What follows belongs to an exercise in optimizing a design on an open flow for small area, a short achievable clock period and few clock cycles; a production flow would make more cautious choices.
Function was checked by simulation only, so behaviour that the tests miss may differ from the original.
Some runs may be left out. An edit can pass the tests and still lose a function that they never use.
Power figures rest on the tool's default switching activity, not on a simulated workload.

==> design/flow/design.v <==
module pipeline (
        input wire clk,
        input wire reset,
        output wire [16-2-1:0] imem_addr,
        input wire [32-1:0] imem_rdata,
        output wire [16-2-1:0] dmem_addr,
        output wire dmem_we,
        output wire [32-1:0] dmem_wdata,
        input wire [32-1:0] dmem_rdata
    );
    reg  [31:0] pc;
    reg  [31:0] rf [1:31];
    reg         m_wen;       
    reg  [4:0]  m_rd;
    reg         m_ld;        
    reg         m_st;        
    reg  [13:0] m_addr;      
    reg  [31:0] m_res;       
    assign dmem_addr  = m_addr;
    assign dmem_we    = m_st;
    assign dmem_wdata = m_res;
    wire [31:0] wb_val = m_ld ? dmem_rdata : m_res;
    always @(posedge clk)
        if (m_wen)
            rf[m_rd] <= wb_val;
    wire [31:0] inst = imem_rdata;
    assign imem_addr = pc[16-1:2];
    wire [4:0] opc = inst[6:2];
    wire [2:0] f3  = inst[14:12];
    wire [4:0] rd  = inst[11:7];
    wire [4:0] rs1 = inst[19:15];
    wire [4:0] rs2 = inst[24:20];
    wire op_r     = opc == 5'b01100;
    wire op_i     = opc == 5'b00100;
    wire op_lui   = opc == 5'b01101;
    wire op_auipc = opc == 5'b00101;
    wire op_ld    = opc == 5'b00000;
    wire op_st    = opc == 5'b01000;
    wire op_jal   = opc == 5'b11011;
    wire op_jalr  = opc == 5'b11001;
    wire op_br    = opc == 5'b11000;
    wire op_sys   = opc == 5'b11100;
    wire [31:0] imm_i = {{20{inst[31]}}, inst[31:20]};
    wire [31:0] imm_s = {{20{inst[31]}}, inst[31:25], inst[11:7]};
    wire [31:0] imm_b = {{19{inst[31]}}, inst[31], inst[7], inst[30:25], inst[11:8], 1'b0};
    wire [31:0] imm_u = {inst[31:12], 12'b0};
    wire [31:0] imm_j = {{11{inst[31]}}, inst[31], inst[19:12], inst[20], inst[30:21], 1'b0};
    wire [1023:0] rf_flat;
    assign rf_flat[31:0] = 32'b0;
    genvar gi;
    generate
        for (gi = 1; gi < 32; gi = gi + 1) begin : g_rf
            assign rf_flat[gi*32 +: 32] = rf[gi];
        end
    endgenerate
    wire [31:0] a = (m_wen && m_rd == rs1) ? wb_val : rf_flat[rs1*32 +: 32];
    wire [31:0] r2 = (m_wen && m_rd == rs2) ? wb_val : rf_flat[rs2*32 +: 32];
    wire [31:0] b = op_r || op_br ? r2 : op_st ? imm_s : imm_i;
    wire sub  = op_br || ((op_r || op_i) && f3[2:1] == 2'b01) || (op_r && f3 == 3'b000 && inst[30]);
    wire usgn = op_br ? f3[1] : f3[0];
    wire [32:0] ax = {~usgn & a[31], a};
    wire [32:0] bx = {~usgn & b[31], b} ^ {33{sub}};
    wire [32:0] sum = ax + bx + {32'b0, sub};
    wire lt = sum[32];
    wire eq = a == r2;
    wire br_taken = (f3[2] ? lt : eq) ^ f3[0];
    wire [4:0] shamt = b[4:0];
    wire [31:0] a_rev;
    generate
        for (gi = 0; gi < 32; gi = gi + 1) begin : g_rev
            assign a_rev[gi] = a[31-gi];
        end
    endgenerate
    wire [31:0] sh_in = f3[2] ? a : a_rev;
    wire signed [32:0] sh_ext = {f3[2] & inst[30] & a[31], sh_in};
    wire [32:0] sh_out = sh_ext >>> shamt;
    wire [31:0] sh_rev;
    generate
        for (gi = 0; gi < 32; gi = gi + 1) begin : g_rev2
            assign sh_rev[gi] = sh_out[31-gi];
        end
    endgenerate
    wire [31:0] mul = a * r2[4:0];
    wire [31:0] pc4   = pc + 32'd4;
    wire [31:0] pcimm = pc + (op_br ? imm_b : op_jal ? imm_j : imm_u);
    reg [31:0] alu;
    always @(*) begin
        case (f3)
            3'b000: alu = (op_r && inst[25]) ? mul : sum[31:0];
            3'b001: alu = sh_rev;
            3'b010: alu = {31'b0, lt};
            3'b011: alu = {31'b0, lt};
            3'b100: alu = a ^ b;
            3'b101: alu = sh_out[31:0];
            3'b110: alu = a | b;
            default: alu = a & b;
        endcase
    end
    reg [31:0] res;
    always @(*) begin
        if (op_r || op_i)
            res = alu;
        else if (op_lui)
            res = imm_u;
        else if (op_auipc)
            res = pcimm;
        else if (op_jal || op_jalr)
            res = pc4;
        else if (op_st)
            res = r2;
        else
            res = 32'b0;
    end
    wire wen = rd != 5'd0 && (op_r || op_i || op_lui || op_auipc || op_ld ||
                              op_jal || op_jalr || op_sys);
    wire [31:0] npc = op_jalr ? {sum[31:1], 1'b0} :
                      (op_jal || (op_br && br_taken)) ? pcimm : pc4;
    always @(posedge clk) begin
        if (reset) begin
            pc    <= 32'h200;
            m_wen <= 1'b0;
            m_ld  <= 1'b0;
            m_st  <= 1'b0;
        end else begin
            pc    <= npc;
            m_wen <= wen;
            m_ld  <= op_ld;
            m_st  <= op_st;
        end
        m_rd   <= rd;
        m_addr <= sum[16-1:2];
        m_res  <= res;
    end
endmodule
==> design/flow/run.sh <==
#!/bin/bash
# synth_recipe.tcl (not shown) runs the flow's synth.tcl, then flattens the netlist and writes it again
# the make line also repeats each setting of config.mk as NAME=value (left out here)
make -C /OpenROAD-flow-scripts/flow DESIGN_CONFIG=/design/flow/config.mk WORK_HOME=/design/flow/orfs CLKGATE_MAP_FILE= SYNTH_SCRIPT=/design/flow/synth_recipe.tcl finish
==> design/flow/config.mk <==
export PLATFORM = sky130hd
export DESIGN_NAME = pipeline
export DESIGN_NICKNAME = pipeline
export VERILOG_FILES = /design/flow/design.v
export SDC_FILE = /design/flow/constraint.sdc
export NUM_CORES = 4
export LEC_CHECK = 0
export CAP_MARGIN = 20
export CORE_MARGIN = 2
export CORE_UTILIZATION = 30
export PLACE_DENSITY = 0.45
export SLEW_MARGIN = 20
==> design/flow/constraint.sdc <==
create_clock -name core_clock -period 10.0 [get_ports {clk}]
set_input_delay 2.0000 -clock core_clock [delete_from_list [all_inputs] [get_ports {clk}]]
set_output_delay 2.0000 -clock core_clock [all_outputs]
set_load 0.01 [all_outputs]
Figure 1. Wire density map (run 1).
24 x 24 tiles, from dark purple (low) to yellow (high), scaled to the fullest tile. Values are wire area over tile area, all layers added.
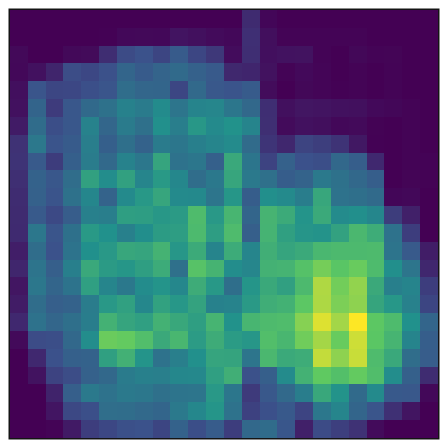
17% of the tiles are nearly empty. 26% of the tiles are over half the peak. The fullest tile reaches 0.66. The mean over all tiles is 0.22. The emptiest ninth of the die: upper right.
average wire length per cell after detail routing: 35.9 um
global routing usage summed across all routing layers: 0.257
total routed wirelength: 293 mm
total number of vias: 48.2k

Figure 2. Zoomed window (run 1).
Window x 216 to 256, y 122 to 162 um. Cells in grey, sequential cells in the stronger grey; small squares are vias.
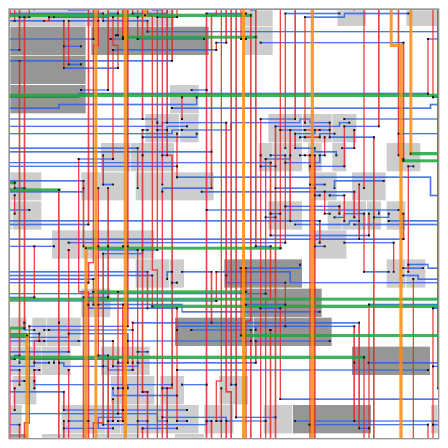
Key: metal 1 = blue; metal 2 = red; metal 4 = orange; metal 3 = green
Most frequent: buf_4 (11). Sequential cells in the window: 10. Netlist names of flops here include m_rd (5), rf (4). 65 logic cells have their middle in the window.

==> qor_table.md, run 1 <==
| Group | Item | This run |
|---|---|---|
| critical path | Endpoint class of the critical path | register |
| routing | Met2 Wirelength | 136 mm |
| power | Internal power | 0.00884 W |
| sta | Post-route worst hold slack | 0.547 ns |
| logic synthesis | Ys flop type | sky130_fd_sc_hd__edfxtp_1 |
| layout | Largest class | multi-input combinational cells |
| routing | Met1 WL | 121 mm |
| layout | Most common library cell in the layout ignoring fill and taps | sky130_fd_sc_hd__edfxtp_1 |
| power | Leak pwr | 26.7 nW |
| worst hold path | Count of cells along the worst hold path | 2 |
| run status | Result of the run | no timing/DRC/antenna violations |
| clock tree | Clock slew seen by the registers of the worst setup and hold paths | 0.07 ns |
| floorplanning | Area of the die | 223,000 um2 |
| clock tree | Post-CTS Repair Setup Buffers | 0 |
| power | Sequential fraction of design power | 0.376 |
| sta | Worst setup slack after layout | 0.985 ns |
| global route | Met1 global-route usage | 0.340 |
| routing | DRT iter0 DRCs | 5,755 |
| logic synthesis | Yosys cell types | 102 |
| sta | Unrepaired setup endpoints after global routing | false |
| global route | Global-route wire length before repair | 399 mm |
| sta | Post-route fraction of the period consumed by the critical path | 0.902 |
| power | Power in combinational cells | 0.00401 W |
| critical path | CP most frequent cell | sky130_fd_sc_hd__buf_4 |
| clock tree | CTS tree | yes |
| logic synthesis | Combinational family with the most area after synthesis | multiplexers |
| critical path | Worst path buffer plus inverter count | 5 |
| critical path | CP arrival | 9.63 ns |
| floorplanning | CORE AREA | 217,000 um2 |
| logic synthesis | Netlist Area Pre-Place | 65,700 um2 |
| global route | Met2 Resource Use GR | 0.410 |
| logic synthesis | Average instance area after synthesis | 13.3 um2 |
| placement | Worst slack at placement | 0.314 ns |
| logic synthesis | Top post-synthesis cells by area | sky130_fd_sc_hd__edfxtp_1 45%, sky130_fd_sc_hd__mux4_2 17%, sky130_fd_sc_hd__ha_1 3.1%, sky130_fd_sc_hd__mux2i_1 2.8%, sky130_fd_sc_hd__dfxtp_1 2.6% |
| critical path | Top Family by Delay on Critical Path | compound AO/OA/AOI/OAI gates |
| clock tree | Clock buffers created by TritonCTS | 120 |
| sta | Hold Fails Final Rpt | 0 |
| layout | Share of cells above drive strength 1 | 0.243 |
| routing | Number of optimization iterations in the first detailed-route pass | 8 |
| critical path | Required @ worst endpoint | 10.62 ns |
| logic synthesis | Ys async rst share | 0 |
| power | NetSw | 0.00449 W |
| global route | Total gr overflow | 0 |
| critical path | Startpoint class of the critical path | input port |
| layout | Most used cells in the layout excluding fill and tap cells | 992 x sky130_fd_sc_hd__edfxtp_1, 484 x sky130_fd_sc_hd__mux4_2, 367 x sky130_fd_sc_hd__buf_4 |
| sta | Slew headroom | 0.182 |
| global route | Pin count of the biggest net entering global routing | 60 |
| floorplanning | Tap Cells | 2,854 |
| layout | Diode count | 5 |
| logic synthesis | YS warnings | 1 |
| power | Total power consumption of the routed design | 0.0133 W |
| logic synthesis | FF+latch count, synth | 1,077 |
| power | Fraction of power consumed by the clock network | 0.323 |
| sta | Clock skew | 0.0501 ns |
| sta | Post-Route Setup TNS | 0 ns |
| layout | Post-route insts no fill | 8,170 |
| routing | Routed vias/inst | 5.90 |
| power | Worst vdd ir | 0.134 mV |
Testbench counts for the RTL of run 1, summed over its fixed seeds: cycles 143,912.
Figure 3. Sequential cells coloured by netlist name (run 1).
Scale bar: 100 um.
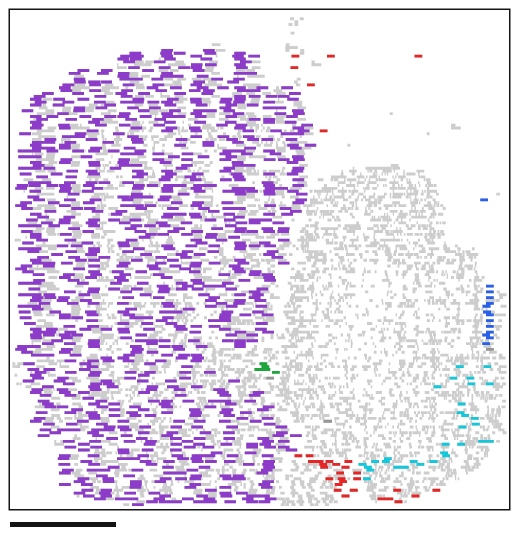
Key: pc = cyan [flops 31, where lower right]; rf = purple [flops 992]; m_res = red [flops 32]; m_rd = green [flops 5, where bottom centre]; m_addr = blue [flops 14, where middle right]
seq pwr: 0.00501 W
footprint of the flip-flops and latches: 31,500 um2
Util after Layout: 0.349
sequential share of cell area: 0.415

-- run 1: path summary, 6_finish.rpt --
check                  from         to  slack [ns]
max          imem_rdata[23]     pc[18]        0.98
min                   pc[1]      pc[1]        0.55
max reg2reg         m_rd[2]  m_res[30]        2.15
min reg2reg           pc[1]      pc[1]        0.55
-- run 1: cells in the mapped netlist (80+ instances only) --
cell                       instances
sky130_fd_sc_hd__a21oi_1         227
sky130_fd_sc_hd__a221oi_1         85
sky130_fd_sc_hd__buf_2            80
sky130_fd_sc_hd__clkbuf_1        178
sky130_fd_sc_hd__dfxtp_1          85
sky130_fd_sc_hd__edfxtp_1        992
sky130_fd_sc_hd__fa_1             85
sky130_fd_sc_hd__ha_1            165
sky130_fd_sc_hd__inv_1           222
sky130_fd_sc_hd__mux2_2          110
sky130_fd_sc_hd__mux2i_1         184
sky130_fd_sc_hd__mux4_2          484
sky130_fd_sc_hd__nand2_1         255
sky130_fd_sc_hd__nor2_1          404
sky130_fd_sc_hd__nor3_1           81
sky130_fd_sc_hd__o21ai_0         185
sky130_fd_sc_hd__xnor2_1         114
Figure 4. Signal wires on met2 (run 1).
Cells faint in the background.
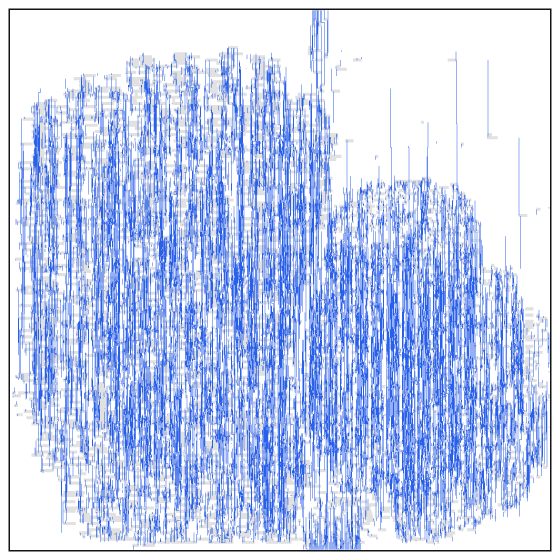

--- run 2 (changed files replaced; the others as in run 1) ---
==> design/flow/design.v <==
module pipeline (
        input wire clk,
        input wire reset,
        output wire [16-2-1:0] imem_addr,
        input wire [32-1:0] imem_rdata,
        output wire [16-2-1:0] dmem_addr,
        output wire dmem_we,
        output wire [32-1:0] dmem_wdata,
        input wire [32-1:0] dmem_rdata
    );
    genvar gi;
    reg         m_wen;       
    reg  [4:0]  m_rd;
    reg         m_ld;
    reg         m_st;
    reg  [13:0] m_addr;      
    reg  [31:0] m_res;       
    assign dmem_addr  = m_addr;
    assign dmem_we    = m_st;
    assign dmem_wdata = m_res;
    wire [31:0] wb_val = m_ld ? dmem_rdata : m_res;
    wire [1023:32] rf;
    generate
        for (gi = 1; gi < 32; gi = gi + 1) begin : g_rf
            reg [31:0] r;
            always @(posedge clk)
                if (m_wen && m_rd == gi)
                    r <= wb_val;
            assign rf[gi*32 +: 32] = r;
        end
    endgenerate
    reg         x_wen, x_ld, x_st, x_br, x_jalr;    
    reg  [4:0]  x_rd;
    reg  [31:1] x_rs1oh, x_rs2oh;                   
    reg         x_fwd1, x_fwd2;                     
    reg         x_alu;       
    reg         x_sdata;     
    reg         x_isr;       
    reg         x_sub, x_usgn, x_sra, x_mul;
    reg  [2:0]  x_f3;
    reg         x_predtk;    
    reg  [31:0] x_imm;
    reg  [31:2] x_v1;        
    wire [31:0] a, r2;
    generate
        for (gi = 0; gi < 32; gi = gi + 1) begin : g_rd
            wire [31:1] c1, c2;
            genvar k;
            for (k = 1; k < 32; k = k + 1) begin : g_k
                assign c1[k] = x_rs1oh[k] & rf[k*32+gi];
                assign c2[k] = x_rs2oh[k] & rf[k*32+gi];
            end
            assign a[gi]  = (|c1) | (x_fwd1 & m_res[gi]);
            assign r2[gi] = (|c2) | (x_fwd2 & m_res[gi]);
        end
    endgenerate
    wire [31:0] b = x_isr ? r2 : x_imm;
    wire [32:0] ax = {~x_usgn & a[31], a};
    wire [32:0] bx = {~x_usgn & b[31], b} ^ {33{x_sub}};
    wire [32:0] sum;
    pfx_add #(33) u_add (.a(ax), .b(bx), .cin(x_sub), .s(sum));
    wire lt = sum[32];
    wire eq = a == r2;
    wire taken = (x_f3[2] ? lt : eq) ^ x_f3[0];
    wire [31:0] a_rev, sh_rev;
    wire [32:0] sh_out;
    generate
        for (gi = 0; gi < 32; gi = gi + 1) begin : g_rev
            assign a_rev[gi]  = a[31-gi];
            assign sh_rev[gi] = sh_out[31-gi];
        end
    endgenerate
    wire signed [32:0] sh_ext = {x_sra & a[31], x_f3[2] ? a : a_rev};
    assign sh_out = sh_ext >>> b[4:0];
    wire [31:0] pp0 = r2[0] ? a         : 32'b0;
    wire [31:0] pp1 = r2[1] ? {a[30:0], 1'b0} : 32'b0;
    wire [31:0] pp2 = r2[2] ? {a[29:0], 2'b0} : 32'b0;
    wire [31:0] pp3 = r2[3] ? {a[28:0], 3'b0} : 32'b0;
    wire [31:0] pp4 = r2[4] ? {a[27:0], 4'b0} : 32'b0;
    wire [31:0] s1 = pp0 ^ pp1 ^ pp2;
    wire [31:0] c1 = {(pp0[30:0] & pp1[30:0]) | (pp0[30:0] & pp2[30:0]) | (pp1[30:0] & pp2[30:0]), 1'b0};
    wire [31:0] s2 = s1 ^ c1 ^ pp3;
    wire [31:0] c2 = {(s1[30:0] & c1[30:0]) | (s1[30:0] & pp3[30:0]) | (c1[30:0] & pp3[30:0]), 1'b0};
    wire [31:0] s3 = s2 ^ c2 ^ pp4;
    wire [31:0] c3 = {(s2[30:0] & c2[30:0]) | (s2[30:0] & pp4[30:0]) | (c2[30:0] & pp4[30:0]), 1'b0};
    wire [31:0] mul;
    pfx_add #(32) u_mul (.a(s3), .b(c3), .cin(1'b0), .s(mul));
    reg [31:0] alu;
    always @(*) begin
        case (x_f3)
            3'b000: alu = x_mul ? mul : sum[31:0];
            3'b001: alu = sh_rev;
            3'b010: alu = {31'b0, lt};
            3'b011: alu = {31'b0, lt};
            3'b100: alu = a ^ b;
            3'b101: alu = sh_out[31:0];
            3'b110: alu = a | b;
            default: alu = a & b;
        endcase
    end
    wire [31:0] res = x_alu ? alu : x_sdata ? r2 : {x_v1, 2'b00};
    wire redirect = x_jalr || (x_br && (taken ^ x_predtk));
    wire [31:2] redirect_pc = x_jalr ? sum[31:2] : x_v1;
    reg  [31:2] pc;
    wire [31:0] inst = imem_rdata;
    assign imem_addr = pc[16-1:2];
    wire [4:0] opc = inst[6:2];
    wire [2:0] f3  = inst[14:12];
    wire [4:0] rd  = inst[11:7];
    wire [4:0] rs1 = inst[19:15];
    wire [4:0] rs2 = inst[24:20];
    wire op_r     = opc == 5'b01100;
    wire op_i     = opc == 5'b00100;
    wire op_lui   = opc == 5'b01101;
    wire op_auipc = opc == 5'b00101;
    wire op_ld    = opc == 5'b00000;
    wire op_st    = opc == 5'b01000;
    wire op_jal   = opc == 5'b11011;
    wire op_jalr  = opc == 5'b11001;
    wire op_br    = opc == 5'b11000;
    wire op_sys   = opc == 5'b11100;
    wire [31:0] imm_i = {{20{inst[31]}}, inst[31:20]};
    wire [31:0] imm_s = {{20{inst[31]}}, inst[31:25], inst[11:7]};
    wire [31:0] imm_b = {{19{inst[31]}}, inst[31], inst[7], inst[30:25], inst[11:8], 1'b0};
    wire [31:0] imm_u = {inst[31:12], 12'b0};
    wire [31:0] imm_j = {{11{inst[31]}}, inst[31], inst[19:12], inst[20], inst[30:21], 1'b0};
    wire [31:2] pc4   = pc + 30'd1;
    wire [31:2] imm_pc = !inst[2] ? imm_b[31:2] : inst[3] ? imm_j[31:2] : imm_u[31:2];
    wire [31:2] pcimm;
    pfx_add #(30) u_pcadd (.a(pc), .b(imm_pc), .cin(1'b0), .s(pcimm));
    wire predtk = op_jal || (op_br && inst[31]);
    wire use1 = !(op_lui || op_auipc || op_jal);
    wire use2 = op_r || op_st || op_br;
    wire wen  = rd != 5'd0 && (op_r || op_i || op_lui || op_auipc || op_ld ||
                               op_jal || op_jalr || op_sys);
    wire stall = x_ld && ((use1 && rs1 == x_rd) || (use2 && rs2 == x_rd));
    wire fwd1 = x_wen && use1 && rs1 == x_rd;
    wire fwd2 = x_wen && use2 && rs2 == x_rd;
    wire [31:1] rs1oh, rs2oh;
    generate
        for (gi = 1; gi < 32; gi = gi + 1) begin : g_oh
            assign rs1oh[gi] = use1 && !fwd1 && rs1 == gi;
            assign rs2oh[gi] = use2 && !fwd2 && rs2 == gi;
        end
    endgenerate
    wire [31:2] v1 = op_lui  ? imm_u[31:2] :
                     op_sys  ? 30'b0 :
                     (op_auipc || (op_br && !predtk)) ? pcimm : pc4;
    wire alu_op = op_r || op_i;
    always @(posedge clk) begin
        if (reset)
            pc <= 32'h200 >> 2;
        else if (redirect)
            pc <= redirect_pc;
        else if (!stall)
            pc <= predtk ? pcimm : pc4;
        if (reset || redirect || stall) begin
            x_wen  <= 1'b0;
            x_ld   <= 1'b0;
            x_st   <= 1'b0;
            x_br   <= 1'b0;
            x_jalr <= 1'b0;
        end else begin
            x_wen  <= wen;
            x_ld   <= op_ld;
            x_st   <= op_st;
            x_br   <= op_br;
            x_jalr <= op_jalr;
        end
        x_rd    <= rd;
        x_rs1oh <= rs1oh;
        x_rs2oh <= rs2oh;
        x_fwd1  <= fwd1;
        x_fwd2  <= fwd2;
        x_alu   <= alu_op;
        x_sdata <= op_st;
        x_isr   <= op_r || op_br;
        x_sub   <= op_br || (alu_op && f3[2:1] == 2'b01) || (op_r && f3 == 3'b000 && inst[30]);
        x_usgn  <= op_br ? f3[1] : f3[0];
        x_sra   <= f3[2] && inst[30];
        x_mul   <= op_r && inst[25];
        x_f3    <= (op_r || op_i || op_br) ? f3 : 3'b000;
        x_predtk <= predtk;
        x_imm   <= op_st ? imm_s : imm_i;
        x_v1    <= v1;
        if (reset) begin
            m_wen <= 1'b0;
            m_ld  <= 1'b0;
            m_st  <= 1'b0;
        end else begin
            m_wen <= x_wen;
            m_ld  <= x_ld;
            m_st  <= x_st;
        end
        m_rd   <= x_rd;
        m_addr <= sum[16-1:2];
        m_res  <= res;
    end
endmodule
module pfx_add #(parameter W = 32) (
        input  wire [W-1:0] a,
        input  wire [W-1:0] b,
        input  wire         cin,
        output wire [W-1:0] s
    );
    wire [W-1:0] p0 = a ^ b;
    reg  [W-1:0] g, p;
    integer i, d;
    always @(*) begin
        g = a & b;
        p = p0;
        g[0] = g[0] | (p[0] & cin);
        for (d = 1; d < W; d = d * 2)
            for (i = W - 1; i >= d; i = i - 1) begin
                g[i] = g[i] | (p[i] & g[i-d]);
                p[i] = p[i] & p[i-d];
            end
    end
    assign s = p0 ^ {g[W-2:0], cin};
endmodule
Figure 5. Signal wires on met2 (run 2).
Cells faint in the background.
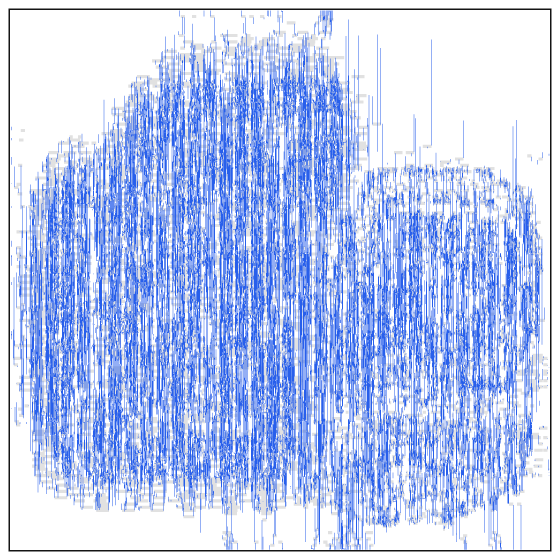
The layer holds 42% of the routed length. The layer carries 153 mm of wire.
met2 Resource Use GR: 0.481
total routed wirelength: 362 mm
total number of vias: 57.1k

Figure 6. Sequential cells coloured by netlist name (run 2).
Scale bar: 100 um.
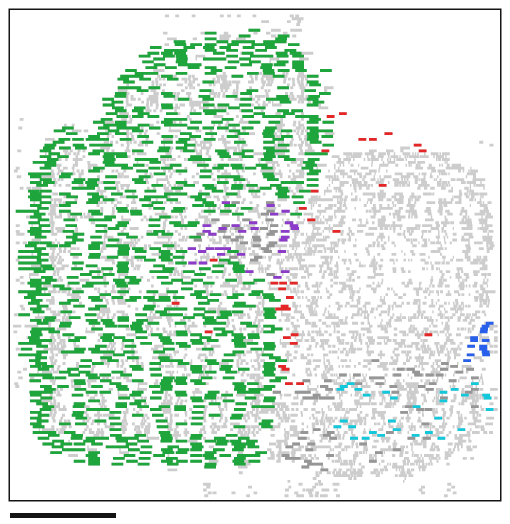
Key: m_res = red [flops 32]; g_rf.r = green [flops 992]; m_addr = blue [flops 14]; x_rs2oh = purple [flops 31, where centre]; pc = cyan [flops 30, where lower right]
Another 104 sequential cells are not coloured.
sequential share of cell area: 0.466
seq pwr: 0.00569 W

==> run 2 against run 1 <==
  * Sequential power is 14% higher
  * Critical path type is now register to register
  * Non-clock buffer count is 136 lower
  * Flip-flop and latch count is 126 higher
  * Count of clock-buffer cells in the layout is 37 higher
  * Synthesized area is 3.5% lower
  * First-iteration DRC count is 89% higher
  * Final cell count is 5.1% higher
  * Via count is 19% higher
==> qor_table.md, run 2 <==
| Group | Item | This run | Change |
|---|---|---|---|
| run status | Result of the run | no timing/DRC/antenna violations | unchanged |
| critical path | Top Family by Delay on Critical Path | simple AND/OR/NAND/NOR gates | was compound AO/OA/AOI/OAI gates |
| worst hold path | Count of cells along the worst hold path | 0 | was 2 |
| logic synthesis | Yosys cell types | 94 | was 102 |
| global route | Global-route wire length before repair | 478 mm | was 399 mm |
| logic synthesis | FF+latch count, synth | 1,203 | was 1,077 |
| logic synthesis | Top post-synthesis cells by area | sky130_fd_sc_hd__edfxtp_1 47%, sky130_fd_sc_hd__a22oi_1 12%, sky130_fd_sc_hd__dfxtp_1 6.7%, sky130_fd_sc_hd__ha_1 3.2%, sky130_fd_sc_hd__fa_1 2.7% | was sky130_fd_sc_hd__edfxtp_1 45%, sky130_fd_sc_hd__mux4_2 17%, sky130_fd_sc_hd__ha_1 3.1%, sky130_fd_sc_hd__mux2i_1 2.8%, sky130_fd_sc_hd__dfxtp_1 2.6% |
| logic synthesis | Average instance area after synthesis | 11.4 um2 | was 13.3 um2 |
| power | NetSw | 0.00377 W | was 0.00449 W |
| critical path | First element of the critical path | x_rs2oh[11] | was imem_rdata[23] |
| critical path | Required @ worst endpoint | 10.72 ns | was 10.62 ns |
| worst hold path | Critical hold path startpoint | x_rd[1] | was pc[1] |
| logic synthesis | Netlist Area Pre-Place | 63,500 um2 | was 65,700 um2 |
| routing | Routed vias/inst | 6.65 | was 5.90 |
| sta | Post-route fraction of the period consumed by the critical path | 0.779 | was 0.902 |
| global route | Met1 global-route usage | 0.415 | was 0.340 |
| worst hold path | Hold worst-path end | m_rd[1] | was pc[1] |
| power | Fraction of power consumed by the clock network | 0.403 | was 0.323 |
| clock tree | CTS tree | yes | unchanged |
| logic synthesis | Combinational family with the most area after synthesis | compound AO/OA/AOI/OAI gates | was multiplexers |
| clock tree | Clock slew seen by the registers of the worst setup and hold paths | 0.06 ns | was 0.07 ns |
| logic synthesis | Ys flop type | sky130_fd_sc_hd__edfxtp_1 | unchanged |
| clock tree | Clock buffers created by TritonCTS | 138 | was 120 |
| layout | Util after Layout | 0.349 | about the same |
| routing | Number of optimization iterations in the first detailed-route pass | 7 | was 8 |
| layout | Most used cells in the layout excluding fill and tap cells | 1,008 x sky130_fd_sc_hd__a22oi_1, 992 x sky130_fd_sc_hd__edfxtp_1, 383 x sky130_fd_sc_hd__nand2_1 | was 992 x sky130_fd_sc_hd__edfxtp_1, 484 x sky130_fd_sc_hd__mux4_2, 367 x sky130_fd_sc_hd__buf_4 |
| sta | Hold Fails Final Rpt | 0 | unchanged |
| sta | Slew headroom | 0.129 | was 0.182 |
| critical path | Critical Path Sink | pc[11] | was pc[18] |
| layout | Share of cells above drive strength 1 | 0.122 | was 0.243 |
| critical path | Endpoint class of the critical path | register | unchanged |
| logic synthesis | YS warnings | 4 | was 1 |
| floorplanning | Area of the die | 215,000 um2 | was 223,000 um2 |
Testbench counts for the RTL of run 2, summed over its fixed seeds: cycles 152,409.
Figure 7. Wire density map (run 2).
23 x 23 tiles, from dark purple (low) to yellow (high), scaled to the fullest tile. Values are wire area over tile area, all layers added.
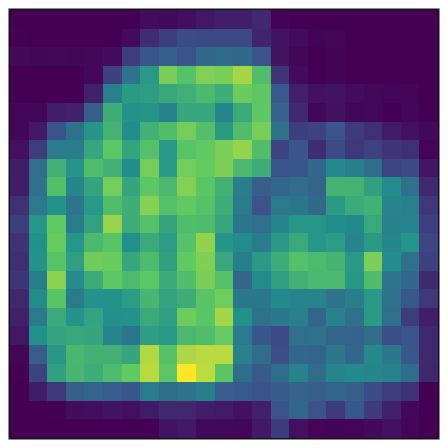
The mean over all tiles is 0.30. 17% of the tiles are nearly empty. The emptiest ninth of the die: upper right.
average wire length per cell after detail routing: 42.1 um
global routing usage summed across all routing layers: 0.324

Figure 8. Full-chip view from the flow's report step (run 2).
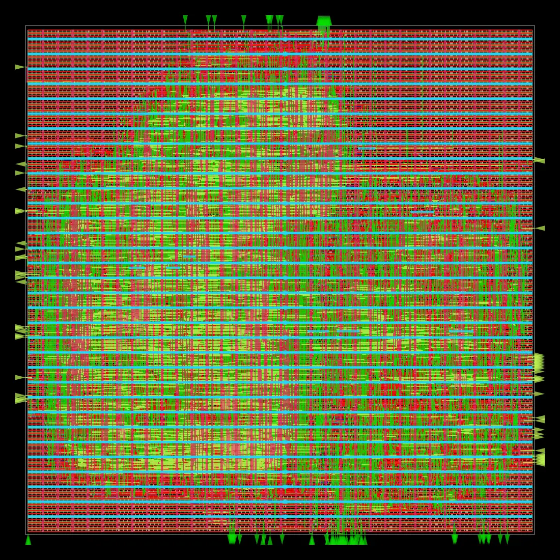
Chip Height: 464 um
post-route insts no fill: 8,589

==> run 2: changes by cell type after synthesis, sizes merged, moves of 36 or more <==
cell	delta
nand4	+243
o21ai	-38
a221oi	-76
mux2i	-148
dfxtp	+126
or4	+36
inv	-60
mux4	-464
a22oi	+964
nand2	+128
mux2	-61
buf	+36
==> run 2: metrics by stage <==
| step | total power [W] | hold slack, ns | instance area [um2] | cells |
|---|---|---|---|---|
| global placement | 0.00775 | 0.395 | 68600 | 8327 |
| finish | 0.0129 | 0.407 | 73200 | 8589 |
| detailed placement | 0.00775 | 0.389 | 68600 | 8327 |
| CTS | 0.0129 | 0.408 | 73200 | 8579 |
| floorplan | 0.00679 | 0.373 | 63500 | 5558 |
| global route | 0.0132 | 0.415 | 73200 | 8579 |
==> run 2: final cells by class <==
type	instances	area [um2]
multi-input combinational	3767	27100
tap	2805	3510
clock inverter	71	842
antenna	10	25.0
fill	20700	137000
sequential	1203	34100
timing repair buffer	372	3180
clock buffer	181	3750
inverter	180	691
==> run 2: layer usage <==
layer  part of all wire  vias to the layer above
met5            0.00034                        -
met4              0.069                       16
met3               0.13                     1254
met2               0.42                     5074
met1               0.38                    28700
li1                   -                    22100
Figure 9. Zoomed window (run 2).
Window x 212 to 252, y 119 to 159 um. Cells in grey, sequential cells in the stronger grey; small squares are vias.
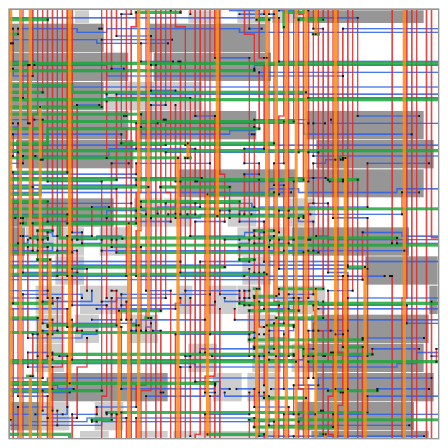

--- run 3 (changed files replaced; the others as in run 2) ---
==> design/flow/design.v <==
module pipeline (
        input wire clk,
        input wire reset,
        output wire [16-2-1:0] imem_addr,
        input wire [32-1:0] imem_rdata,
        output wire [16-2-1:0] dmem_addr,
        output wire dmem_we,
        output wire [32-1:0] dmem_wdata,
        input wire [32-1:0] dmem_rdata
    );
    genvar gi;
    reg         m_wen;       
    reg  [4:0]  m_rd;
    reg         m_ld;
    reg         m_st;
    reg  [13:0] m_addr;      
    reg  [31:0] m_res;       
    reg         m_mul;       
    reg  [31:0] m_res2;      
    assign dmem_addr  = m_addr;
    assign dmem_we    = m_st;
    assign dmem_wdata = m_res;
    wire [31:0] mul;
    pfx_add #(32) u_mul (.a(m_res), .b(m_res2), .cin(1'b0), .s(mul));
    wire [31:0] wb_val = m_ld ? dmem_rdata : m_mul ? mul : m_res;
    wire [1023:32] rf;
    generate
        for (gi = 1; gi < 32; gi = gi + 1) begin : g_rf
            reg [31:0] r;
            always @(posedge clk)
                if (m_wen && m_rd == gi)
                    r <= wb_val;
            assign rf[gi*32 +: 32] = r;
        end
    endgenerate
    reg         x_wen, x_ld, x_st, x_br, x_jalr, x_mul;    
    reg  [4:0]  x_rd;
    reg  [31:0] x_a, x_r2;   
    reg         x_a_m, x_a_r, x_r2_m, x_r2_r, x_b_m, x_b_r, x_b_i;
    reg         x_alu;       
    reg         x_sdata;     
    reg         x_sub, x_usgn, x_sra;
    reg  [2:0]  x_f3;
    reg         x_predtk;    
    reg  [31:0] x_imm;       
    reg  [31:2] x_v1;        
    wire [31:0] a  = ({32{x_a_m}} & m_res) | ({32{x_a_r}} & x_a);
    wire [31:0] r2 = ({32{x_r2_m}} & m_res) | ({32{x_r2_r}} & x_r2);
    wire [31:0] bx = ({32{x_b_m}} & (m_res ^ {32{x_sub}})) |
                     ({32{x_b_r}} & (x_r2 ^ {32{x_sub}})) |
                     ({32{x_b_i}} & x_imm);
    wire [31:0] b  = bx;     
    wire [32:0] ax  = {~x_usgn & a[31], a};
    wire [32:0] bx1 = {x_usgn ? x_sub : bx[31], bx};
    wire [32:0] sum;
    pfx_add #(33) u_add (.a(ax), .b(bx1), .cin(x_sub), .s(sum));
    wire lt = sum[32];
    wire geu;
    pfx_carry #(32) u_cmp (.a(a), .b(~r2), .cin(1'b1), .cout(geu));
    wire br_ltu = ~geu;
    wire br_lt  = (a[31] ^ r2[31]) ? a[31] : br_ltu;
    wire br_eq  = a == r2;
    wire taken  = (x_f3[2] ? (x_f3[1] ? br_ltu : br_lt) : br_eq) ^ x_f3[0];
    wire [31:0] a_rev, sh_rev;
    wire [32:0] sh_out;
    generate
        for (gi = 0; gi < 32; gi = gi + 1) begin : g_rev
            assign a_rev[gi]  = a[31-gi];
            assign sh_rev[gi] = sh_out[31-gi];
        end
    endgenerate
    wire signed [32:0] sh_ext = {x_sra & a[31], x_f3[2] ? a : a_rev};
    assign sh_out = sh_ext >>> b[4:0];
    wire [31:0] res = x_alu ? alu : x_sdata ? r2 : {x_v1, 2'b00};
    wire [4:0] mb = r2[4:0];
    wire b_neg0 = mb[1];                     
    wire b_one0 = mb[0];
    wire b_two0 = mb[1] & ~mb[0];
    wire b_neg1 = mb[3] & ~(mb[2] & mb[1]);  
    wire b_one1 = mb[2] ^ mb[1];
    wire b_two1 = (mb[3] & ~mb[2] & ~mb[1]) | (~mb[3] & mb[2] & mb[1]);
    wire b_one2 = mb[4] ^ mb[3];             
    wire b_two2 = mb[4] & mb[3];
    wire [31:0] a2  = {a[30:0], 1'b0};
    wire [31:0] bp0 = ({32{b_one0}} & a) | ({32{b_two0}} & a2);
    wire [31:0] bp1 = ({32{b_one1}} & a) | ({32{b_two1}} & a2);
    wire [31:0] bp2 = ({32{b_one2}} & a) | ({32{b_two2}} & a2);
    wire [31:0] q0 = bp0 ^ {32{b_neg0}};
    wire [31:0] q1 = {bp1[29:0] ^ {30{b_neg1}}, 1'b0, b_neg0};
    wire [31:0] q2 = {bp2[27:0], 1'b0, b_neg1, 2'b0};
    wire [31:0] cs_s = q0 ^ q1 ^ q2;
    wire [31:0] cs_c = {(q0[30:0] & q1[30:0]) | (q0[30:0] & q2[30:0]) | (q1[30:0] & q2[30:0]), 1'b0};
    reg [31:0] alu;
    always @(*) begin
        case (x_f3)
            3'b000: alu = x_mul ? cs_s : sum[31:0];
            3'b001: alu = sh_rev;
            3'b010: alu = {31'b0, lt};
            3'b011: alu = {31'b0, lt};
            3'b100: alu = a ^ b;
            3'b101: alu = sh_out[31:0];
            3'b110: alu = a | b;
            default: alu = a & b;
        endcase
    end
    wire redirect = x_jalr || (x_br && (taken ^ x_predtk));
    wire [31:2] redirect_pc = x_jalr ? sum[31:2] : x_v1;
    reg  [31:2] pc;
    wire [31:0] inst = imem_rdata;
    assign imem_addr = pc[16-1:2];
    wire [4:0] opc = inst[6:2];
    wire [2:0] f3  = inst[14:12];
    wire [4:0] rd  = inst[11:7];
    wire [4:0] rs1 = inst[19:15];
    wire [4:0] rs2 = inst[24:20];
    wire op_r     = opc == 5'b01100;
    wire op_i     = opc == 5'b00100;
    wire op_lui   = opc == 5'b01101;
    wire op_auipc = opc == 5'b00101;
    wire op_ld    = opc == 5'b00000;
    wire op_st    = opc == 5'b01000;
    wire op_jal   = opc == 5'b11011;
    wire op_jalr  = opc == 5'b11001;
    wire op_br    = opc == 5'b11000;
    wire op_sys   = opc == 5'b11100;
    wire [31:0] imm_i = {{20{inst[31]}}, inst[31:20]};
    wire [31:0] imm_s = {{20{inst[31]}}, inst[31:25], inst[11:7]};
    wire [31:0] imm_b = {{19{inst[31]}}, inst[31], inst[7], inst[30:25], inst[11:8], 1'b0};
    wire [31:0] imm_u = {inst[31:12], 12'b0};
    wire [31:0] imm_j = {{11{inst[31]}}, inst[31], inst[19:12], inst[20], inst[30:21], 1'b0};
    wire [31:0] rv1, rv2;
    generate
        for (gi = 0; gi < 32; gi = gi + 1) begin : g_rd
            wire [31:1] c1, c2;
            genvar k;
            for (k = 1; k < 32; k = k + 1) begin : g_k
                assign c1[k] = rs1 == k && rf[k*32+gi];
                assign c2[k] = rs2 == k && rf[k*32+gi];
            end
            assign rv1[gi] = |c1;
            assign rv2[gi] = |c2;
        end
    endgenerate
    wire mf1 = m_wen && m_rd == rs1;
    wire mf2 = m_wen && m_rd == rs2;
    wire [31:0] a_f  = mf1 ? wb_val : rv1;
    wire [31:0] r2_f = mf2 ? wb_val : rv2;
    wire [31:2] pc4 = pc + 30'd1;
    wire [31:2] imm_pc = inst[2] ? imm_j[31:2] : imm_b[31:2];
    wire [31:2] pcimm;
    pfx_add #(30) u_pcadd (.a(pc), .b(imm_pc), .cin(1'b0), .s(pcimm));
    wire [31:12] auipc_hi;
    pfx_add #(20) u_auipc (.a(pc[31:12]), .b(imm_u[31:12]), .cin(1'b0), .s(auipc_hi));
    wire predtk = op_jal || (op_br && inst[31]);
    wire use1 = !(op_lui || op_auipc || op_jal);
    wire use2 = op_r || op_st || op_br;
    wire wen  = rd != 5'd0 && (op_r || op_i || op_lui || op_auipc || op_ld ||
                               op_jal || op_jalr || op_sys);
    wire stall = (x_ld || x_mul) && ((use1 && rs1 == x_rd) || (use2 && rs2 == x_rd));
    wire [31:2] v1 = op_lui   ? imm_u[31:2] :
                     op_sys   ? 30'b0 :
                     op_auipc ? {auipc_hi, pc[11:2]} :
                     (op_br && !predtk) ? pcimm : pc4;
    wire alu_op = op_r || op_i;
    wire sub  = (alu_op && f3[2:1] == 2'b01) || (op_r && f3 == 3'b000 && inst[30]);
    wire fwd1 = x_wen && rs1 == x_rd;
    wire fwd2 = x_wen && rs2 == x_rd;
    always @(posedge clk) begin
        if (reset)
            pc <= 32'h200 >> 2;
        else if (redirect)
            pc <= redirect_pc;
        else if (!stall)
            pc <= predtk ? pcimm : pc4;
        if (reset || redirect || stall) begin
            x_wen  <= 1'b0;
            x_ld   <= 1'b0;
            x_st   <= 1'b0;
            x_br   <= 1'b0;
            x_jalr <= 1'b0;
            x_mul  <= 1'b0;
        end else begin
            x_wen  <= wen;
            x_ld   <= op_ld;
            x_st   <= op_st;
            x_br   <= op_br;
            x_jalr <= op_jalr;
            x_mul  <= op_r && inst[25];
        end
        x_rd    <= rd;
        x_a     <= a_f;
        x_r2    <= r2_f;
        x_a_m   <= fwd1;
        x_a_r   <= !fwd1;
        x_r2_m  <= fwd2;
        x_r2_r  <= !fwd2;
        x_b_m   <= op_r && fwd2;
        x_b_r   <= op_r && !fwd2;
        x_b_i   <= !op_r;
        x_alu   <= alu_op;
        x_sdata <= op_st;
        x_sub   <= sub;
        x_usgn  <= f3[0];
        x_sra   <= f3[2] && inst[30];
        x_f3    <= (op_r || op_i || op_br) ? f3 : 3'b000;
        x_predtk <= predtk;
        x_imm   <= (op_st ? imm_s : imm_i) ^ {32{sub}};
        x_v1    <= v1;
        if (reset) begin
            m_wen <= 1'b0;
            m_ld  <= 1'b0;
            m_st  <= 1'b0;
        end else begin
            m_wen <= x_wen;
            m_ld  <= x_ld;
            m_st  <= x_st;
        end
        m_rd   <= x_rd;
        m_addr <= sum[16-1:2];
        m_res  <= res;
        m_mul  <= x_mul;
        m_res2 <= cs_c;
    end
endmodule
module pfx_add #(parameter W = 32) (
        input  wire [W-1:0] a,
        input  wire [W-1:0] b,
        input  wire         cin,
        output wire [W-1:0] s
    );
    wire [W-1:0] p0 = a ^ b;
    reg  [W-1:0] g, p;
    integer i, d;
    always @(*) begin
        g = a & b;
        p = p0;
        g[0] = g[0] | (p[0] & cin);
        for (d = 1; d < W; d = d * 2)
            for (i = W - 1; i >= d; i = i - 1) begin
                g[i] = g[i] | (p[i] & g[i-d]);
                p[i] = p[i] & p[i-d];
            end
    end
    assign s = p0 ^ {g[W-2:0], cin};
endmodule
module pfx_carry #(parameter W = 32) (
        input  wire [W-1:0] a,
        input  wire [W-1:0] b,
        input  wire         cin,
        output wire         cout
    );
    reg [63:0] g, p;
    integer i, n;
    always @(*) begin
        g = 64'b0;
        p = {64{1'b1}};
        g[0] = cin;
        for (i = 0; i < W; i = i + 1) begin
            g[i+1] = a[i] & b[i];
            p[i+1] = a[i] | b[i];
        end
        for (n = 32; n >= 1; n = n / 2)
            for (i = 0; i < n; i = i + 1) begin
                g[i] = g[2*i+1] | (p[2*i+1] & g[2*i]);
                p[i] = p[2*i+1] & p[2*i];
            end
    end
    assign cout = g[0];
endmodule
==> design/flow/config.mk <==
export PLATFORM = sky130hd
export DESIGN_NAME = pipeline
export DESIGN_NICKNAME = pipeline
export VERILOG_FILES = /design/flow/design.v
export SDC_FILE = /design/flow/constraint.sdc
export NUM_CORES = 4
export LEC_CHECK = 0
export CAP_MARGIN = 20
export CORE_MARGIN = 2
export CORE_UTILIZATION = 50
export PLACE_DENSITY = 0.6
export SETUP_SLACK_MARGIN = 5
export SLEW_MARGIN = 20
Figure 10. Zoomed window (run 3).
Window x 164 to 204, y 90 to 130 um. Cells in grey, sequential cells in the stronger grey; small squares are vias.
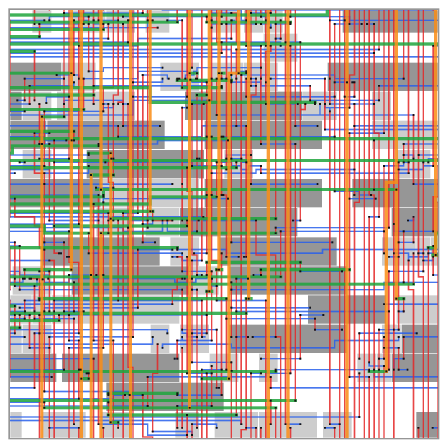
Key: metal 2 = red; metal 4 = orange; metal 1 = blue; metal 3 = green
Netlist names of flops here include g_rf.r (17), x_r2 (2). 70 logic cells have their middle in the window. Sequential cells in the window: 20. Most frequent: edfxtp_1 (17), a22oi_1 (9), buf_4 (7).

Figure 11. Signal wires on met2 (run 3).
Cells faint in the background.
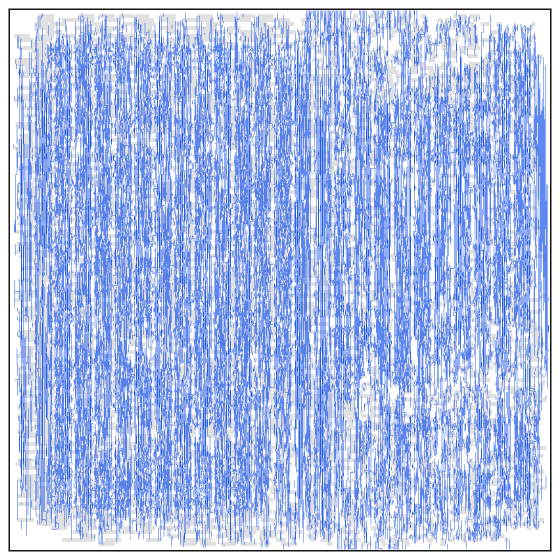
The layer carries 141 mm of wire. 5,135 nets have wire on it. The wires run mostly vertical.
total number of vias: 60.2k
met2 Resource Use GR: 0.709
total routed wirelength: 339 mm

Figure 12. Wire density map (run 3).
37 x 37 tiles, from dark purple (low) to yellow (high), scaled to the fullest tile. Values are wire area over tile area, all layers added.
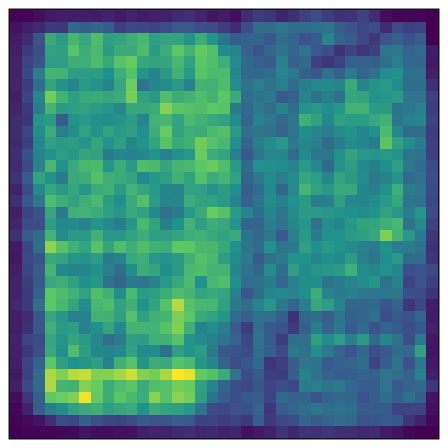
The fullest tile reaches 1.1. The emptiest ninth of the die: lower right. 1.2% of the tiles are nearly empty. The mean over all tiles is 0.47.
global routing usage summed across all routing layers: 0.488
average wire length per cell after detail routing: 44.0 um

Figure 13. Sequential cells coloured by netlist name (run 3).
Scale bar: 100 um.
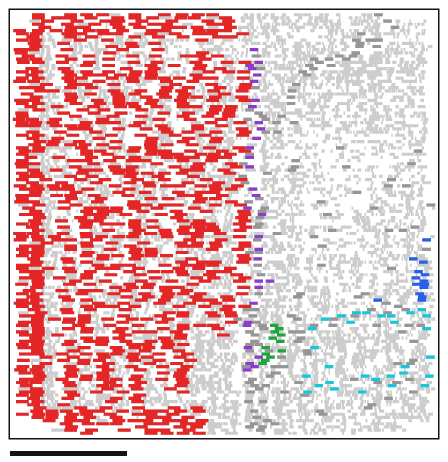
Key: x_a = purple [flops 32, where a column down the middle]; g_rf.r = red [flops 992]; x_imm = green [flops 12, where bottom centre]; m_addr = blue [flops 14]; pc = cyan [flops 30, where lower right]
Another 160 sequential cells are not coloured.
seq pwr: 0.00598 W
Util after Layout: 0.570
footprint of the flip-flops and latches: 34,800 um2

==> run 3 against run 2 <==
  * Sequential share of layout area down 0.10 points
  * Design area grew 2.2%
  * Sequential power increased by 5.1%
  * Non-clock buffer count decreased by 2
==> qor_table.md, run 3 <==
| Group | Item | This run | Change |
|---|---|---|---|
| run status | Result of the run | no timing/DRC/antenna violations | unchanged |
| routing | DRT iter0 DRCs | 11.3k | was 10.9k |
| clock tree | Post-CTS Repair Setup Buffers | 9 | was 0 |
| global route | Total gr overflow | 0 | unchanged |
| sta | Post-route worst hold slack | 0.401 ns | was 0.407 ns |
| layout | Most common library cell in the layout ignoring fill and taps | sky130_fd_sc_hd__edfxtp_1 | was sky130_fd_sc_hd__a22oi_1 |
| routing | Met2 Wirelength | 141 mm | was 153 mm |
| floorplanning | CORE AREA | 131,000 um2 | was 210,000 um2 |
| routing | Met3 routed WL | 50.1 mm | was 47.8 mm |
| layout | Area of all placed cells without fillers | 74,800 um2 | was 73,200 um2 |
| power | Worst vdd ir | 0.189 mV | was 0.184 mV |
| logic synthesis | Top post-synthesis cells by area | sky130_fd_sc_hd__edfxtp_1 45%, sky130_fd_sc_hd__dfxtp_1 7.5%, sky130_fd_sc_hd__a22o_1 5.5%, sky130_fd_sc_hd__a221oi_1 5.5%, sky130_fd_sc_hd__ha_1 4.0% | was sky130_fd_sc_hd__edfxtp_1 47%, sky130_fd_sc_hd__a22oi_1 12%, sky130_fd_sc_hd__dfxtp_1 6.7%, sky130_fd_sc_hd__ha_1 3.2%, sky130_fd_sc_hd__fa_1 2.7% |
| floorplanning | Area of the die | 135,000 um2 | was 215,000 um2 |
| sta | Post-Route Setup TNS | 0 ns | unchanged |
| power | Sequential fraction of design power | 0.419 | was 0.441 |
| logic synthesis | Most numerous cell types in the synthesized netlist | 992 x sky130_fd_sc_hd__edfxtp_1, 422 x sky130_fd_sc_hd__nor2_1, 414 x sky130_fd_sc_hd__a22o_1 | was 1,008 x sky130_fd_sc_hd__a22oi_1, 992 x sky130_fd_sc_hd__edfxtp_1, 383 x sky130_fd_sc_hd__nand2_1 |
| power | Leak pwr | 26.5 nW | was 24.9 nW |
| critical path | Required @ worst endpoint | 10.63 ns | was 10.72 ns |
| critical path | Endpoint class of the critical path | register | unchanged |
| layout | Most used cells in the layout excluding fill and tap cells | 992 x sky130_fd_sc_hd__edfxtp_1, 408 x sky130_fd_sc_hd__a221oi_1, 406 x sky130_fd_sc_hd__a22o_1 | was 1,008 x sky130_fd_sc_hd__a22oi_1, 992 x sky130_fd_sc_hd__edfxtp_1, 383 x sky130_fd_sc_hd__nand2_1 |
| logic synthesis | Yosys cell types | 88 | was 94 |
| logic synthesis | Ys flop type | sky130_fd_sc_hd__edfxtp_1 | unchanged |
| logic synthesis | Netlist Area Pre-Place | 66,000 um2 | was 63,500 um2 |
| clock tree | Clock buffers created by TritonCTS | 132 | was 138 |
| power | NetSw | 0.00460 W | was 0.00377 W |
| layout | Layout filler cell count | 11.0k | was 20.7k |
| logic synthesis | Average instance area after synthesis | 11.3 um2 | was 11.4 um2 |
| worst hold path | Count of cells along the worst hold path | 0 | unchanged |
| power | Internal power | 0.00967 W | was 0.00915 W |
| layout | Share of cells above drive strength 1 | 0.127 | was 0.122 |
| sta | Clock skew | 0.0521 ns | was 0.0681 ns |
Testbench counts for the RTL of run 3, summed over its fixed seeds: cycles 152,448.
-- run 3: through the flow --
step | setup slack, ns | instances | util
4_1_cts | 5.01 | 7681 | 0.568
3_3_place_gp | 3.42 | 7443 | 0.533
3_5_place_dp | 3.38 | 7445 | 0.533
6_report | 4.73 | 7697 | 0.570
2_1_floorplan | 5.00 | 5812 | -
5_1_grt | 4.83 | 7691 | 0.570
-- run 3: final timing paths --
check | from | to | slack, ns
min | x_rd[0] | m_rd[0] | 0.40
min reg2reg | x_rd[0] | m_rd[0] | 0.40
max | imem_rdata[19] | x_a[4] | 4.73
max reg2reg | x_a_m | x_br | 4.91
-- run 3: cell type report --
class	count	area [um2]	area share
Timing Repair Buffer	370	3150	0.0422
Sequential cell	1240	34800	0.465
Antenna cell	8	20.0	0.000268
Clock inverter	65	679	0.00908
Multi-Input combinational cell	3927	29700	0.397
Tap cell	1755	2200	0.0294
Clock buffer	162	3650	0.0489
Inverter	170	638	0.00853
-- run 3: logic make-up after synthesis --
logic type | share of synthesized area
XOR/XNOR | 0.0254
buffers and inverters | 0.0413
multiplexers | 0.0271
AO/OA/AOI/OAI | 0.244
adder cells (fa/ha/maj) | 0.0492
flip-flops | 0.527
AND/OR/NAND/NOR | 0.0863
Figure 14. Full-chip view from the flow's report step (run 3).
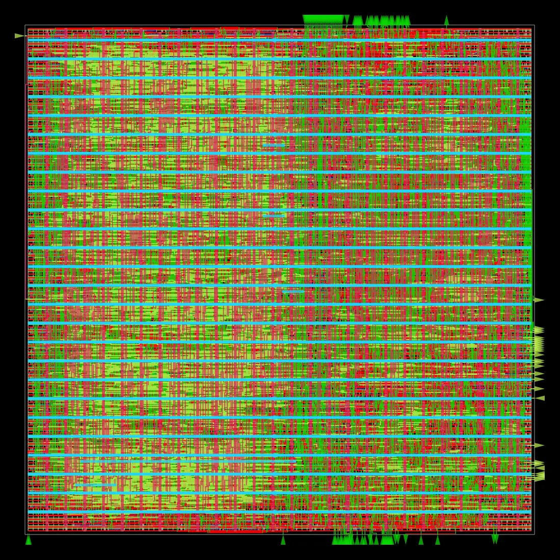

==> inputs of run 4 (changes only) <==
--- a/design/flow/design.v
+++ b/design/flow/design.v
@@ -33,7 +33,14 @@
             assign rf[gi*32 +: 32] = r;
         end
     endgenerate
-    reg         x_wen, x_ld, x_st, x_br, x_jalr, x_mul;    
+    reg         x_valid;     
+    reg         xr_wen, xr_ld, xr_st, xr_br, xr_jalr, xr_mul;
+    wire        x_wen  = x_valid & xr_wen;
+    wire        x_ld   = x_valid & xr_ld;
+    wire        x_st   = x_valid & xr_st;
+    wire        x_br   = x_valid & xr_br;
+    wire        x_jalr = x_valid & xr_jalr;
+    wire        x_mul  = x_valid & xr_mul;
     reg  [4:0]  x_rd;
     reg  [31:0] x_a, x_r2;   
     reg         x_a_m, x_a_r, x_r2_m, x_r2_r, x_b_m, x_b_r, x_b_i;
@@ -42,13 +49,13 @@
     reg         x_sub, x_usgn, x_sra;
     reg  [2:0]  x_f3;
     reg         x_predtk;    
-    reg  [31:0] x_imm;       
+    reg  [11:0] x_imm;       
     reg  [31:2] x_v1;        
     wire [31:0] a  = ({32{x_a_m}} & m_res) | ({32{x_a_r}} & x_a);
     wire [31:0] r2 = ({32{x_r2_m}} & m_res) | ({32{x_r2_r}} & x_r2);
     wire [31:0] bx = ({32{x_b_m}} & (m_res ^ {32{x_sub}})) |
                      ({32{x_b_r}} & (x_r2 ^ {32{x_sub}})) |
-                     ({32{x_b_i}} & x_imm);
+                     ({32{x_b_i}} & {{20{x_imm[11]}}, x_imm});
     wire [31:0] b  = bx;     
     wire [32:0] ax  = {~x_usgn & a[31], a};
     wire [32:0] bx1 = {x_usgn ? x_sub : bx[31], bx};
@@ -70,7 +77,9 @@
         end
     endgenerate
     wire signed [32:0] sh_ext = {x_sra & a[31], x_f3[2] ? a : a_rev};
-    assign sh_out = sh_ext >>> b[4:0];
+    wire [4:0] shamt = ({5{x_b_m}} & m_res[4:0]) | ({5{x_b_r}} & x_r2[4:0]) |
+                       ({5{x_b_i}} & x_imm[4:0]);
+    assign sh_out = sh_ext >>> shamt;
     wire [31:0] res = x_alu ? alu : x_sdata ? r2 : {x_v1, 2'b00};
     wire [4:0] mb = r2[4:0];
     wire b_neg0 = mb[1];                     
@@ -93,7 +102,7 @@
     reg [31:0] alu;
     always @(*) begin
         case (x_f3)
-            3'b000: alu = x_mul ? cs_s : sum[31:0];
+            3'b000: alu = xr_mul ? cs_s : sum[31:0];
             3'b001: alu = sh_rev;
             3'b010: alu = {31'b0, lt};
             3'b011: alu = {31'b0, lt};
@@ -105,7 +114,9 @@
     end
     wire redirect = x_jalr || (x_br && (taken ^ x_predtk));
     wire [31:2] redirect_pc = x_jalr ? sum[31:2] : x_v1;
-    reg  [31:2] pc;
+    reg  [31:2] pc_pred, pc_redir;
+    reg         use_redir;
+    wire [31:2] pc = use_redir ? pc_redir : pc_pred;
     wire [31:0] inst = imem_rdata;
     assign imem_addr = pc[16-1:2];
     wire [4:0] opc = inst[6:2];
@@ -167,26 +178,20 @@
     wire fwd2 = x_wen && rs2 == x_rd;
     always @(posedge clk) begin
         if (reset)
-            pc <= 32'h200 >> 2;
-        else if (redirect)
-            pc <= redirect_pc;
-        else if (!stall)
-            pc <= predtk ? pcimm : pc4;
-        if (reset || redirect || stall) begin
-            x_wen  <= 1'b0;
-            x_ld   <= 1'b0;
-            x_st   <= 1'b0;
-            x_br   <= 1'b0;
-            x_jalr <= 1'b0;
-            x_mul  <= 1'b0;
-        end else begin
-            x_wen  <= wen;
-            x_ld   <= op_ld;
-            x_st   <= op_st;
-            x_br   <= op_br;
-            x_jalr <= op_jalr;
-            x_mul  <= op_r && inst[25];
-        end
+            pc_pred <= 32'h200 >> 2;
+        else if (stall)
+            pc_pred <= pc;
+        else
+            pc_pred <= predtk ? pcimm : pc4;
+        pc_redir  <= redirect_pc;
+        use_redir <= !reset && redirect;
+        x_valid <= !reset && !redirect && !stall;
+        xr_wen  <= wen;
+        xr_ld   <= op_ld;
+        xr_st   <= op_st;
+        xr_br   <= op_br;
+        xr_jalr <= op_jalr;
+        xr_mul  <= op_r && inst[25];
         x_rd    <= rd;
         x_a     <= a_f;
         x_r2    <= r2_f;
@@ -204,7 +209,7 @@
         x_sra   <= f3[2] && inst[30];
         x_f3    <= (op_r || op_i || op_br) ? f3 : 3'b000;
         x_predtk <= predtk;
-        x_imm   <= (op_st ? imm_s : imm_i) ^ {32{sub}};
+        x_imm   <= (op_st ? imm_s[11:0] : imm_i[11:0]) ^ {12{sub}};
         x_v1    <= v1;
         if (reset) begin
             m_wen <= 1'b0;
==> design/flow/flow/run.sh (new file) <==
#!/bin/bash
# The standard flow: the standard flow's synthesis unchanged, then the layout with the
# port buffers made of buf_4 cells and the resizer asked for more setup slack.
set -euo pipefail
bash standard.sh synth > synth.log 2>&1
export BUFFER_PORTS_ARGS="-buffer_cell sky130_fd_sc_hd__buf_4"
bash standard.sh SETUP_SLACK_MARGIN=6 finish > layout.log 2>&1
==> design/flow/standard.sh (new file) <==
#!/bin/bash
# synth_recipe.tcl (not shown) runs the flow's synth.tcl, then flattens the netlist and writes it again
# the make line also repeats each setting of config.mk as NAME=value (left out here)
make -C /OpenROAD-flow-scripts/flow DESIGN_CONFIG=/design/flow/config.mk WORK_HOME=/design/flow/orfs CLKGATE_MAP_FILE= SYNTH_SCRIPT=/design/flow/synth_recipe.tcl "${@:-finish}"
--- a/design/flow/config.mk
+++ b/design/flow/config.mk
@@ -8,6 +8,7 @@
 export CAP_MARGIN = 20
 export CORE_MARGIN = 2
 export CORE_UTILIZATION = 50
+export CTS_BUF_LIST = sky130_fd_sc_hd__clkbuf_8
 export PLACE_DENSITY = 0.6
-export SETUP_SLACK_MARGIN = 5
 export SLEW_MARGIN = 20
+export TNS_END_PERCENT = 20
removed: design/flow/run.sh
Figure 15. Full-chip view from the flow's report step (run 4).
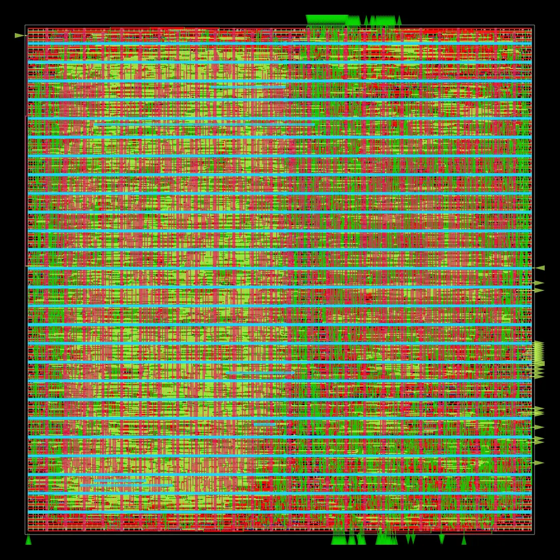
Chip Height: 370 um
number of top-level pins: 127
Util after Layout: 0.578

Figure 16. Wire density map (run 4).
37 x 37 tiles, from dark purple (low) to yellow (high), scaled to the fullest tile. Values are wire area over tile area, all layers added.
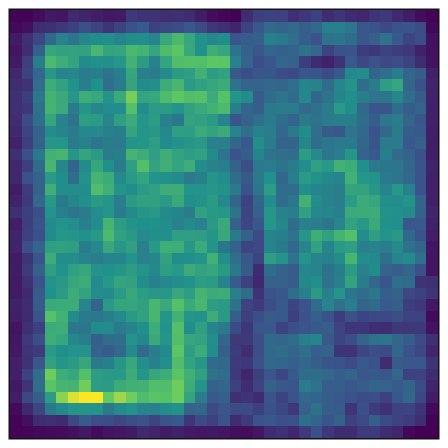
The fullest tile reaches 1.3. The mean over all tiles is 0.48. 0.80% of the tiles are nearly empty. The emptiest ninth of the die: lower right. 28% of the tiles are over half the peak.
total routed wirelength: 344 mm
global routing usage summed across all routing layers: 0.486
total number of vias: 61.7k
average wire length per cell after detail routing: 42.9 um

Figure 17. Sequential cells coloured by netlist name (run 4).
Scale bar: 100 um.
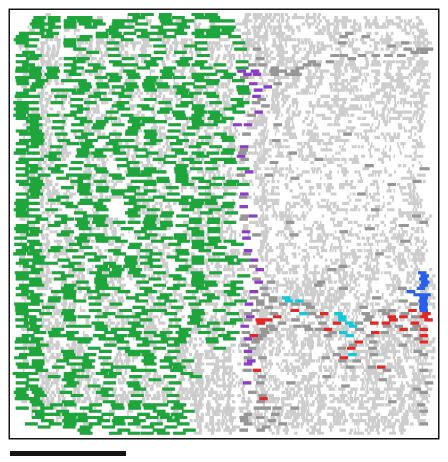
Key: x_imm = cyan [flops 12, where lower right]; x_a = purple [flops 32, where a column down the middle]; pc_redir = red [flops 30, where lower right]; g_rf.r = green [flops 992]; m_addr = blue [flops 14]
Another 191 sequential cells are not coloured.
footprint of the flip-flops and latches: 35,400 um2
seq pwr: 0.00608 W
sequential share of cell area: 0.461

Figure 18. Signal wires on met2 (run 4).
Cells faint in the background.
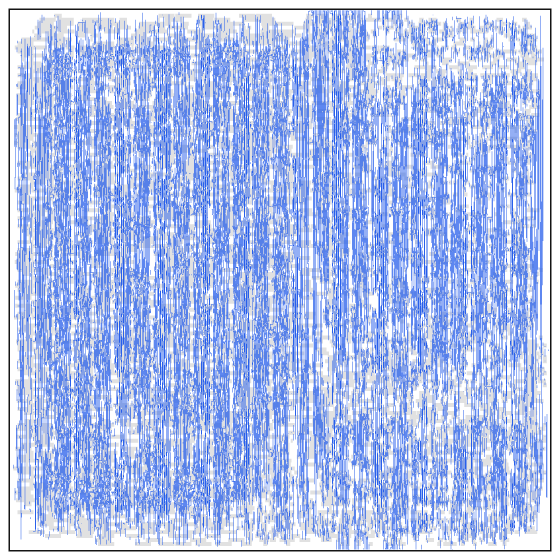
The layer carries 139 mm of wire. The wires run mostly vertical. The layer holds 40% of the routed length.
met2 Resource Use GR: 0.691

==> run 4 against run 3 <==
  * Clock power is 7.2% lower
  * Clock skew is 0.066 ns higher
  * Synthesized cell count is 1.9% higher
  * Final cell count is 4.3% higher
==> qor_table.md, run 4 <==
| Group | Item | This run | Change |
|---|---|---|---|
| power | Total power consumption of the routed design | 0.0141 W | was 0.0143 W |
| critical path | Register-to-register path setup slack | 5.76 ns | was 4.91 ns |
| run status | Result of the run | no timing/DRC/antenna violations | unchanged |
| clock tree | Clock slew seen by the registers of the worst setup and hold paths | 0.06 ns | was 0.07 ns |
| critical path | Top Family by Delay on Critical Path | simple AND/OR/NAND/NOR gates | unchanged |
| logic synthesis | Simple-gate area share of the yosys netlist | 0.0895 | was 0.0863 |
| global route | Total gr overflow | 0 | unchanged |
| critical path | Startpoint class of the critical path | input port | unchanged |
| floorplanning | CORE AREA | 133,000 um2 | was 131,000 um2 |
| layout | Diode count | 6 | was 8 |
| layout | Share of cells above drive strength 1 | 0.179 | was 0.127 |
| layout | Area occupied by multi-input gates | 30,900 um2 | was 29,700 um2 |
| logic synthesis | Ys flop type | sky130_fd_sc_hd__edfxtp_1 | unchanged |
| routing | Number of optimization iterations in the first detailed-route pass | 13 | was 11 |
| critical path | Required @ worst endpoint | 10.80 ns | was 10.63 ns |
| routing | DRT iter0 DRCs | 12.3k | was 11.3k |
| logic synthesis | Most numerous cell types in the synthesized netlist | 992 x sky130_fd_sc_hd__edfxtp_1, 428 x sky130_fd_sc_hd__a22o_1, 393 x sky130_fd_sc_hd__a221oi_1 | was 992 x sky130_fd_sc_hd__edfxtp_1, 422 x sky130_fd_sc_hd__nor2_1, 414 x sky130_fd_sc_hd__a22o_1 |
| routing | Met2 Wirelength | 139 mm | was 141 mm |
| routing | Top layer reached by signal wires | met5 | unchanged |
| sta | Slew headroom | 0.0470 | was 0.154 |
| power | Power in combinational cells | 0.00341 W | was 0.00329 W |
| critical path | Capture point of the worst reg-to-reg path | g_rf[13].r[22] | was x_br |
| layout | Number of multi-input combinational cells | 4,006 | was 3,927 |
| sta | Post-route worst hold slack | 0.397 ns | was 0.401 ns |
| global route | Global-route wire length before repair | 459 mm | was 457 mm |
| critical path | CP arrival | 5.14 ns | was 5.90 ns |
| global route | Pin count of the biggest net entering global routing | 73 | was 66 |
| sta | Unrepaired setup endpoints after global routing | true | unchanged |
| layout | Most common library cell in the layout ignoring fill and taps | sky130_fd_sc_hd__edfxtp_1 | unchanged |
| logic synthesis | Cell with the most instances after synthesis | sky130_fd_sc_hd__edfxtp_1 | unchanged |
| sta | Hold Fails Final Rpt | 0 | unchanged |
| clock tree | Clock buffers created by TritonCTS | 204 | was 132 |
| logic synthesis | Netlist Area Pre-Place | 66,900 um2 | was 66,000 um2 |
| critical path | Launch point of the worst reg-to-reg path | m_res[15] | was x_a_m |
| logic synthesis | Yosys cell types | 95 | was 88 |
| sta | Clock skew | 0.118 ns | was 0.0521 ns |
| worst hold path | Count of cells along the worst hold path | 0 | unchanged |
| logic synthesis | FF+latch count, synth | 1,271 | was 1,240 |
| power | Worst vdd ir | 0.145 mV | was 0.189 mV |
| layout | Flip-flop and latch count | 1,271 | was 1,240 |
| sta | Post-route fraction of the period consumed by the critical path | 0.434 | was 0.527 |
| power | Fraction of power consumed by the clock network | 0.329 | was 0.351 |
| logic synthesis | YS warnings | 6 | unchanged |
| floorplanning | Area of the die | 137,000 um2 | was 135,000 um2 |
| layout | Clock buffer count in the final layout | 212 | was 162 |
| routing | Met1 WL | 114 mm | was 113 mm |
Testbench counts for the RTL of run 4, summed over its fixed seeds: cycles 152,448.
-- run 4: changes by cell type in the layout (fill, tap and decap cells not counted), moves of 43 or more --
cell / change
sky130_fd_sc_hd__a21oi_1: -53
sky130_fd_sc_hd__buf_4: +122
sky130_fd_sc_hd__clkbuf_16: -138
sky130_fd_sc_hd__clkbuf_8: +203
sky130_fd_sc_hd__clkdlybuf4s50_1: -107
sky130_fd_sc_hd__inv_1: +51
sky130_fd_sc_hd__nand2_1: +78
sky130_fd_sc_hd__o22ai_1: -43
-- run 4: metrics by stage --
| step | instance area (um2) | util | instances | worst slack [ns] |
|---|---|---|---|---|
| final | 76900 | 0.578 | 8029 | 5.66 |
| after global routing | 76900 | 0.578 | 8025 | 5.77 |
| after CTS | 75600 | 0.568 | 7967 | 5.57 |
| after detailed placement | 70700 | 0.531 | 7562 | 4.51 |
| after global placement | 70700 | 0.531 | 7562 | 4.50 |
| after floorplan | 67100 | - | 5924 | 5.36 |
-- run 4: routing by layer --
layer,global-route usage,vias up
li1,-,23900
met1,0.587,29500
met2,0.691,6212
met3,0.203,1988
met4,0.364,13
met5,0.00140,-
Figure 19. Zoomed window (run 4).
Window x 165 to 205, y 91 to 131 um. Cells in grey, sequential cells in the stronger grey; small squares are vias.
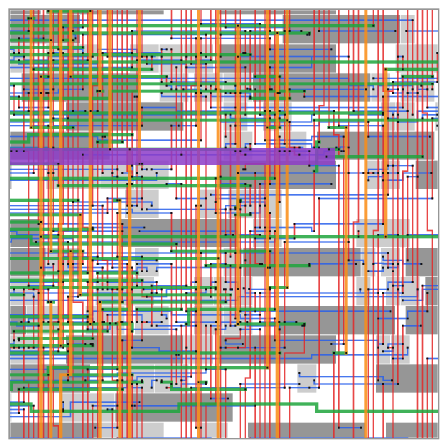

==> inputs of run 5 (changes only) <==
--- a/design/flow/config.mk
+++ b/design/flow/config.mk
@@ -5,6 +5,7 @@
 export SDC_FILE = /design/flow/constraint.sdc
 export NUM_CORES = 4
 export LEC_CHECK = 0
+export ABC_AREA = 1
 export CAP_MARGIN = 20
 export CORE_MARGIN = 2
 export CORE_UTILIZATION = 50
Figure 20. Zoomed window (run 5).
Window x 169 to 209, y 94 to 134 um. Cells in grey, sequential cells in the stronger grey; small squares are vias.
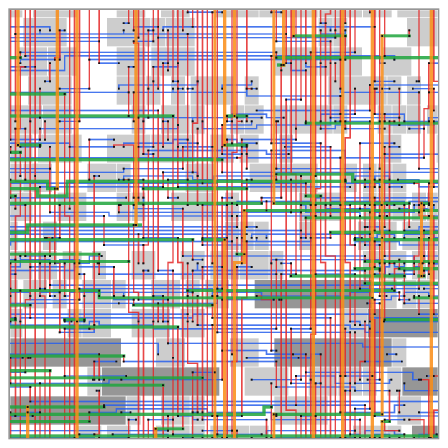
Key: metal 4 = orange; metal 1 = blue; metal 2 = red; metal 3 = green
Most frequent: nand2_1 (27), buf_4 (23), inv_1 (17). Sequential cells in the window: 6. Netlist names of flops here include g_rf.r (5), m_rd (1). 125 logic cells have their middle in the window.

Figure 21. Signal wires on met2 (run 5).
Cells faint in the background.
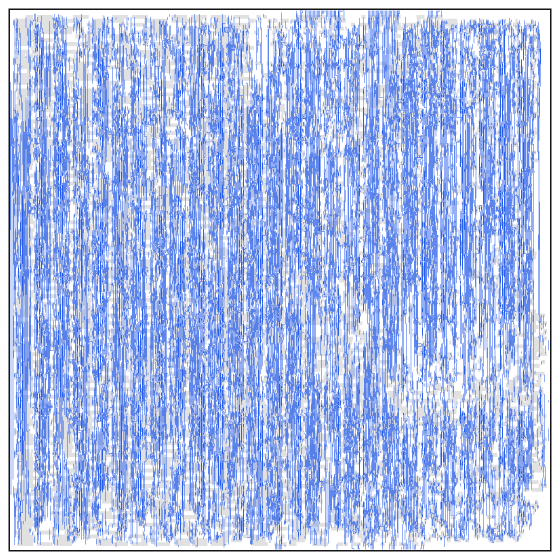
The layer holds 43% of the routed length. The longest straight run is 264 um. 6,920 nets have wire on it. The wires run mostly vertical.
total routed wirelength: 335 mm
met2 Resource Use GR: 0.678
total number of vias: 67.3k

==> run 5 against run 4 <==
  * Sequential share of layout area fell by 1.8 points
  * Critical path type unchanged
  * Synthesized cell count rose by 35%
  * Still clean on timing, DRC and antenna
  * Register-to-register slack improved by 0.04 ns
  * Clock power rose by 2%
  * Largest cell class unchanged
  * Sequential power rose by 1%
==> qor_table.md, run 5 <==
| Group | Item | This run | Change |
|---|---|---|---|
| run status | Result of the run | no timing/DRC/antenna violations | unchanged |
| layout | Number of buffers outside the clock class in the layout | 373 | was 391 |
| routing | Met2 Wirelength | 143 mm | was 139 mm |
| power | Fraction of power consumed by the clock network | 0.331 | was 0.329 |
| global route | Total gr overflow | 0 | unchanged |
| global route | Global route hottest layer | met2 | unchanged |
| sta | Slew headroom | 0.166 | was 0.0470 |
| layout | Number of multi-input combinational cells | 5,230 | was 4,006 |
| power | Sequential fraction of design power | 0.430 | about the same |
| sta | Hold Fails Final Rpt | 0 | unchanged |
| logic synthesis | Cell with the most instances after synthesis | sky130_fd_sc_hd__nand2_1 | was sky130_fd_sc_hd__edfxtp_1 |
| critical path | CP arrival | 5.02 ns | was 5.14 ns |
| placement | Total instance count after detailed placement | 9,794 | was 7,562 |
| layout | Diode count | 11 | was 6 |
| logic synthesis | Yosys cell types | 68 | was 95 |
| power | Worst vdd ir | 0.173 mV | was 0.145 mV |
| layout | Flip-flop and latch count | 1,271 | unchanged |
| critical path | First element of the critical path | imem_rdata[21] | was imem_rdata[20] |
| routing | DRT iter0 DRCs | 10.3k | was 12.3k |
| layout | Sequential share of cell area | 0.443 | was 0.461 |
| worst hold path | Hold worst-path end | m_rd[1] | was m_rd[4] |
| critical path | Register-to-register path setup slack | 5.80 ns | was 5.76 ns |
| layout | Inverters | 1,112 | was 211 |
| layout | Layout filler cell count | 12.6k | was 11.3k |
| logic synthesis | YS warnings | 6 | unchanged |
Figure 22. Wire density map (run 5).
38 x 38 tiles, from dark purple (low) to yellow (high), scaled to the fullest tile. Values are wire area over tile area, all layers added.
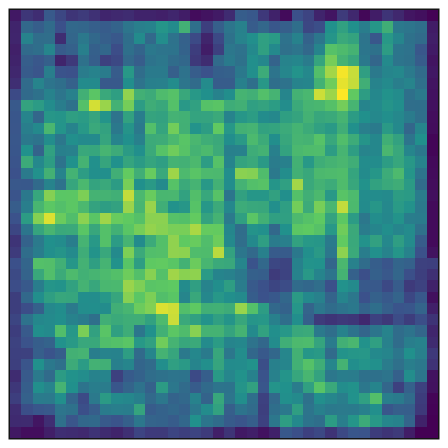
42% of the tiles are over half the peak. 0.60% of the tiles are nearly empty. The mean over all tiles is 0.42. The fullest tile reaches 0.92.
average wire length per cell after detail routing: 32.6 um
global routing usage summed across all routing layers: 0.455

Figure 23. Full-chip view from the flow's report step (run 5).
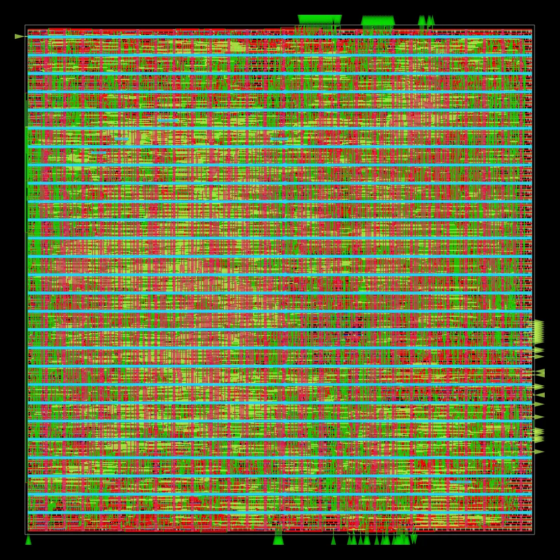
post-route insts no fill: 10.3k
area of the die: 143,000 um2
Die Span X: 379 um
Chip Height: 379 um

[run 5: changes by cell type after synthesis, sizes merged, moves of 66 or more]
cell | previous run | this run
nand2 | 345 | 1697
inv | 191 | 1077
o22ai | 28 | 494
a22o | 431 | 60
nand3 | 109 | 429
a22oi | 242 | 3
o21ai | 222 | 441
a221oi | 394 | 234
xnor2 | 135 | 33
nor2 | 391 | 489
mux2i | 74 | 4
a222oi | 67 | 0
clkbuf | 364 | 298
[run 5: cell families (layout without fill, tap and decap cells)]
| logic type | count (synthesis) | in the layout | synth area share |
|---|---|---|---|
| and+or+nand+nor | 2971 | 2972 | 0.179 |
| DFF | 1271 | 1271 | 0.504 |
| other | 0 | 11 | 0 |
| muxes | 7 | 7 | 0.00105 |
| buffers and inverters | 1490 | 1877 | 0.0808 |
| adders and majority gates | 239 | 239 | 0.0459 |
| xor gates and xnor gates | 162 | 162 | 0.0202 |
| AOI/OAI and AO/OA | 1850 | 1850 | 0.169 |
[run 5: repair_timing]
action	in CTS	in global routing
setup buffers	25	32
setup endpoints to repair	157	142
pin swaps	8	18
cloned	5	3
gates resized for setup	159	161
Figure 24. Sequential cells coloured by netlist name (run 5).
Scale bar: 100 um.
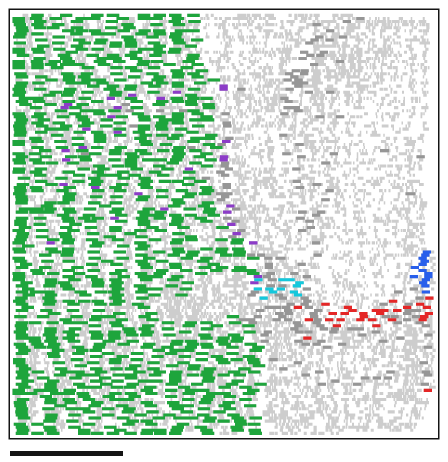

==> inputs of run 6 (changes only) <==
--- a/design/flow/config.mk
+++ b/design/flow/config.mk
@@ -5,11 +5,10 @@
 export SDC_FILE = /design/flow/constraint.sdc
 export NUM_CORES = 4
 export LEC_CHECK = 0
-export ABC_AREA = 1
 export CAP_MARGIN = 20
 export CORE_MARGIN = 2
 export CORE_UTILIZATION = 50
 export CTS_BUF_LIST = sky130_fd_sc_hd__clkbuf_8
 export PLACE_DENSITY = 0.6
 export SLEW_MARGIN = 20
-export TNS_END_PERCENT = 20
+export TNS_END_PERCENT = 10
Figure 25. Sequential cells coloured by netlist name (run 6).
Scale bar: 100 um.
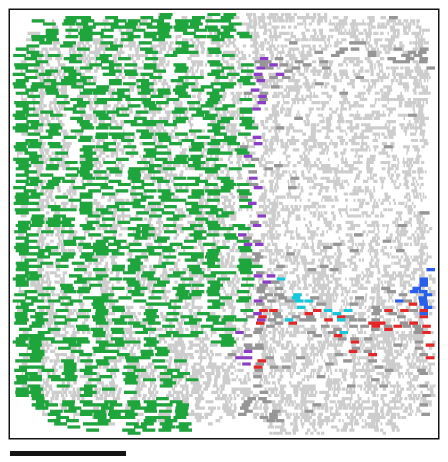
Key: x_imm = cyan [flops 12]; x_a = purple [flops 32, where a column down the middle]; g_rf.r = green [flops 992]; m_addr = blue [flops 14]; pc_redir = red [flops 30, where lower right]
Another 191 sequential cells are not coloured.
footprint of the flip-flops and latches: 35,400 um2
sequential share of cell area: 0.465
Util after Layout: 0.572

Figure 26. Zoomed window (run 6).
Window x 165 to 205, y 91 to 131 um. Cells in grey, sequential cells in the stronger grey; small squares are vias.
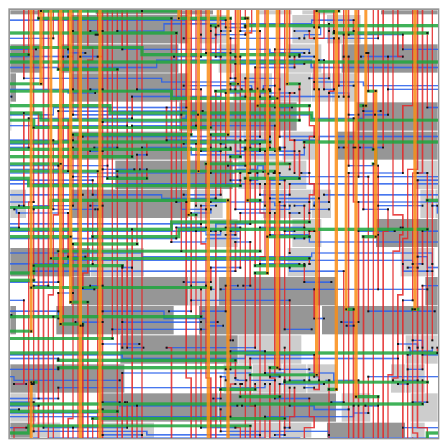
Key: metal 1 = blue; metal 4 = orange; metal 2 = red; metal 3 = green
65 logic cells have their middle in the window. Most frequent: edfxtp_1 (21), a22oi_1 (12), nand4_1 (5). Sequential cells in the window: 22. Netlist names of flops here include g_rf.r (21), x_a (1).

==> run 6 against run 5 <==
  * Critical path depth fell by 2
  * Register-to-register slack got worse by 0.08 ns
  * Total power decreased by 1.2%
  * Synthesized cell count decreased by 26%
  * Core utilization shrank 0.077 points
  * Non-clock buffer count decreased by 8
  * Sequential share of layout area up 2.2 points
==> qor_table.md, run 6 <==
| Group | Item | This run | Change |
|---|---|---|---|
| logic synthesis | Most numerous cell types in the synthesized netlist | 992 x sky130_fd_sc_hd__edfxtp_1, 428 x sky130_fd_sc_hd__a22o_1, 393 x sky130_fd_sc_hd__a221oi_1 | was 1,688 x sky130_fd_sc_hd__nand2_1, 1,062 x sky130_fd_sc_hd__inv_1, 992 x sky130_fd_sc_hd__edfxtp_1 |
| worst hold path | Hold worst-path end | m_rd[4] | was m_rd[1] |
| critical path | CP arrival | 5.33 ns | was 5.02 ns |
| power | Power in combinational cells | 0.00326 W | was 0.00344 W |
| routing | DRT iter0 DRCs | 12.4k | was 10.3k |
| power | Internal power | 0.00950 W | was 0.00936 W |
| clock tree | CTS tree | yes | unchanged |
| clock tree | Clock buffers created by TritonCTS | 204 | was 207 |
| power | Leak pwr | 27.4 nW | was 32.3 nW |
| run status | Result of the run | no timing/DRC/antenna violations | unchanged |
| sta | Clock skew | 0.0879 ns | was 0.111 ns |
| critical path | Register-to-register path setup slack | 5.72 ns | was 5.80 ns |
| critical path | Worst path buffer plus inverter count | 2 | was 5 |
| logic synthesis | Top post-synthesis cells by area | sky130_fd_sc_hd__edfxtp_1 45%, sky130_fd_sc_hd__dfxtp_1 8.4%, sky130_fd_sc_hd__a22o_1 5.6%, sky130_fd_sc_hd__a221oi_1 5.1%, sky130_fd_sc_hd__ha_1 3.9% | was sky130_fd_sc_hd__edfxtp_1 42%, sky130_fd_sc_hd__nand2_1 9.0%, sky130_fd_sc_hd__dfxtp_1 8.0%, sky130_fd_sc_hd__inv_1 5.7%, sky130_fd_sc_hd__o22ai_1 4.4% |
| layout | Most common library cell in the layout ignoring fill and taps | sky130_fd_sc_hd__edfxtp_1 | was sky130_fd_sc_hd__nand2_1 |
| worst hold path | Count of cells along the worst hold path | 0 | unchanged |
| placement | Total instance count after detailed placement | 7,565 | was 9,794 |
| logic synthesis | Average instance area after synthesis | 11.3 um2 | was 8.79 um2 |
| routing | Average wire length per cell after detail routing | 43.0 um | was 32.6 um |
| logic synthesis | Netlist Area Pre-Place | 66,900 um2 | was 70,200 um2 |
| worst hold path | Critical hold path startpoint | x_rd[4] | was x_rd[1] |
| sta | Slew headroom | 0.173 | was 0.166 |
| placement | Placed Area | 70,700 um2 | was 73,800 um2 |
| placement | Worst slack at placement | 4.33 ns | was 3.99 ns |
| power | Fraction of power consumed by the clock network | 0.341 | was 0.331 |
| clock tree | Clock slew seen by the registers of the worst setup and hold paths | 0.06 ns | about the same |
| layout | Share of cells above drive strength 1 | 0.169 | was 0.119 |
| sta | Post-Route Setup TNS | 0 ns | unchanged |
| logic synthesis | FF+latch count, synth | 1,271 | unchanged |
| critical path | First element of the critical path | imem_rdata[18] | was imem_rdata[21] |
| power | Worst vdd ir | 0.138 mV | was 0.173 mV |
Figure 27. Signal wires on met2 (run 6).
Cells faint in the background.
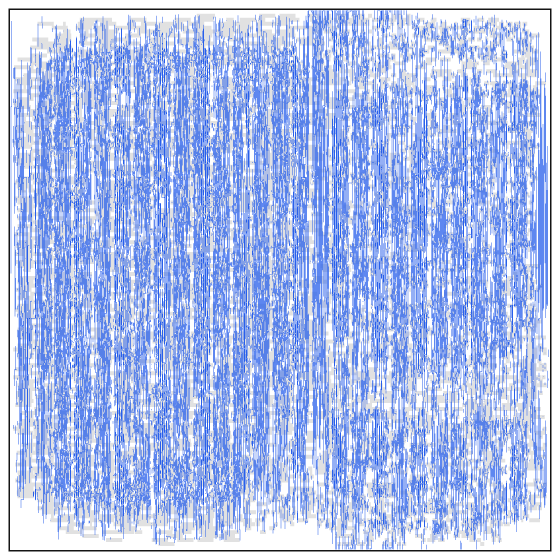
5,322 nets have wire on it. The wires run mostly vertical.
total routed wirelength: 344 mm
met2 Resource Use GR: 0.695

Figure 28. Full-chip view from the flow's report step (run 6).
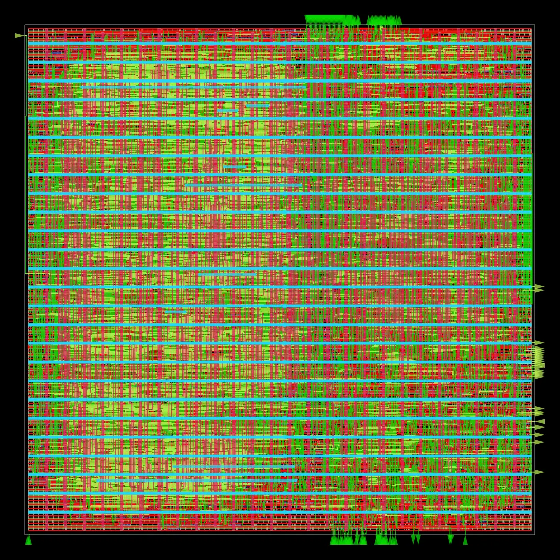
area of the die: 137,000 um2
post-route insts no fill: 8,004

## run 6: area by class of cell
| type | instances | area [um2] | area share |
|---|---|---|---|
| Clock inverter | 151 | 1250 | 0.0165 |
| Inverter | 196 | 803 | 0.0105 |
| Tap cell | 1768 | 2210 | 0.0290 |
| Clock buffer | 220 | 3030 | 0.0398 |
| Antenna cell | 14 | 35.0 | 0.000460 |
| Multi-Input combinational cell | 4005 | 30400 | 0.399 |
| Timing Repair inverter | 14 | 105 | 0.00138 |
| Timing Repair Buffer | 365 | 2930 | 0.0385 |
| Sequential cell | 1271 | 35400 | 0.465 |
## run 6: metal layers
metal,vias to the layer above,part of all wire,track usage,wire (um)
li1,23900,-,-,-
met1,29700,0.33,0.586,115000
met2,6337,0.41,0.695,140000
met3,2017,0.15,0.204,53200
met4,18,0.10,0.386,35500
met5,-,0.0017,0.0203,572
## run 6: cells by family after synthesis
family | count (synthesis) | synth area share
fa+ha+maj | 240 | 0.0484
xor+xnor | 243 | 0.0318
compound gates | 2096 | 0.234
mux | 147 | 0.0286
flops | 1271 | 0.529
simple gates | 1279 | 0.0895
buf+inv | 648 | 0.0384
Figure 29. Wire density map (run 6).
37 x 37 tiles, from dark purple (low) to yellow (high), scaled to the fullest tile. Values are wire area over tile area, all layers added.
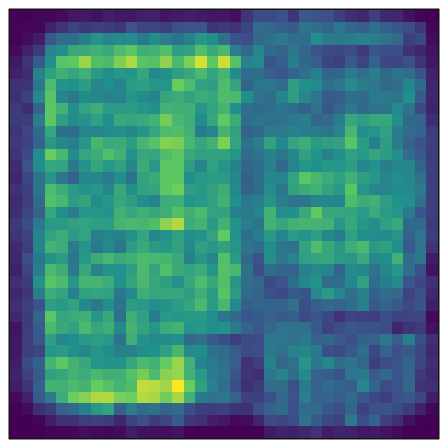

==> inputs of run 7 (changes only) <==
--- a/design/flow/config.mk
+++ b/design/flow/config.mk
@@ -7,8 +7,8 @@
 export LEC_CHECK = 0
 export CAP_MARGIN = 20
 export CORE_MARGIN = 2
-export CORE_UTILIZATION = 50
+export CORE_UTILIZATION = 58
 export CTS_BUF_LIST = sky130_fd_sc_hd__clkbuf_8
-export PLACE_DENSITY = 0.6
+export PLACE_DENSITY = 0.68
 export SLEW_MARGIN = 20
-export TNS_END_PERCENT = 10
+export TNS_END_PERCENT = 20
Figure 30. Wire density map (run 7).
34 x 34 tiles, from dark purple (low) to yellow (high), scaled to the fullest tile. Values are wire area over tile area, all layers added.
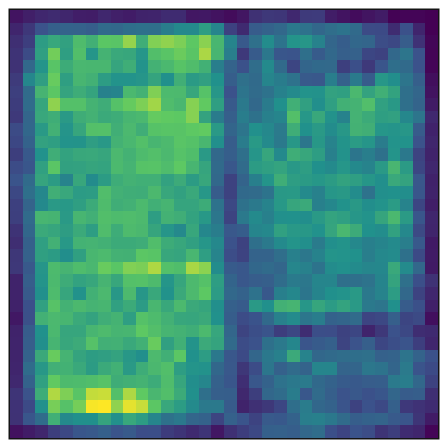
46% of the tiles are over half the peak. The emptiest ninth of the die: lower right. 0.80% of the tiles are nearly empty. The mean over all tiles is 0.56. The fullest tile reaches 1.2.
total routed wirelength: 333 mm
average wire length per cell after detail routing: 43.1 um
global routing usage summed across all routing layers: 0.548
total number of vias: 62.9k

Figure 31. Full-chip view from the flow's report step (run 7).
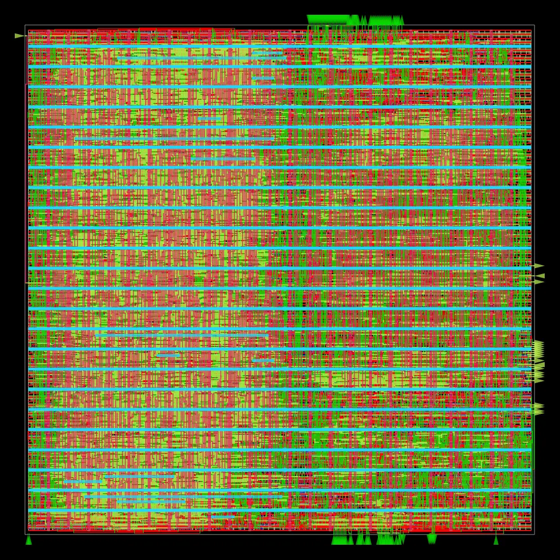
Die Span X: 344 um
post-route insts no fill: 7,729

==> run 7 against run 6 <==
  * Still clean on timing, DRC and antenna
  * Clock skew shrank 0.024 ns
  * Final cell count is 3.4% lower
  * Sequential power about the same
  * Synthesized cell count did not move
  * Flip-flop and latch count is the same
  * Total power decreased by 1.4%
  * Via count is 1.6% higher
  * Setup slack better by 0.14 ns
  * Clock power shrank 5.6%
  * Wire length decreased by 3.4%
  * Critical path type unchanged
  * Critical endpoint is now x_r2[18]
  * Largest power group unchanged
==> qor_table.md, run 7 <==
| Group | Item | This run | Change |
|---|---|---|---|
| sta | Post-Route Setup TNS | 0 ns | unchanged |
| run status | Result of the run | no timing/DRC/antenna violations | unchanged |
| layout | Most used cells in the layout excluding fill and tap cells | 992 x sky130_fd_sc_hd__edfxtp_1, 422 x sky130_fd_sc_hd__a22o_1, 392 x sky130_fd_sc_hd__a221oi_1 | was 992 x sky130_fd_sc_hd__edfxtp_1, 420 x sky130_fd_sc_hd__a22o_1, 392 x sky130_fd_sc_hd__a221oi_1 |
| layout | Share of cells above drive strength 1 | 0.172 | was 0.169 |
| global route | Total gr overflow | 0 | unchanged |
| logic synthesis | Average instance area after synthesis | 11.3 um2 | unchanged |
| logic synthesis | Cell with the most instances after synthesis | sky130_fd_sc_hd__edfxtp_1 | unchanged |
| placement | Total instance count after detailed placement | 7,298 | was 7,565 |
| routing | DRT iter0 DRCs | 13.5k | was 12.4k |
| clock tree | Post-CTS Repair Setup Buffers | 24 | was 21 |
| logic synthesis | YS warnings | 6 | unchanged |
| logic synthesis | Ys async rst share | 0 | unchanged |
| logic synthesis | Netlist Area Pre-Place | 66,900 um2 | unchanged |
| global route | Global-route wire length before repair | 448 mm | was 464 mm |
| worst hold path | Count of cells along the worst hold path | 0 | unchanged |
| power | Worst vdd ir | 0.158 mV | was 0.138 mV |
| power | Internal power | 0.00928 W | was 0.00950 W |
| routing | Number of optimization iterations in the first detailed-route pass | 14 | was 12 |
| critical path | Top Family by Delay on Critical Path | simple AND/OR/NAND/NOR gates | unchanged |
| logic synthesis | Most numerous cell types in the synthesized netlist | 992 x sky130_fd_sc_hd__edfxtp_1, 428 x sky130_fd_sc_hd__a22o_1, 393 x sky130_fd_sc_hd__a221oi_1 | unchanged |
| logic synthesis | FF+latch count, synth | 1,271 | unchanged |
| global route | Pin count of the biggest net entering global routing | 65 | was 59 |
| critical path | Register-to-register path setup slack | 5.72 ns | about the same |
| floorplanning | Number of top-level pins | 127 | unchanged |
| logic synthesis | Ys flop type | sky130_fd_sc_hd__edfxtp_1 | unchanged |
| routing | Routed vias/inst | 8.13 | was 7.73 |
| critical path | CP most frequent cell | sky130_fd_sc_hd__buf_4 | unchanged |
| sta | Post-route fraction of the period consumed by the critical path | 0.444 | was 0.457 |
| critical path | Startpoint class of the critical path | input port | unchanged |
| critical path | Critical Path Sink | x_r2[18] | was x_a[13] |
| critical path | First element of the critical path | imem_rdata[21] | was imem_rdata[18] |
| clock tree | CTS tree | yes | unchanged |
| worst hold path | Hold worst-path end | m_rd[0] | was m_rd[4] |
| sta | Clock skew | 0.0642 ns | was 0.0879 ns |
| critical path | Required @ worst endpoint | 10.77 ns | was 10.76 ns |
| power | Power in combinational cells | 0.00332 W | was 0.00326 W |
| worst hold path | Critical hold path startpoint | x_rd[0] | was x_rd[4] |
| layout | Area of all placed cells without fillers | 75,900 um2 | was 76,200 um2 |
| power | Leak pwr | 27.4 nW | about the same |
| power | Fraction of power consumed by the clock network | 0.326 | was 0.341 |
| clock tree | Number of gates resized after cts | 139 | was 116 |
| clock tree | Clock buffers created by TritonCTS | 197 | was 204 |
| layout | Most common library cell in the layout ignoring fill and taps | sky130_fd_sc_hd__edfxtp_1 | unchanged |
| placement | Placed Area | 70,300 um2 | was 70,700 um2 |
| power | Total power consumption of the routed design | 0.0140 W | was 0.0142 W |
| logic synthesis | Top post-synthesis cells by area | sky130_fd_sc_hd__edfxtp_1 45%, sky130_fd_sc_hd__dfxtp_1 8.4%, sky130_fd_sc_hd__a22o_1 5.6%, sky130_fd_sc_hd__a221oi_1 5.1%, sky130_fd_sc_hd__ha_1 3.9% | unchanged |
Figure 32. Sequential cells coloured by netlist name (run 7).
Scale bar: 100 um.
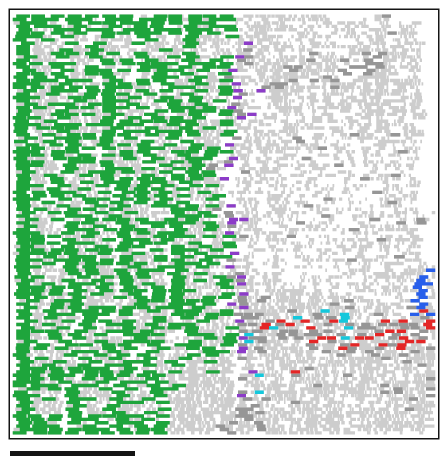
Key: m_addr = blue [flops 14]; g_rf.r = green [flops 992]; pc_redir = red [flops 30, where lower right]; x_a = purple [flops 32, where a column down the middle]; x_imm = cyan [flops 12]
Another 191 sequential cells are not coloured.
seq pwr: 0.00610 W
Util after Layout: 0.664
sequential share of cell area: 0.467
footprint of the flip-flops and latches: 35,400 um2

Figure 33. Signal wires on met2 (run 7).
Cells faint in the background.
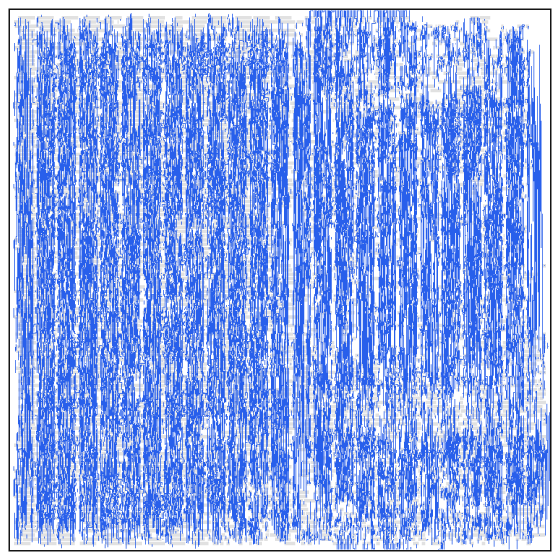
5,388 nets have wire on it. The layer carries 130 mm of wire. The wires run mostly vertical.
met2 Resource Use GR: 0.754

run 7: cell families after synthesis:
family,synth area share
compound gates,0.234
xor+xnor,0.0318
fa+ha+maj,0.0484
buf+inv,0.0384
flops,0.529
mux,0.0286
simple gates,0.0895
run 7: metal layers:
| layer | routed length, um | vias up | GRT usage |
|---|---|---|---|
| li1 | - | 23800 | - |
| met1 | 102000 | 29300 | 0.631 |
| met4 | 39600 | 28 | 0.458 |
| met2 | 130000 | 7145 | 0.754 |
| met5 | 731 | - | 0.0313 |
| met3 | 60300 | 2606 | 0.280 |
run 7: per-stage QoR:
stage / setup slack, ns / util / hold WS (ns)
6_report: 5.56 / 0.664 / 0.404
5_1_grt: 5.67 / 0.663 / 0.416
3_5_place_dp: 4.56 / 0.615 / 0.390
3_3_place_gp: 4.43 / 0.615 / 0.386
4_1_cts: 5.74 / 0.657 / 0.407
2_1_floorplan: 5.36 / - / 0.373
run 7: final cells by class:
class                      instances  area (um2)
antenna                           11        27.5
clock buffer                     207        2850
clock inverter                   153        1170
fill                            8605       38500
inverter                         196         796
multi-input combinational       4005       30600
sequential                      1271       35400
tap                             1512        1890
timing repair buffer             366        3090
timing repair inverter             8        60.1
Figure 34. Zoomed window (run 7).
Window x 152 to 192, y 83 to 123 um. Cells in grey, sequential cells in the stronger grey; small squares are vias.
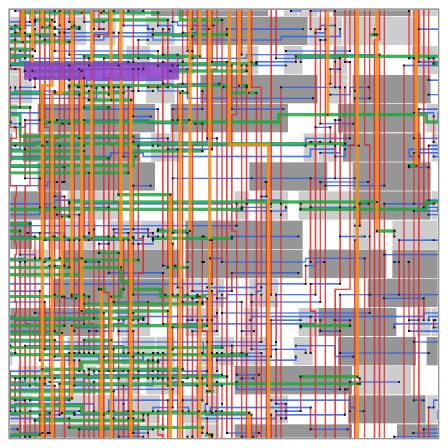

==> inputs of run 8 (changes only) <==
--- a/design/flow/design.v
+++ b/design/flow/design.v
@@ -22,7 +22,7 @@
     assign dmem_wdata = m_res;
     wire [31:0] mul;
     pfx_add #(32) u_mul (.a(m_res), .b(m_res2), .cin(1'b0), .s(mul));
-    wire [31:0] wb_val = m_ld ? dmem_rdata : m_mul ? mul : m_res;
+    wire [31:0] wb_val = m_mul ? mul : m_ld ? dmem_rdata : m_res;
     wire [1023:32] rf;
     generate
         for (gi = 1; gi < 32; gi = gi + 1) begin : g_rf
@@ -117,8 +117,9 @@
     reg  [31:2] pc_pred, pc_redir;
     reg         use_redir;
     wire [31:2] pc = use_redir ? pc_redir : pc_pred;
+    reg  [15:2] ia;
     wire [31:0] inst = imem_rdata;
-    assign imem_addr = pc[16-1:2];
+    assign imem_addr = ia;
     wire [4:0] opc = inst[6:2];
     wire [2:0] f3  = inst[14:12];
     wire [4:0] rd  = inst[11:7];
@@ -184,6 +185,14 @@
         else
             pc_pred <= predtk ? pcimm : pc4;
         pc_redir  <= redirect_pc;
+        if (reset)
+            ia <= 32'h200 >> 2;
+        else if (redirect)
+            ia <= redirect_pc[15:2];
+        else if (predtk && !stall)
+            ia <= pcimm[15:2];
+        else
+            ia <= stall ? pc[15:2] : pc4[15:2];
         use_redir <= !reset && redirect;
         x_valid <= !reset && !redirect && !stall;
         xr_wen  <= wen;
--- a/design/flow/config.mk
+++ b/design/flow/config.mk
@@ -7,8 +7,8 @@
 export LEC_CHECK = 0
 export CAP_MARGIN = 20
 export CORE_MARGIN = 2
-export CORE_UTILIZATION = 58
+export CORE_UTILIZATION = 50
 export CTS_BUF_LIST = sky130_fd_sc_hd__clkbuf_8
-export PLACE_DENSITY = 0.68
+export PLACE_DENSITY = 0.6
 export SLEW_MARGIN = 20
 export TNS_END_PERCENT = 20
Figure 35. Zoomed window (run 8).
Window x 165 to 205, y 91 to 131 um. Cells in grey, sequential cells in the stronger grey; small squares are vias.
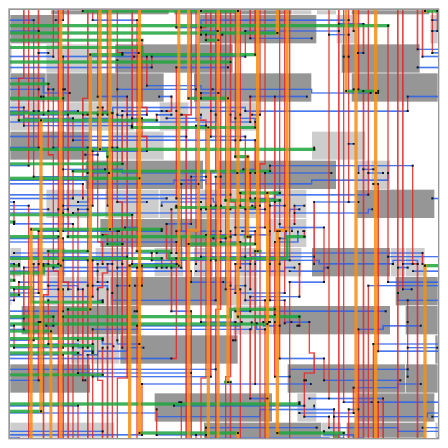
Key: metal 3 = green; metal 2 = red; metal 1 = blue; metal 4 = orange
Sequential cells in the window: 23. 61 logic cells have their middle in the window. Netlist names of flops here include g_rf.r (17), x_a (3), x_r2 (3). Most frequent: edfxtp_1 (17), a22oi_1 (9), dfxtp_1 (6).

Figure 36. Wire density map (run 8).
37 x 37 tiles, from dark purple (low) to yellow (high), scaled to the fullest tile. Values are wire area over tile area, all layers added.
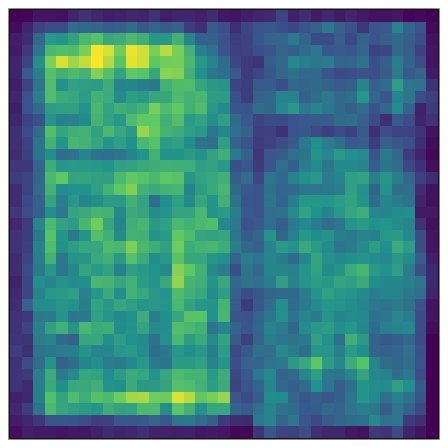
The fullest tile reaches 1.1. 1.0% of the tiles are nearly empty. The emptiest ninth of the die: upper right. 37% of the tiles are over half the peak.
total routed wirelength: 341 mm
average wire length per cell after detail routing: 42.4 um
total number of vias: 61.2k
global routing usage summed across all routing layers: 0.482

==> run 8 against run 7 <==
  * Combinational power about the same
  * Critical endpoint is now x_a[25]
  * Count of clock-buffer cells in the layout is 29 higher
  * Total power increased by 3.9%
  * Non-clock buffer count rose by 17
  * Via count down 2.6%
  * Setup slack lost 0.17 ns
  * Largest cell class unchanged
  * First-iteration DRC count fell by 13%
  * Synthesized cell count rose by 0.41%
  * Sequential power increased by 0.7%
  * Register-to-register slack worse by 0.12 ns
==> qor_table.md, run 8 <==
| Group | Item | This run | Change |
|---|---|---|---|
| routing | Met3 routed WL | 50.9 mm | was 60.3 mm |
| logic synthesis | Cell with the most instances after synthesis | sky130_fd_sc_hd__edfxtp_1 | unchanged |
| sta | Post-route worst hold slack | 0.403 ns | was 0.404 ns |
| sta | Post-route fraction of the period consumed by the critical path | 0.461 | was 0.444 |
| power | Leak pwr | 28.2 nW | was 27.4 nW |
| critical path | Critical Path Sink | x_a[25] | was x_r2[18] |
| power | Sequential fraction of design power | 0.423 | was 0.436 |
| power | NetSw | 0.00474 W | was 0.00470 W |
| critical path | Launch point of the worst reg-to-reg path | m_res[1] | unchanged |
| worst hold path | Count of cells along the worst hold path | 0 | unchanged |
| run status | Result of the run | no timing/DRC/antenna violations | unchanged |
| sta | Clock skew | 0.0747 ns | was 0.0642 ns |
| layout | Most common library cell in the layout ignoring fill and taps | sky130_fd_sc_hd__edfxtp_1 | unchanged |
| logic synthesis | Ys flop type | sky130_fd_sc_hd__edfxtp_1 | unchanged |
| routing | Met2 Wirelength | 141 mm | was 130 mm |
| logic synthesis | Yosys cell types | 91 | was 95 |
| sta | Hold Fails Final Rpt | 0 | unchanged |
| worst hold path | Hold worst-path end | m_rd[2] | was m_rd[0] |
| critical path | First element of the critical path | imem_rdata[16] | was imem_rdata[21] |
| power | Power in combinational cells | 0.00329 W | was 0.00332 W |
| critical path | Capture point of the worst reg-to-reg path | g_rf[10].r[13] | unchanged |
| clock tree | Post-CTS Repair Setup Buffers | 31 | was 24 |
| logic synthesis | Most numerous cell types in the synthesized netlist | 992 x sky130_fd_sc_hd__edfxtp_1, 432 x sky130_fd_sc_hd__a22o_1, 395 x sky130_fd_sc_hd__nor2_1 | was 992 x sky130_fd_sc_hd__edfxtp_1, 428 x sky130_fd_sc_hd__a22o_1, 393 x sky130_fd_sc_hd__a221oi_1 |
| logic synthesis | Average instance area after synthesis | 11.3 um2 | about the same |
| logic synthesis | YS warnings | 6 | unchanged |
| logic synthesis | Netlist Area Pre-Place | 67,300 um2 | was 66,900 um2 |
| power | Total power consumption of the routed design | 0.0145 W | was 0.0140 W |
| layout | Share of cells above drive strength 1 | 0.175 | was 0.172 |
| placement | Placed Area | 71,000 um2 | was 70,300 um2 |
| floorplanning | Chip Height | 371 um | was 344 um |
| worst hold path | Critical hold path startpoint | x_rd[2] | was x_rd[0] |
| routing | Routed vias/inst | 7.61 | was 8.13 |
| logic synthesis | Ys async rst share | 0 | unchanged |
| clock tree | Clock buffers created by TritonCTS | 211 | was 197 |
| critical path | CP arrival | 5.42 ns | was 5.21 ns |
| power | Fraction of power consumed by the clock network | 0.351 | was 0.326 |
| global route | Global route hottest layer | met2 | unchanged |
| routing | Number of optimization iterations in the first detailed-route pass | 14 | unchanged |
| clock tree | Number of gates resized after cts | 129 | was 139 |
| critical path | Register-to-register path setup slack | 5.60 ns | was 5.72 ns |
Testbench counts for the RTL of run 8, summed over its fixed seeds: cycles 152,448.
Figure 37. Sequential cells coloured by netlist name (run 8).
Scale bar: 100 um.
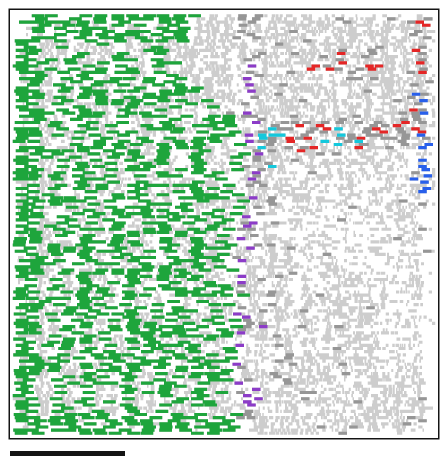
Key: g_rf.r = green [flops 992]; x_imm = cyan [flops 12]; pc_redir = red [flops 30, where upper right]; m_addr = blue [flops 14]; x_a = purple [flops 32, where a column down the middle]
seq pwr: 0.00614 W
Util after Layout: 0.580

Figure 38. Full-chip view from the flow's report step (run 8).
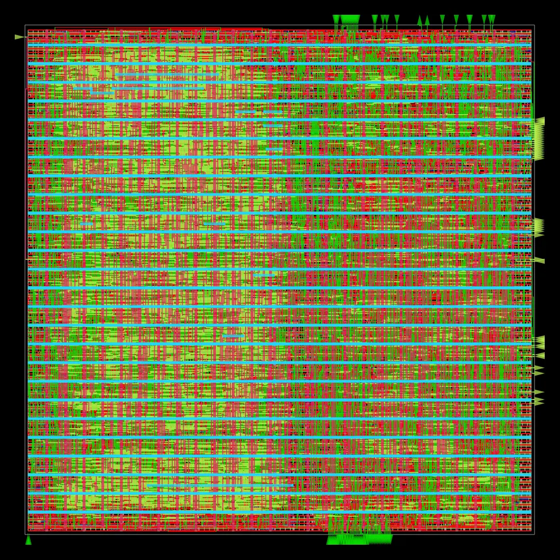
area of the die: 138,000 um2
post-route insts no fill: 8,043
area of all placed cells without fillers: 77,400 um2
floorplan row count: 134

==> run 8: changes by cell type after synthesis, sizes merged, moves of 11 or more <==
cell and delta:
xnor2 -16, o21a -12, nor4 +11, a31oi -21, and3 -13, a211oi -14, a21o +16, inv -16
and2 +11, dfxtp +14, xor2 +24, clkbuf +11, nand2 -30, mux2i +17
==> run 8: cells by family (layout without fill, tap and decap cells) <==
| kind of cell | after synthesis | count (layout) | synth area share |
|---|---|---|---|
| other | 0 | 7 | 0 |
| flip-flops | 1285 | 1285 | 0.530 |
| XOR/XNOR | 251 | 251 | 0.0327 |
| AO/OA/AOI/OAI | 2080 | 2080 | 0.231 |
| buffers and inverters | 642 | 962 | 0.0369 |
| adder cells (fa/ha/maj) | 241 | 241 | 0.0482 |
| multiplexers | 172 | 172 | 0.0324 |
| AND/OR/NAND/NOR | 1277 | 1277 | 0.0888 |
==> run 8: cell type report <==
type,count,area [um2]
clock inverters,159,1380
fillers,11300,56100
clock buffers,236,3250
multi-input cells,4021,30900
flip-flops and latches,1285,35700
repair inverters,5,35.0
diodes,7,17.5
inverters,179,708
well taps,1768,2210
repair buffers,383,3190

[afterwards: timing with drivers on the ports]
How much do the figures lean on ideal ports? The routed layouts below were timed once more, with nothing changed but the port constraints.
Step 1: set_driving_cell puts a clkbuf_16 on clk and a buf_2 on each other input, an assumption about the parent block.
Step 2 moves the port delays by t, midway between the first and last clock arrival at a register: inputs arrive t later, outputs are due t later. That takes back most of the time a late clock gives input paths.
a / b / c = ideal ports / drivers / drivers and shift; a / b = the first two.
run	shift t [ns]	setup slack, ns	worst setup path at the end	worst slew at a driven data input, ns	cell pins on the clock port's net
run 1	0.857	0.985 / 1.033 / 0.176	input to register	0.07	1
run 2	0.871	2.207 / 2.207 / 2.207	register to register	0.06	1
run 3	0.875	4.732 / 4.788 / 3.914	input to register	0.06	1
run 4	1.048	5.658 / 5.710 / 4.661	input to register	0.14	1
run 5	1.051	5.735 / 5.772 / 4.749	input to register	0.08	1
run 6	1.028	5.426 / 5.474 / 4.446	input to register	0.09	1
run 7	1.012	5.564 / 5.615 / 4.603	input to register	0.14	1
run 8	1.054	5.393 / 5.444 / 4.390	input to register	0.14	1
After both steps setup and hold are still met in every run listed. For run 8, which loses most, drivers alone change the setup slack by +0.051 ns; drivers and shift together by -1.003 ns.
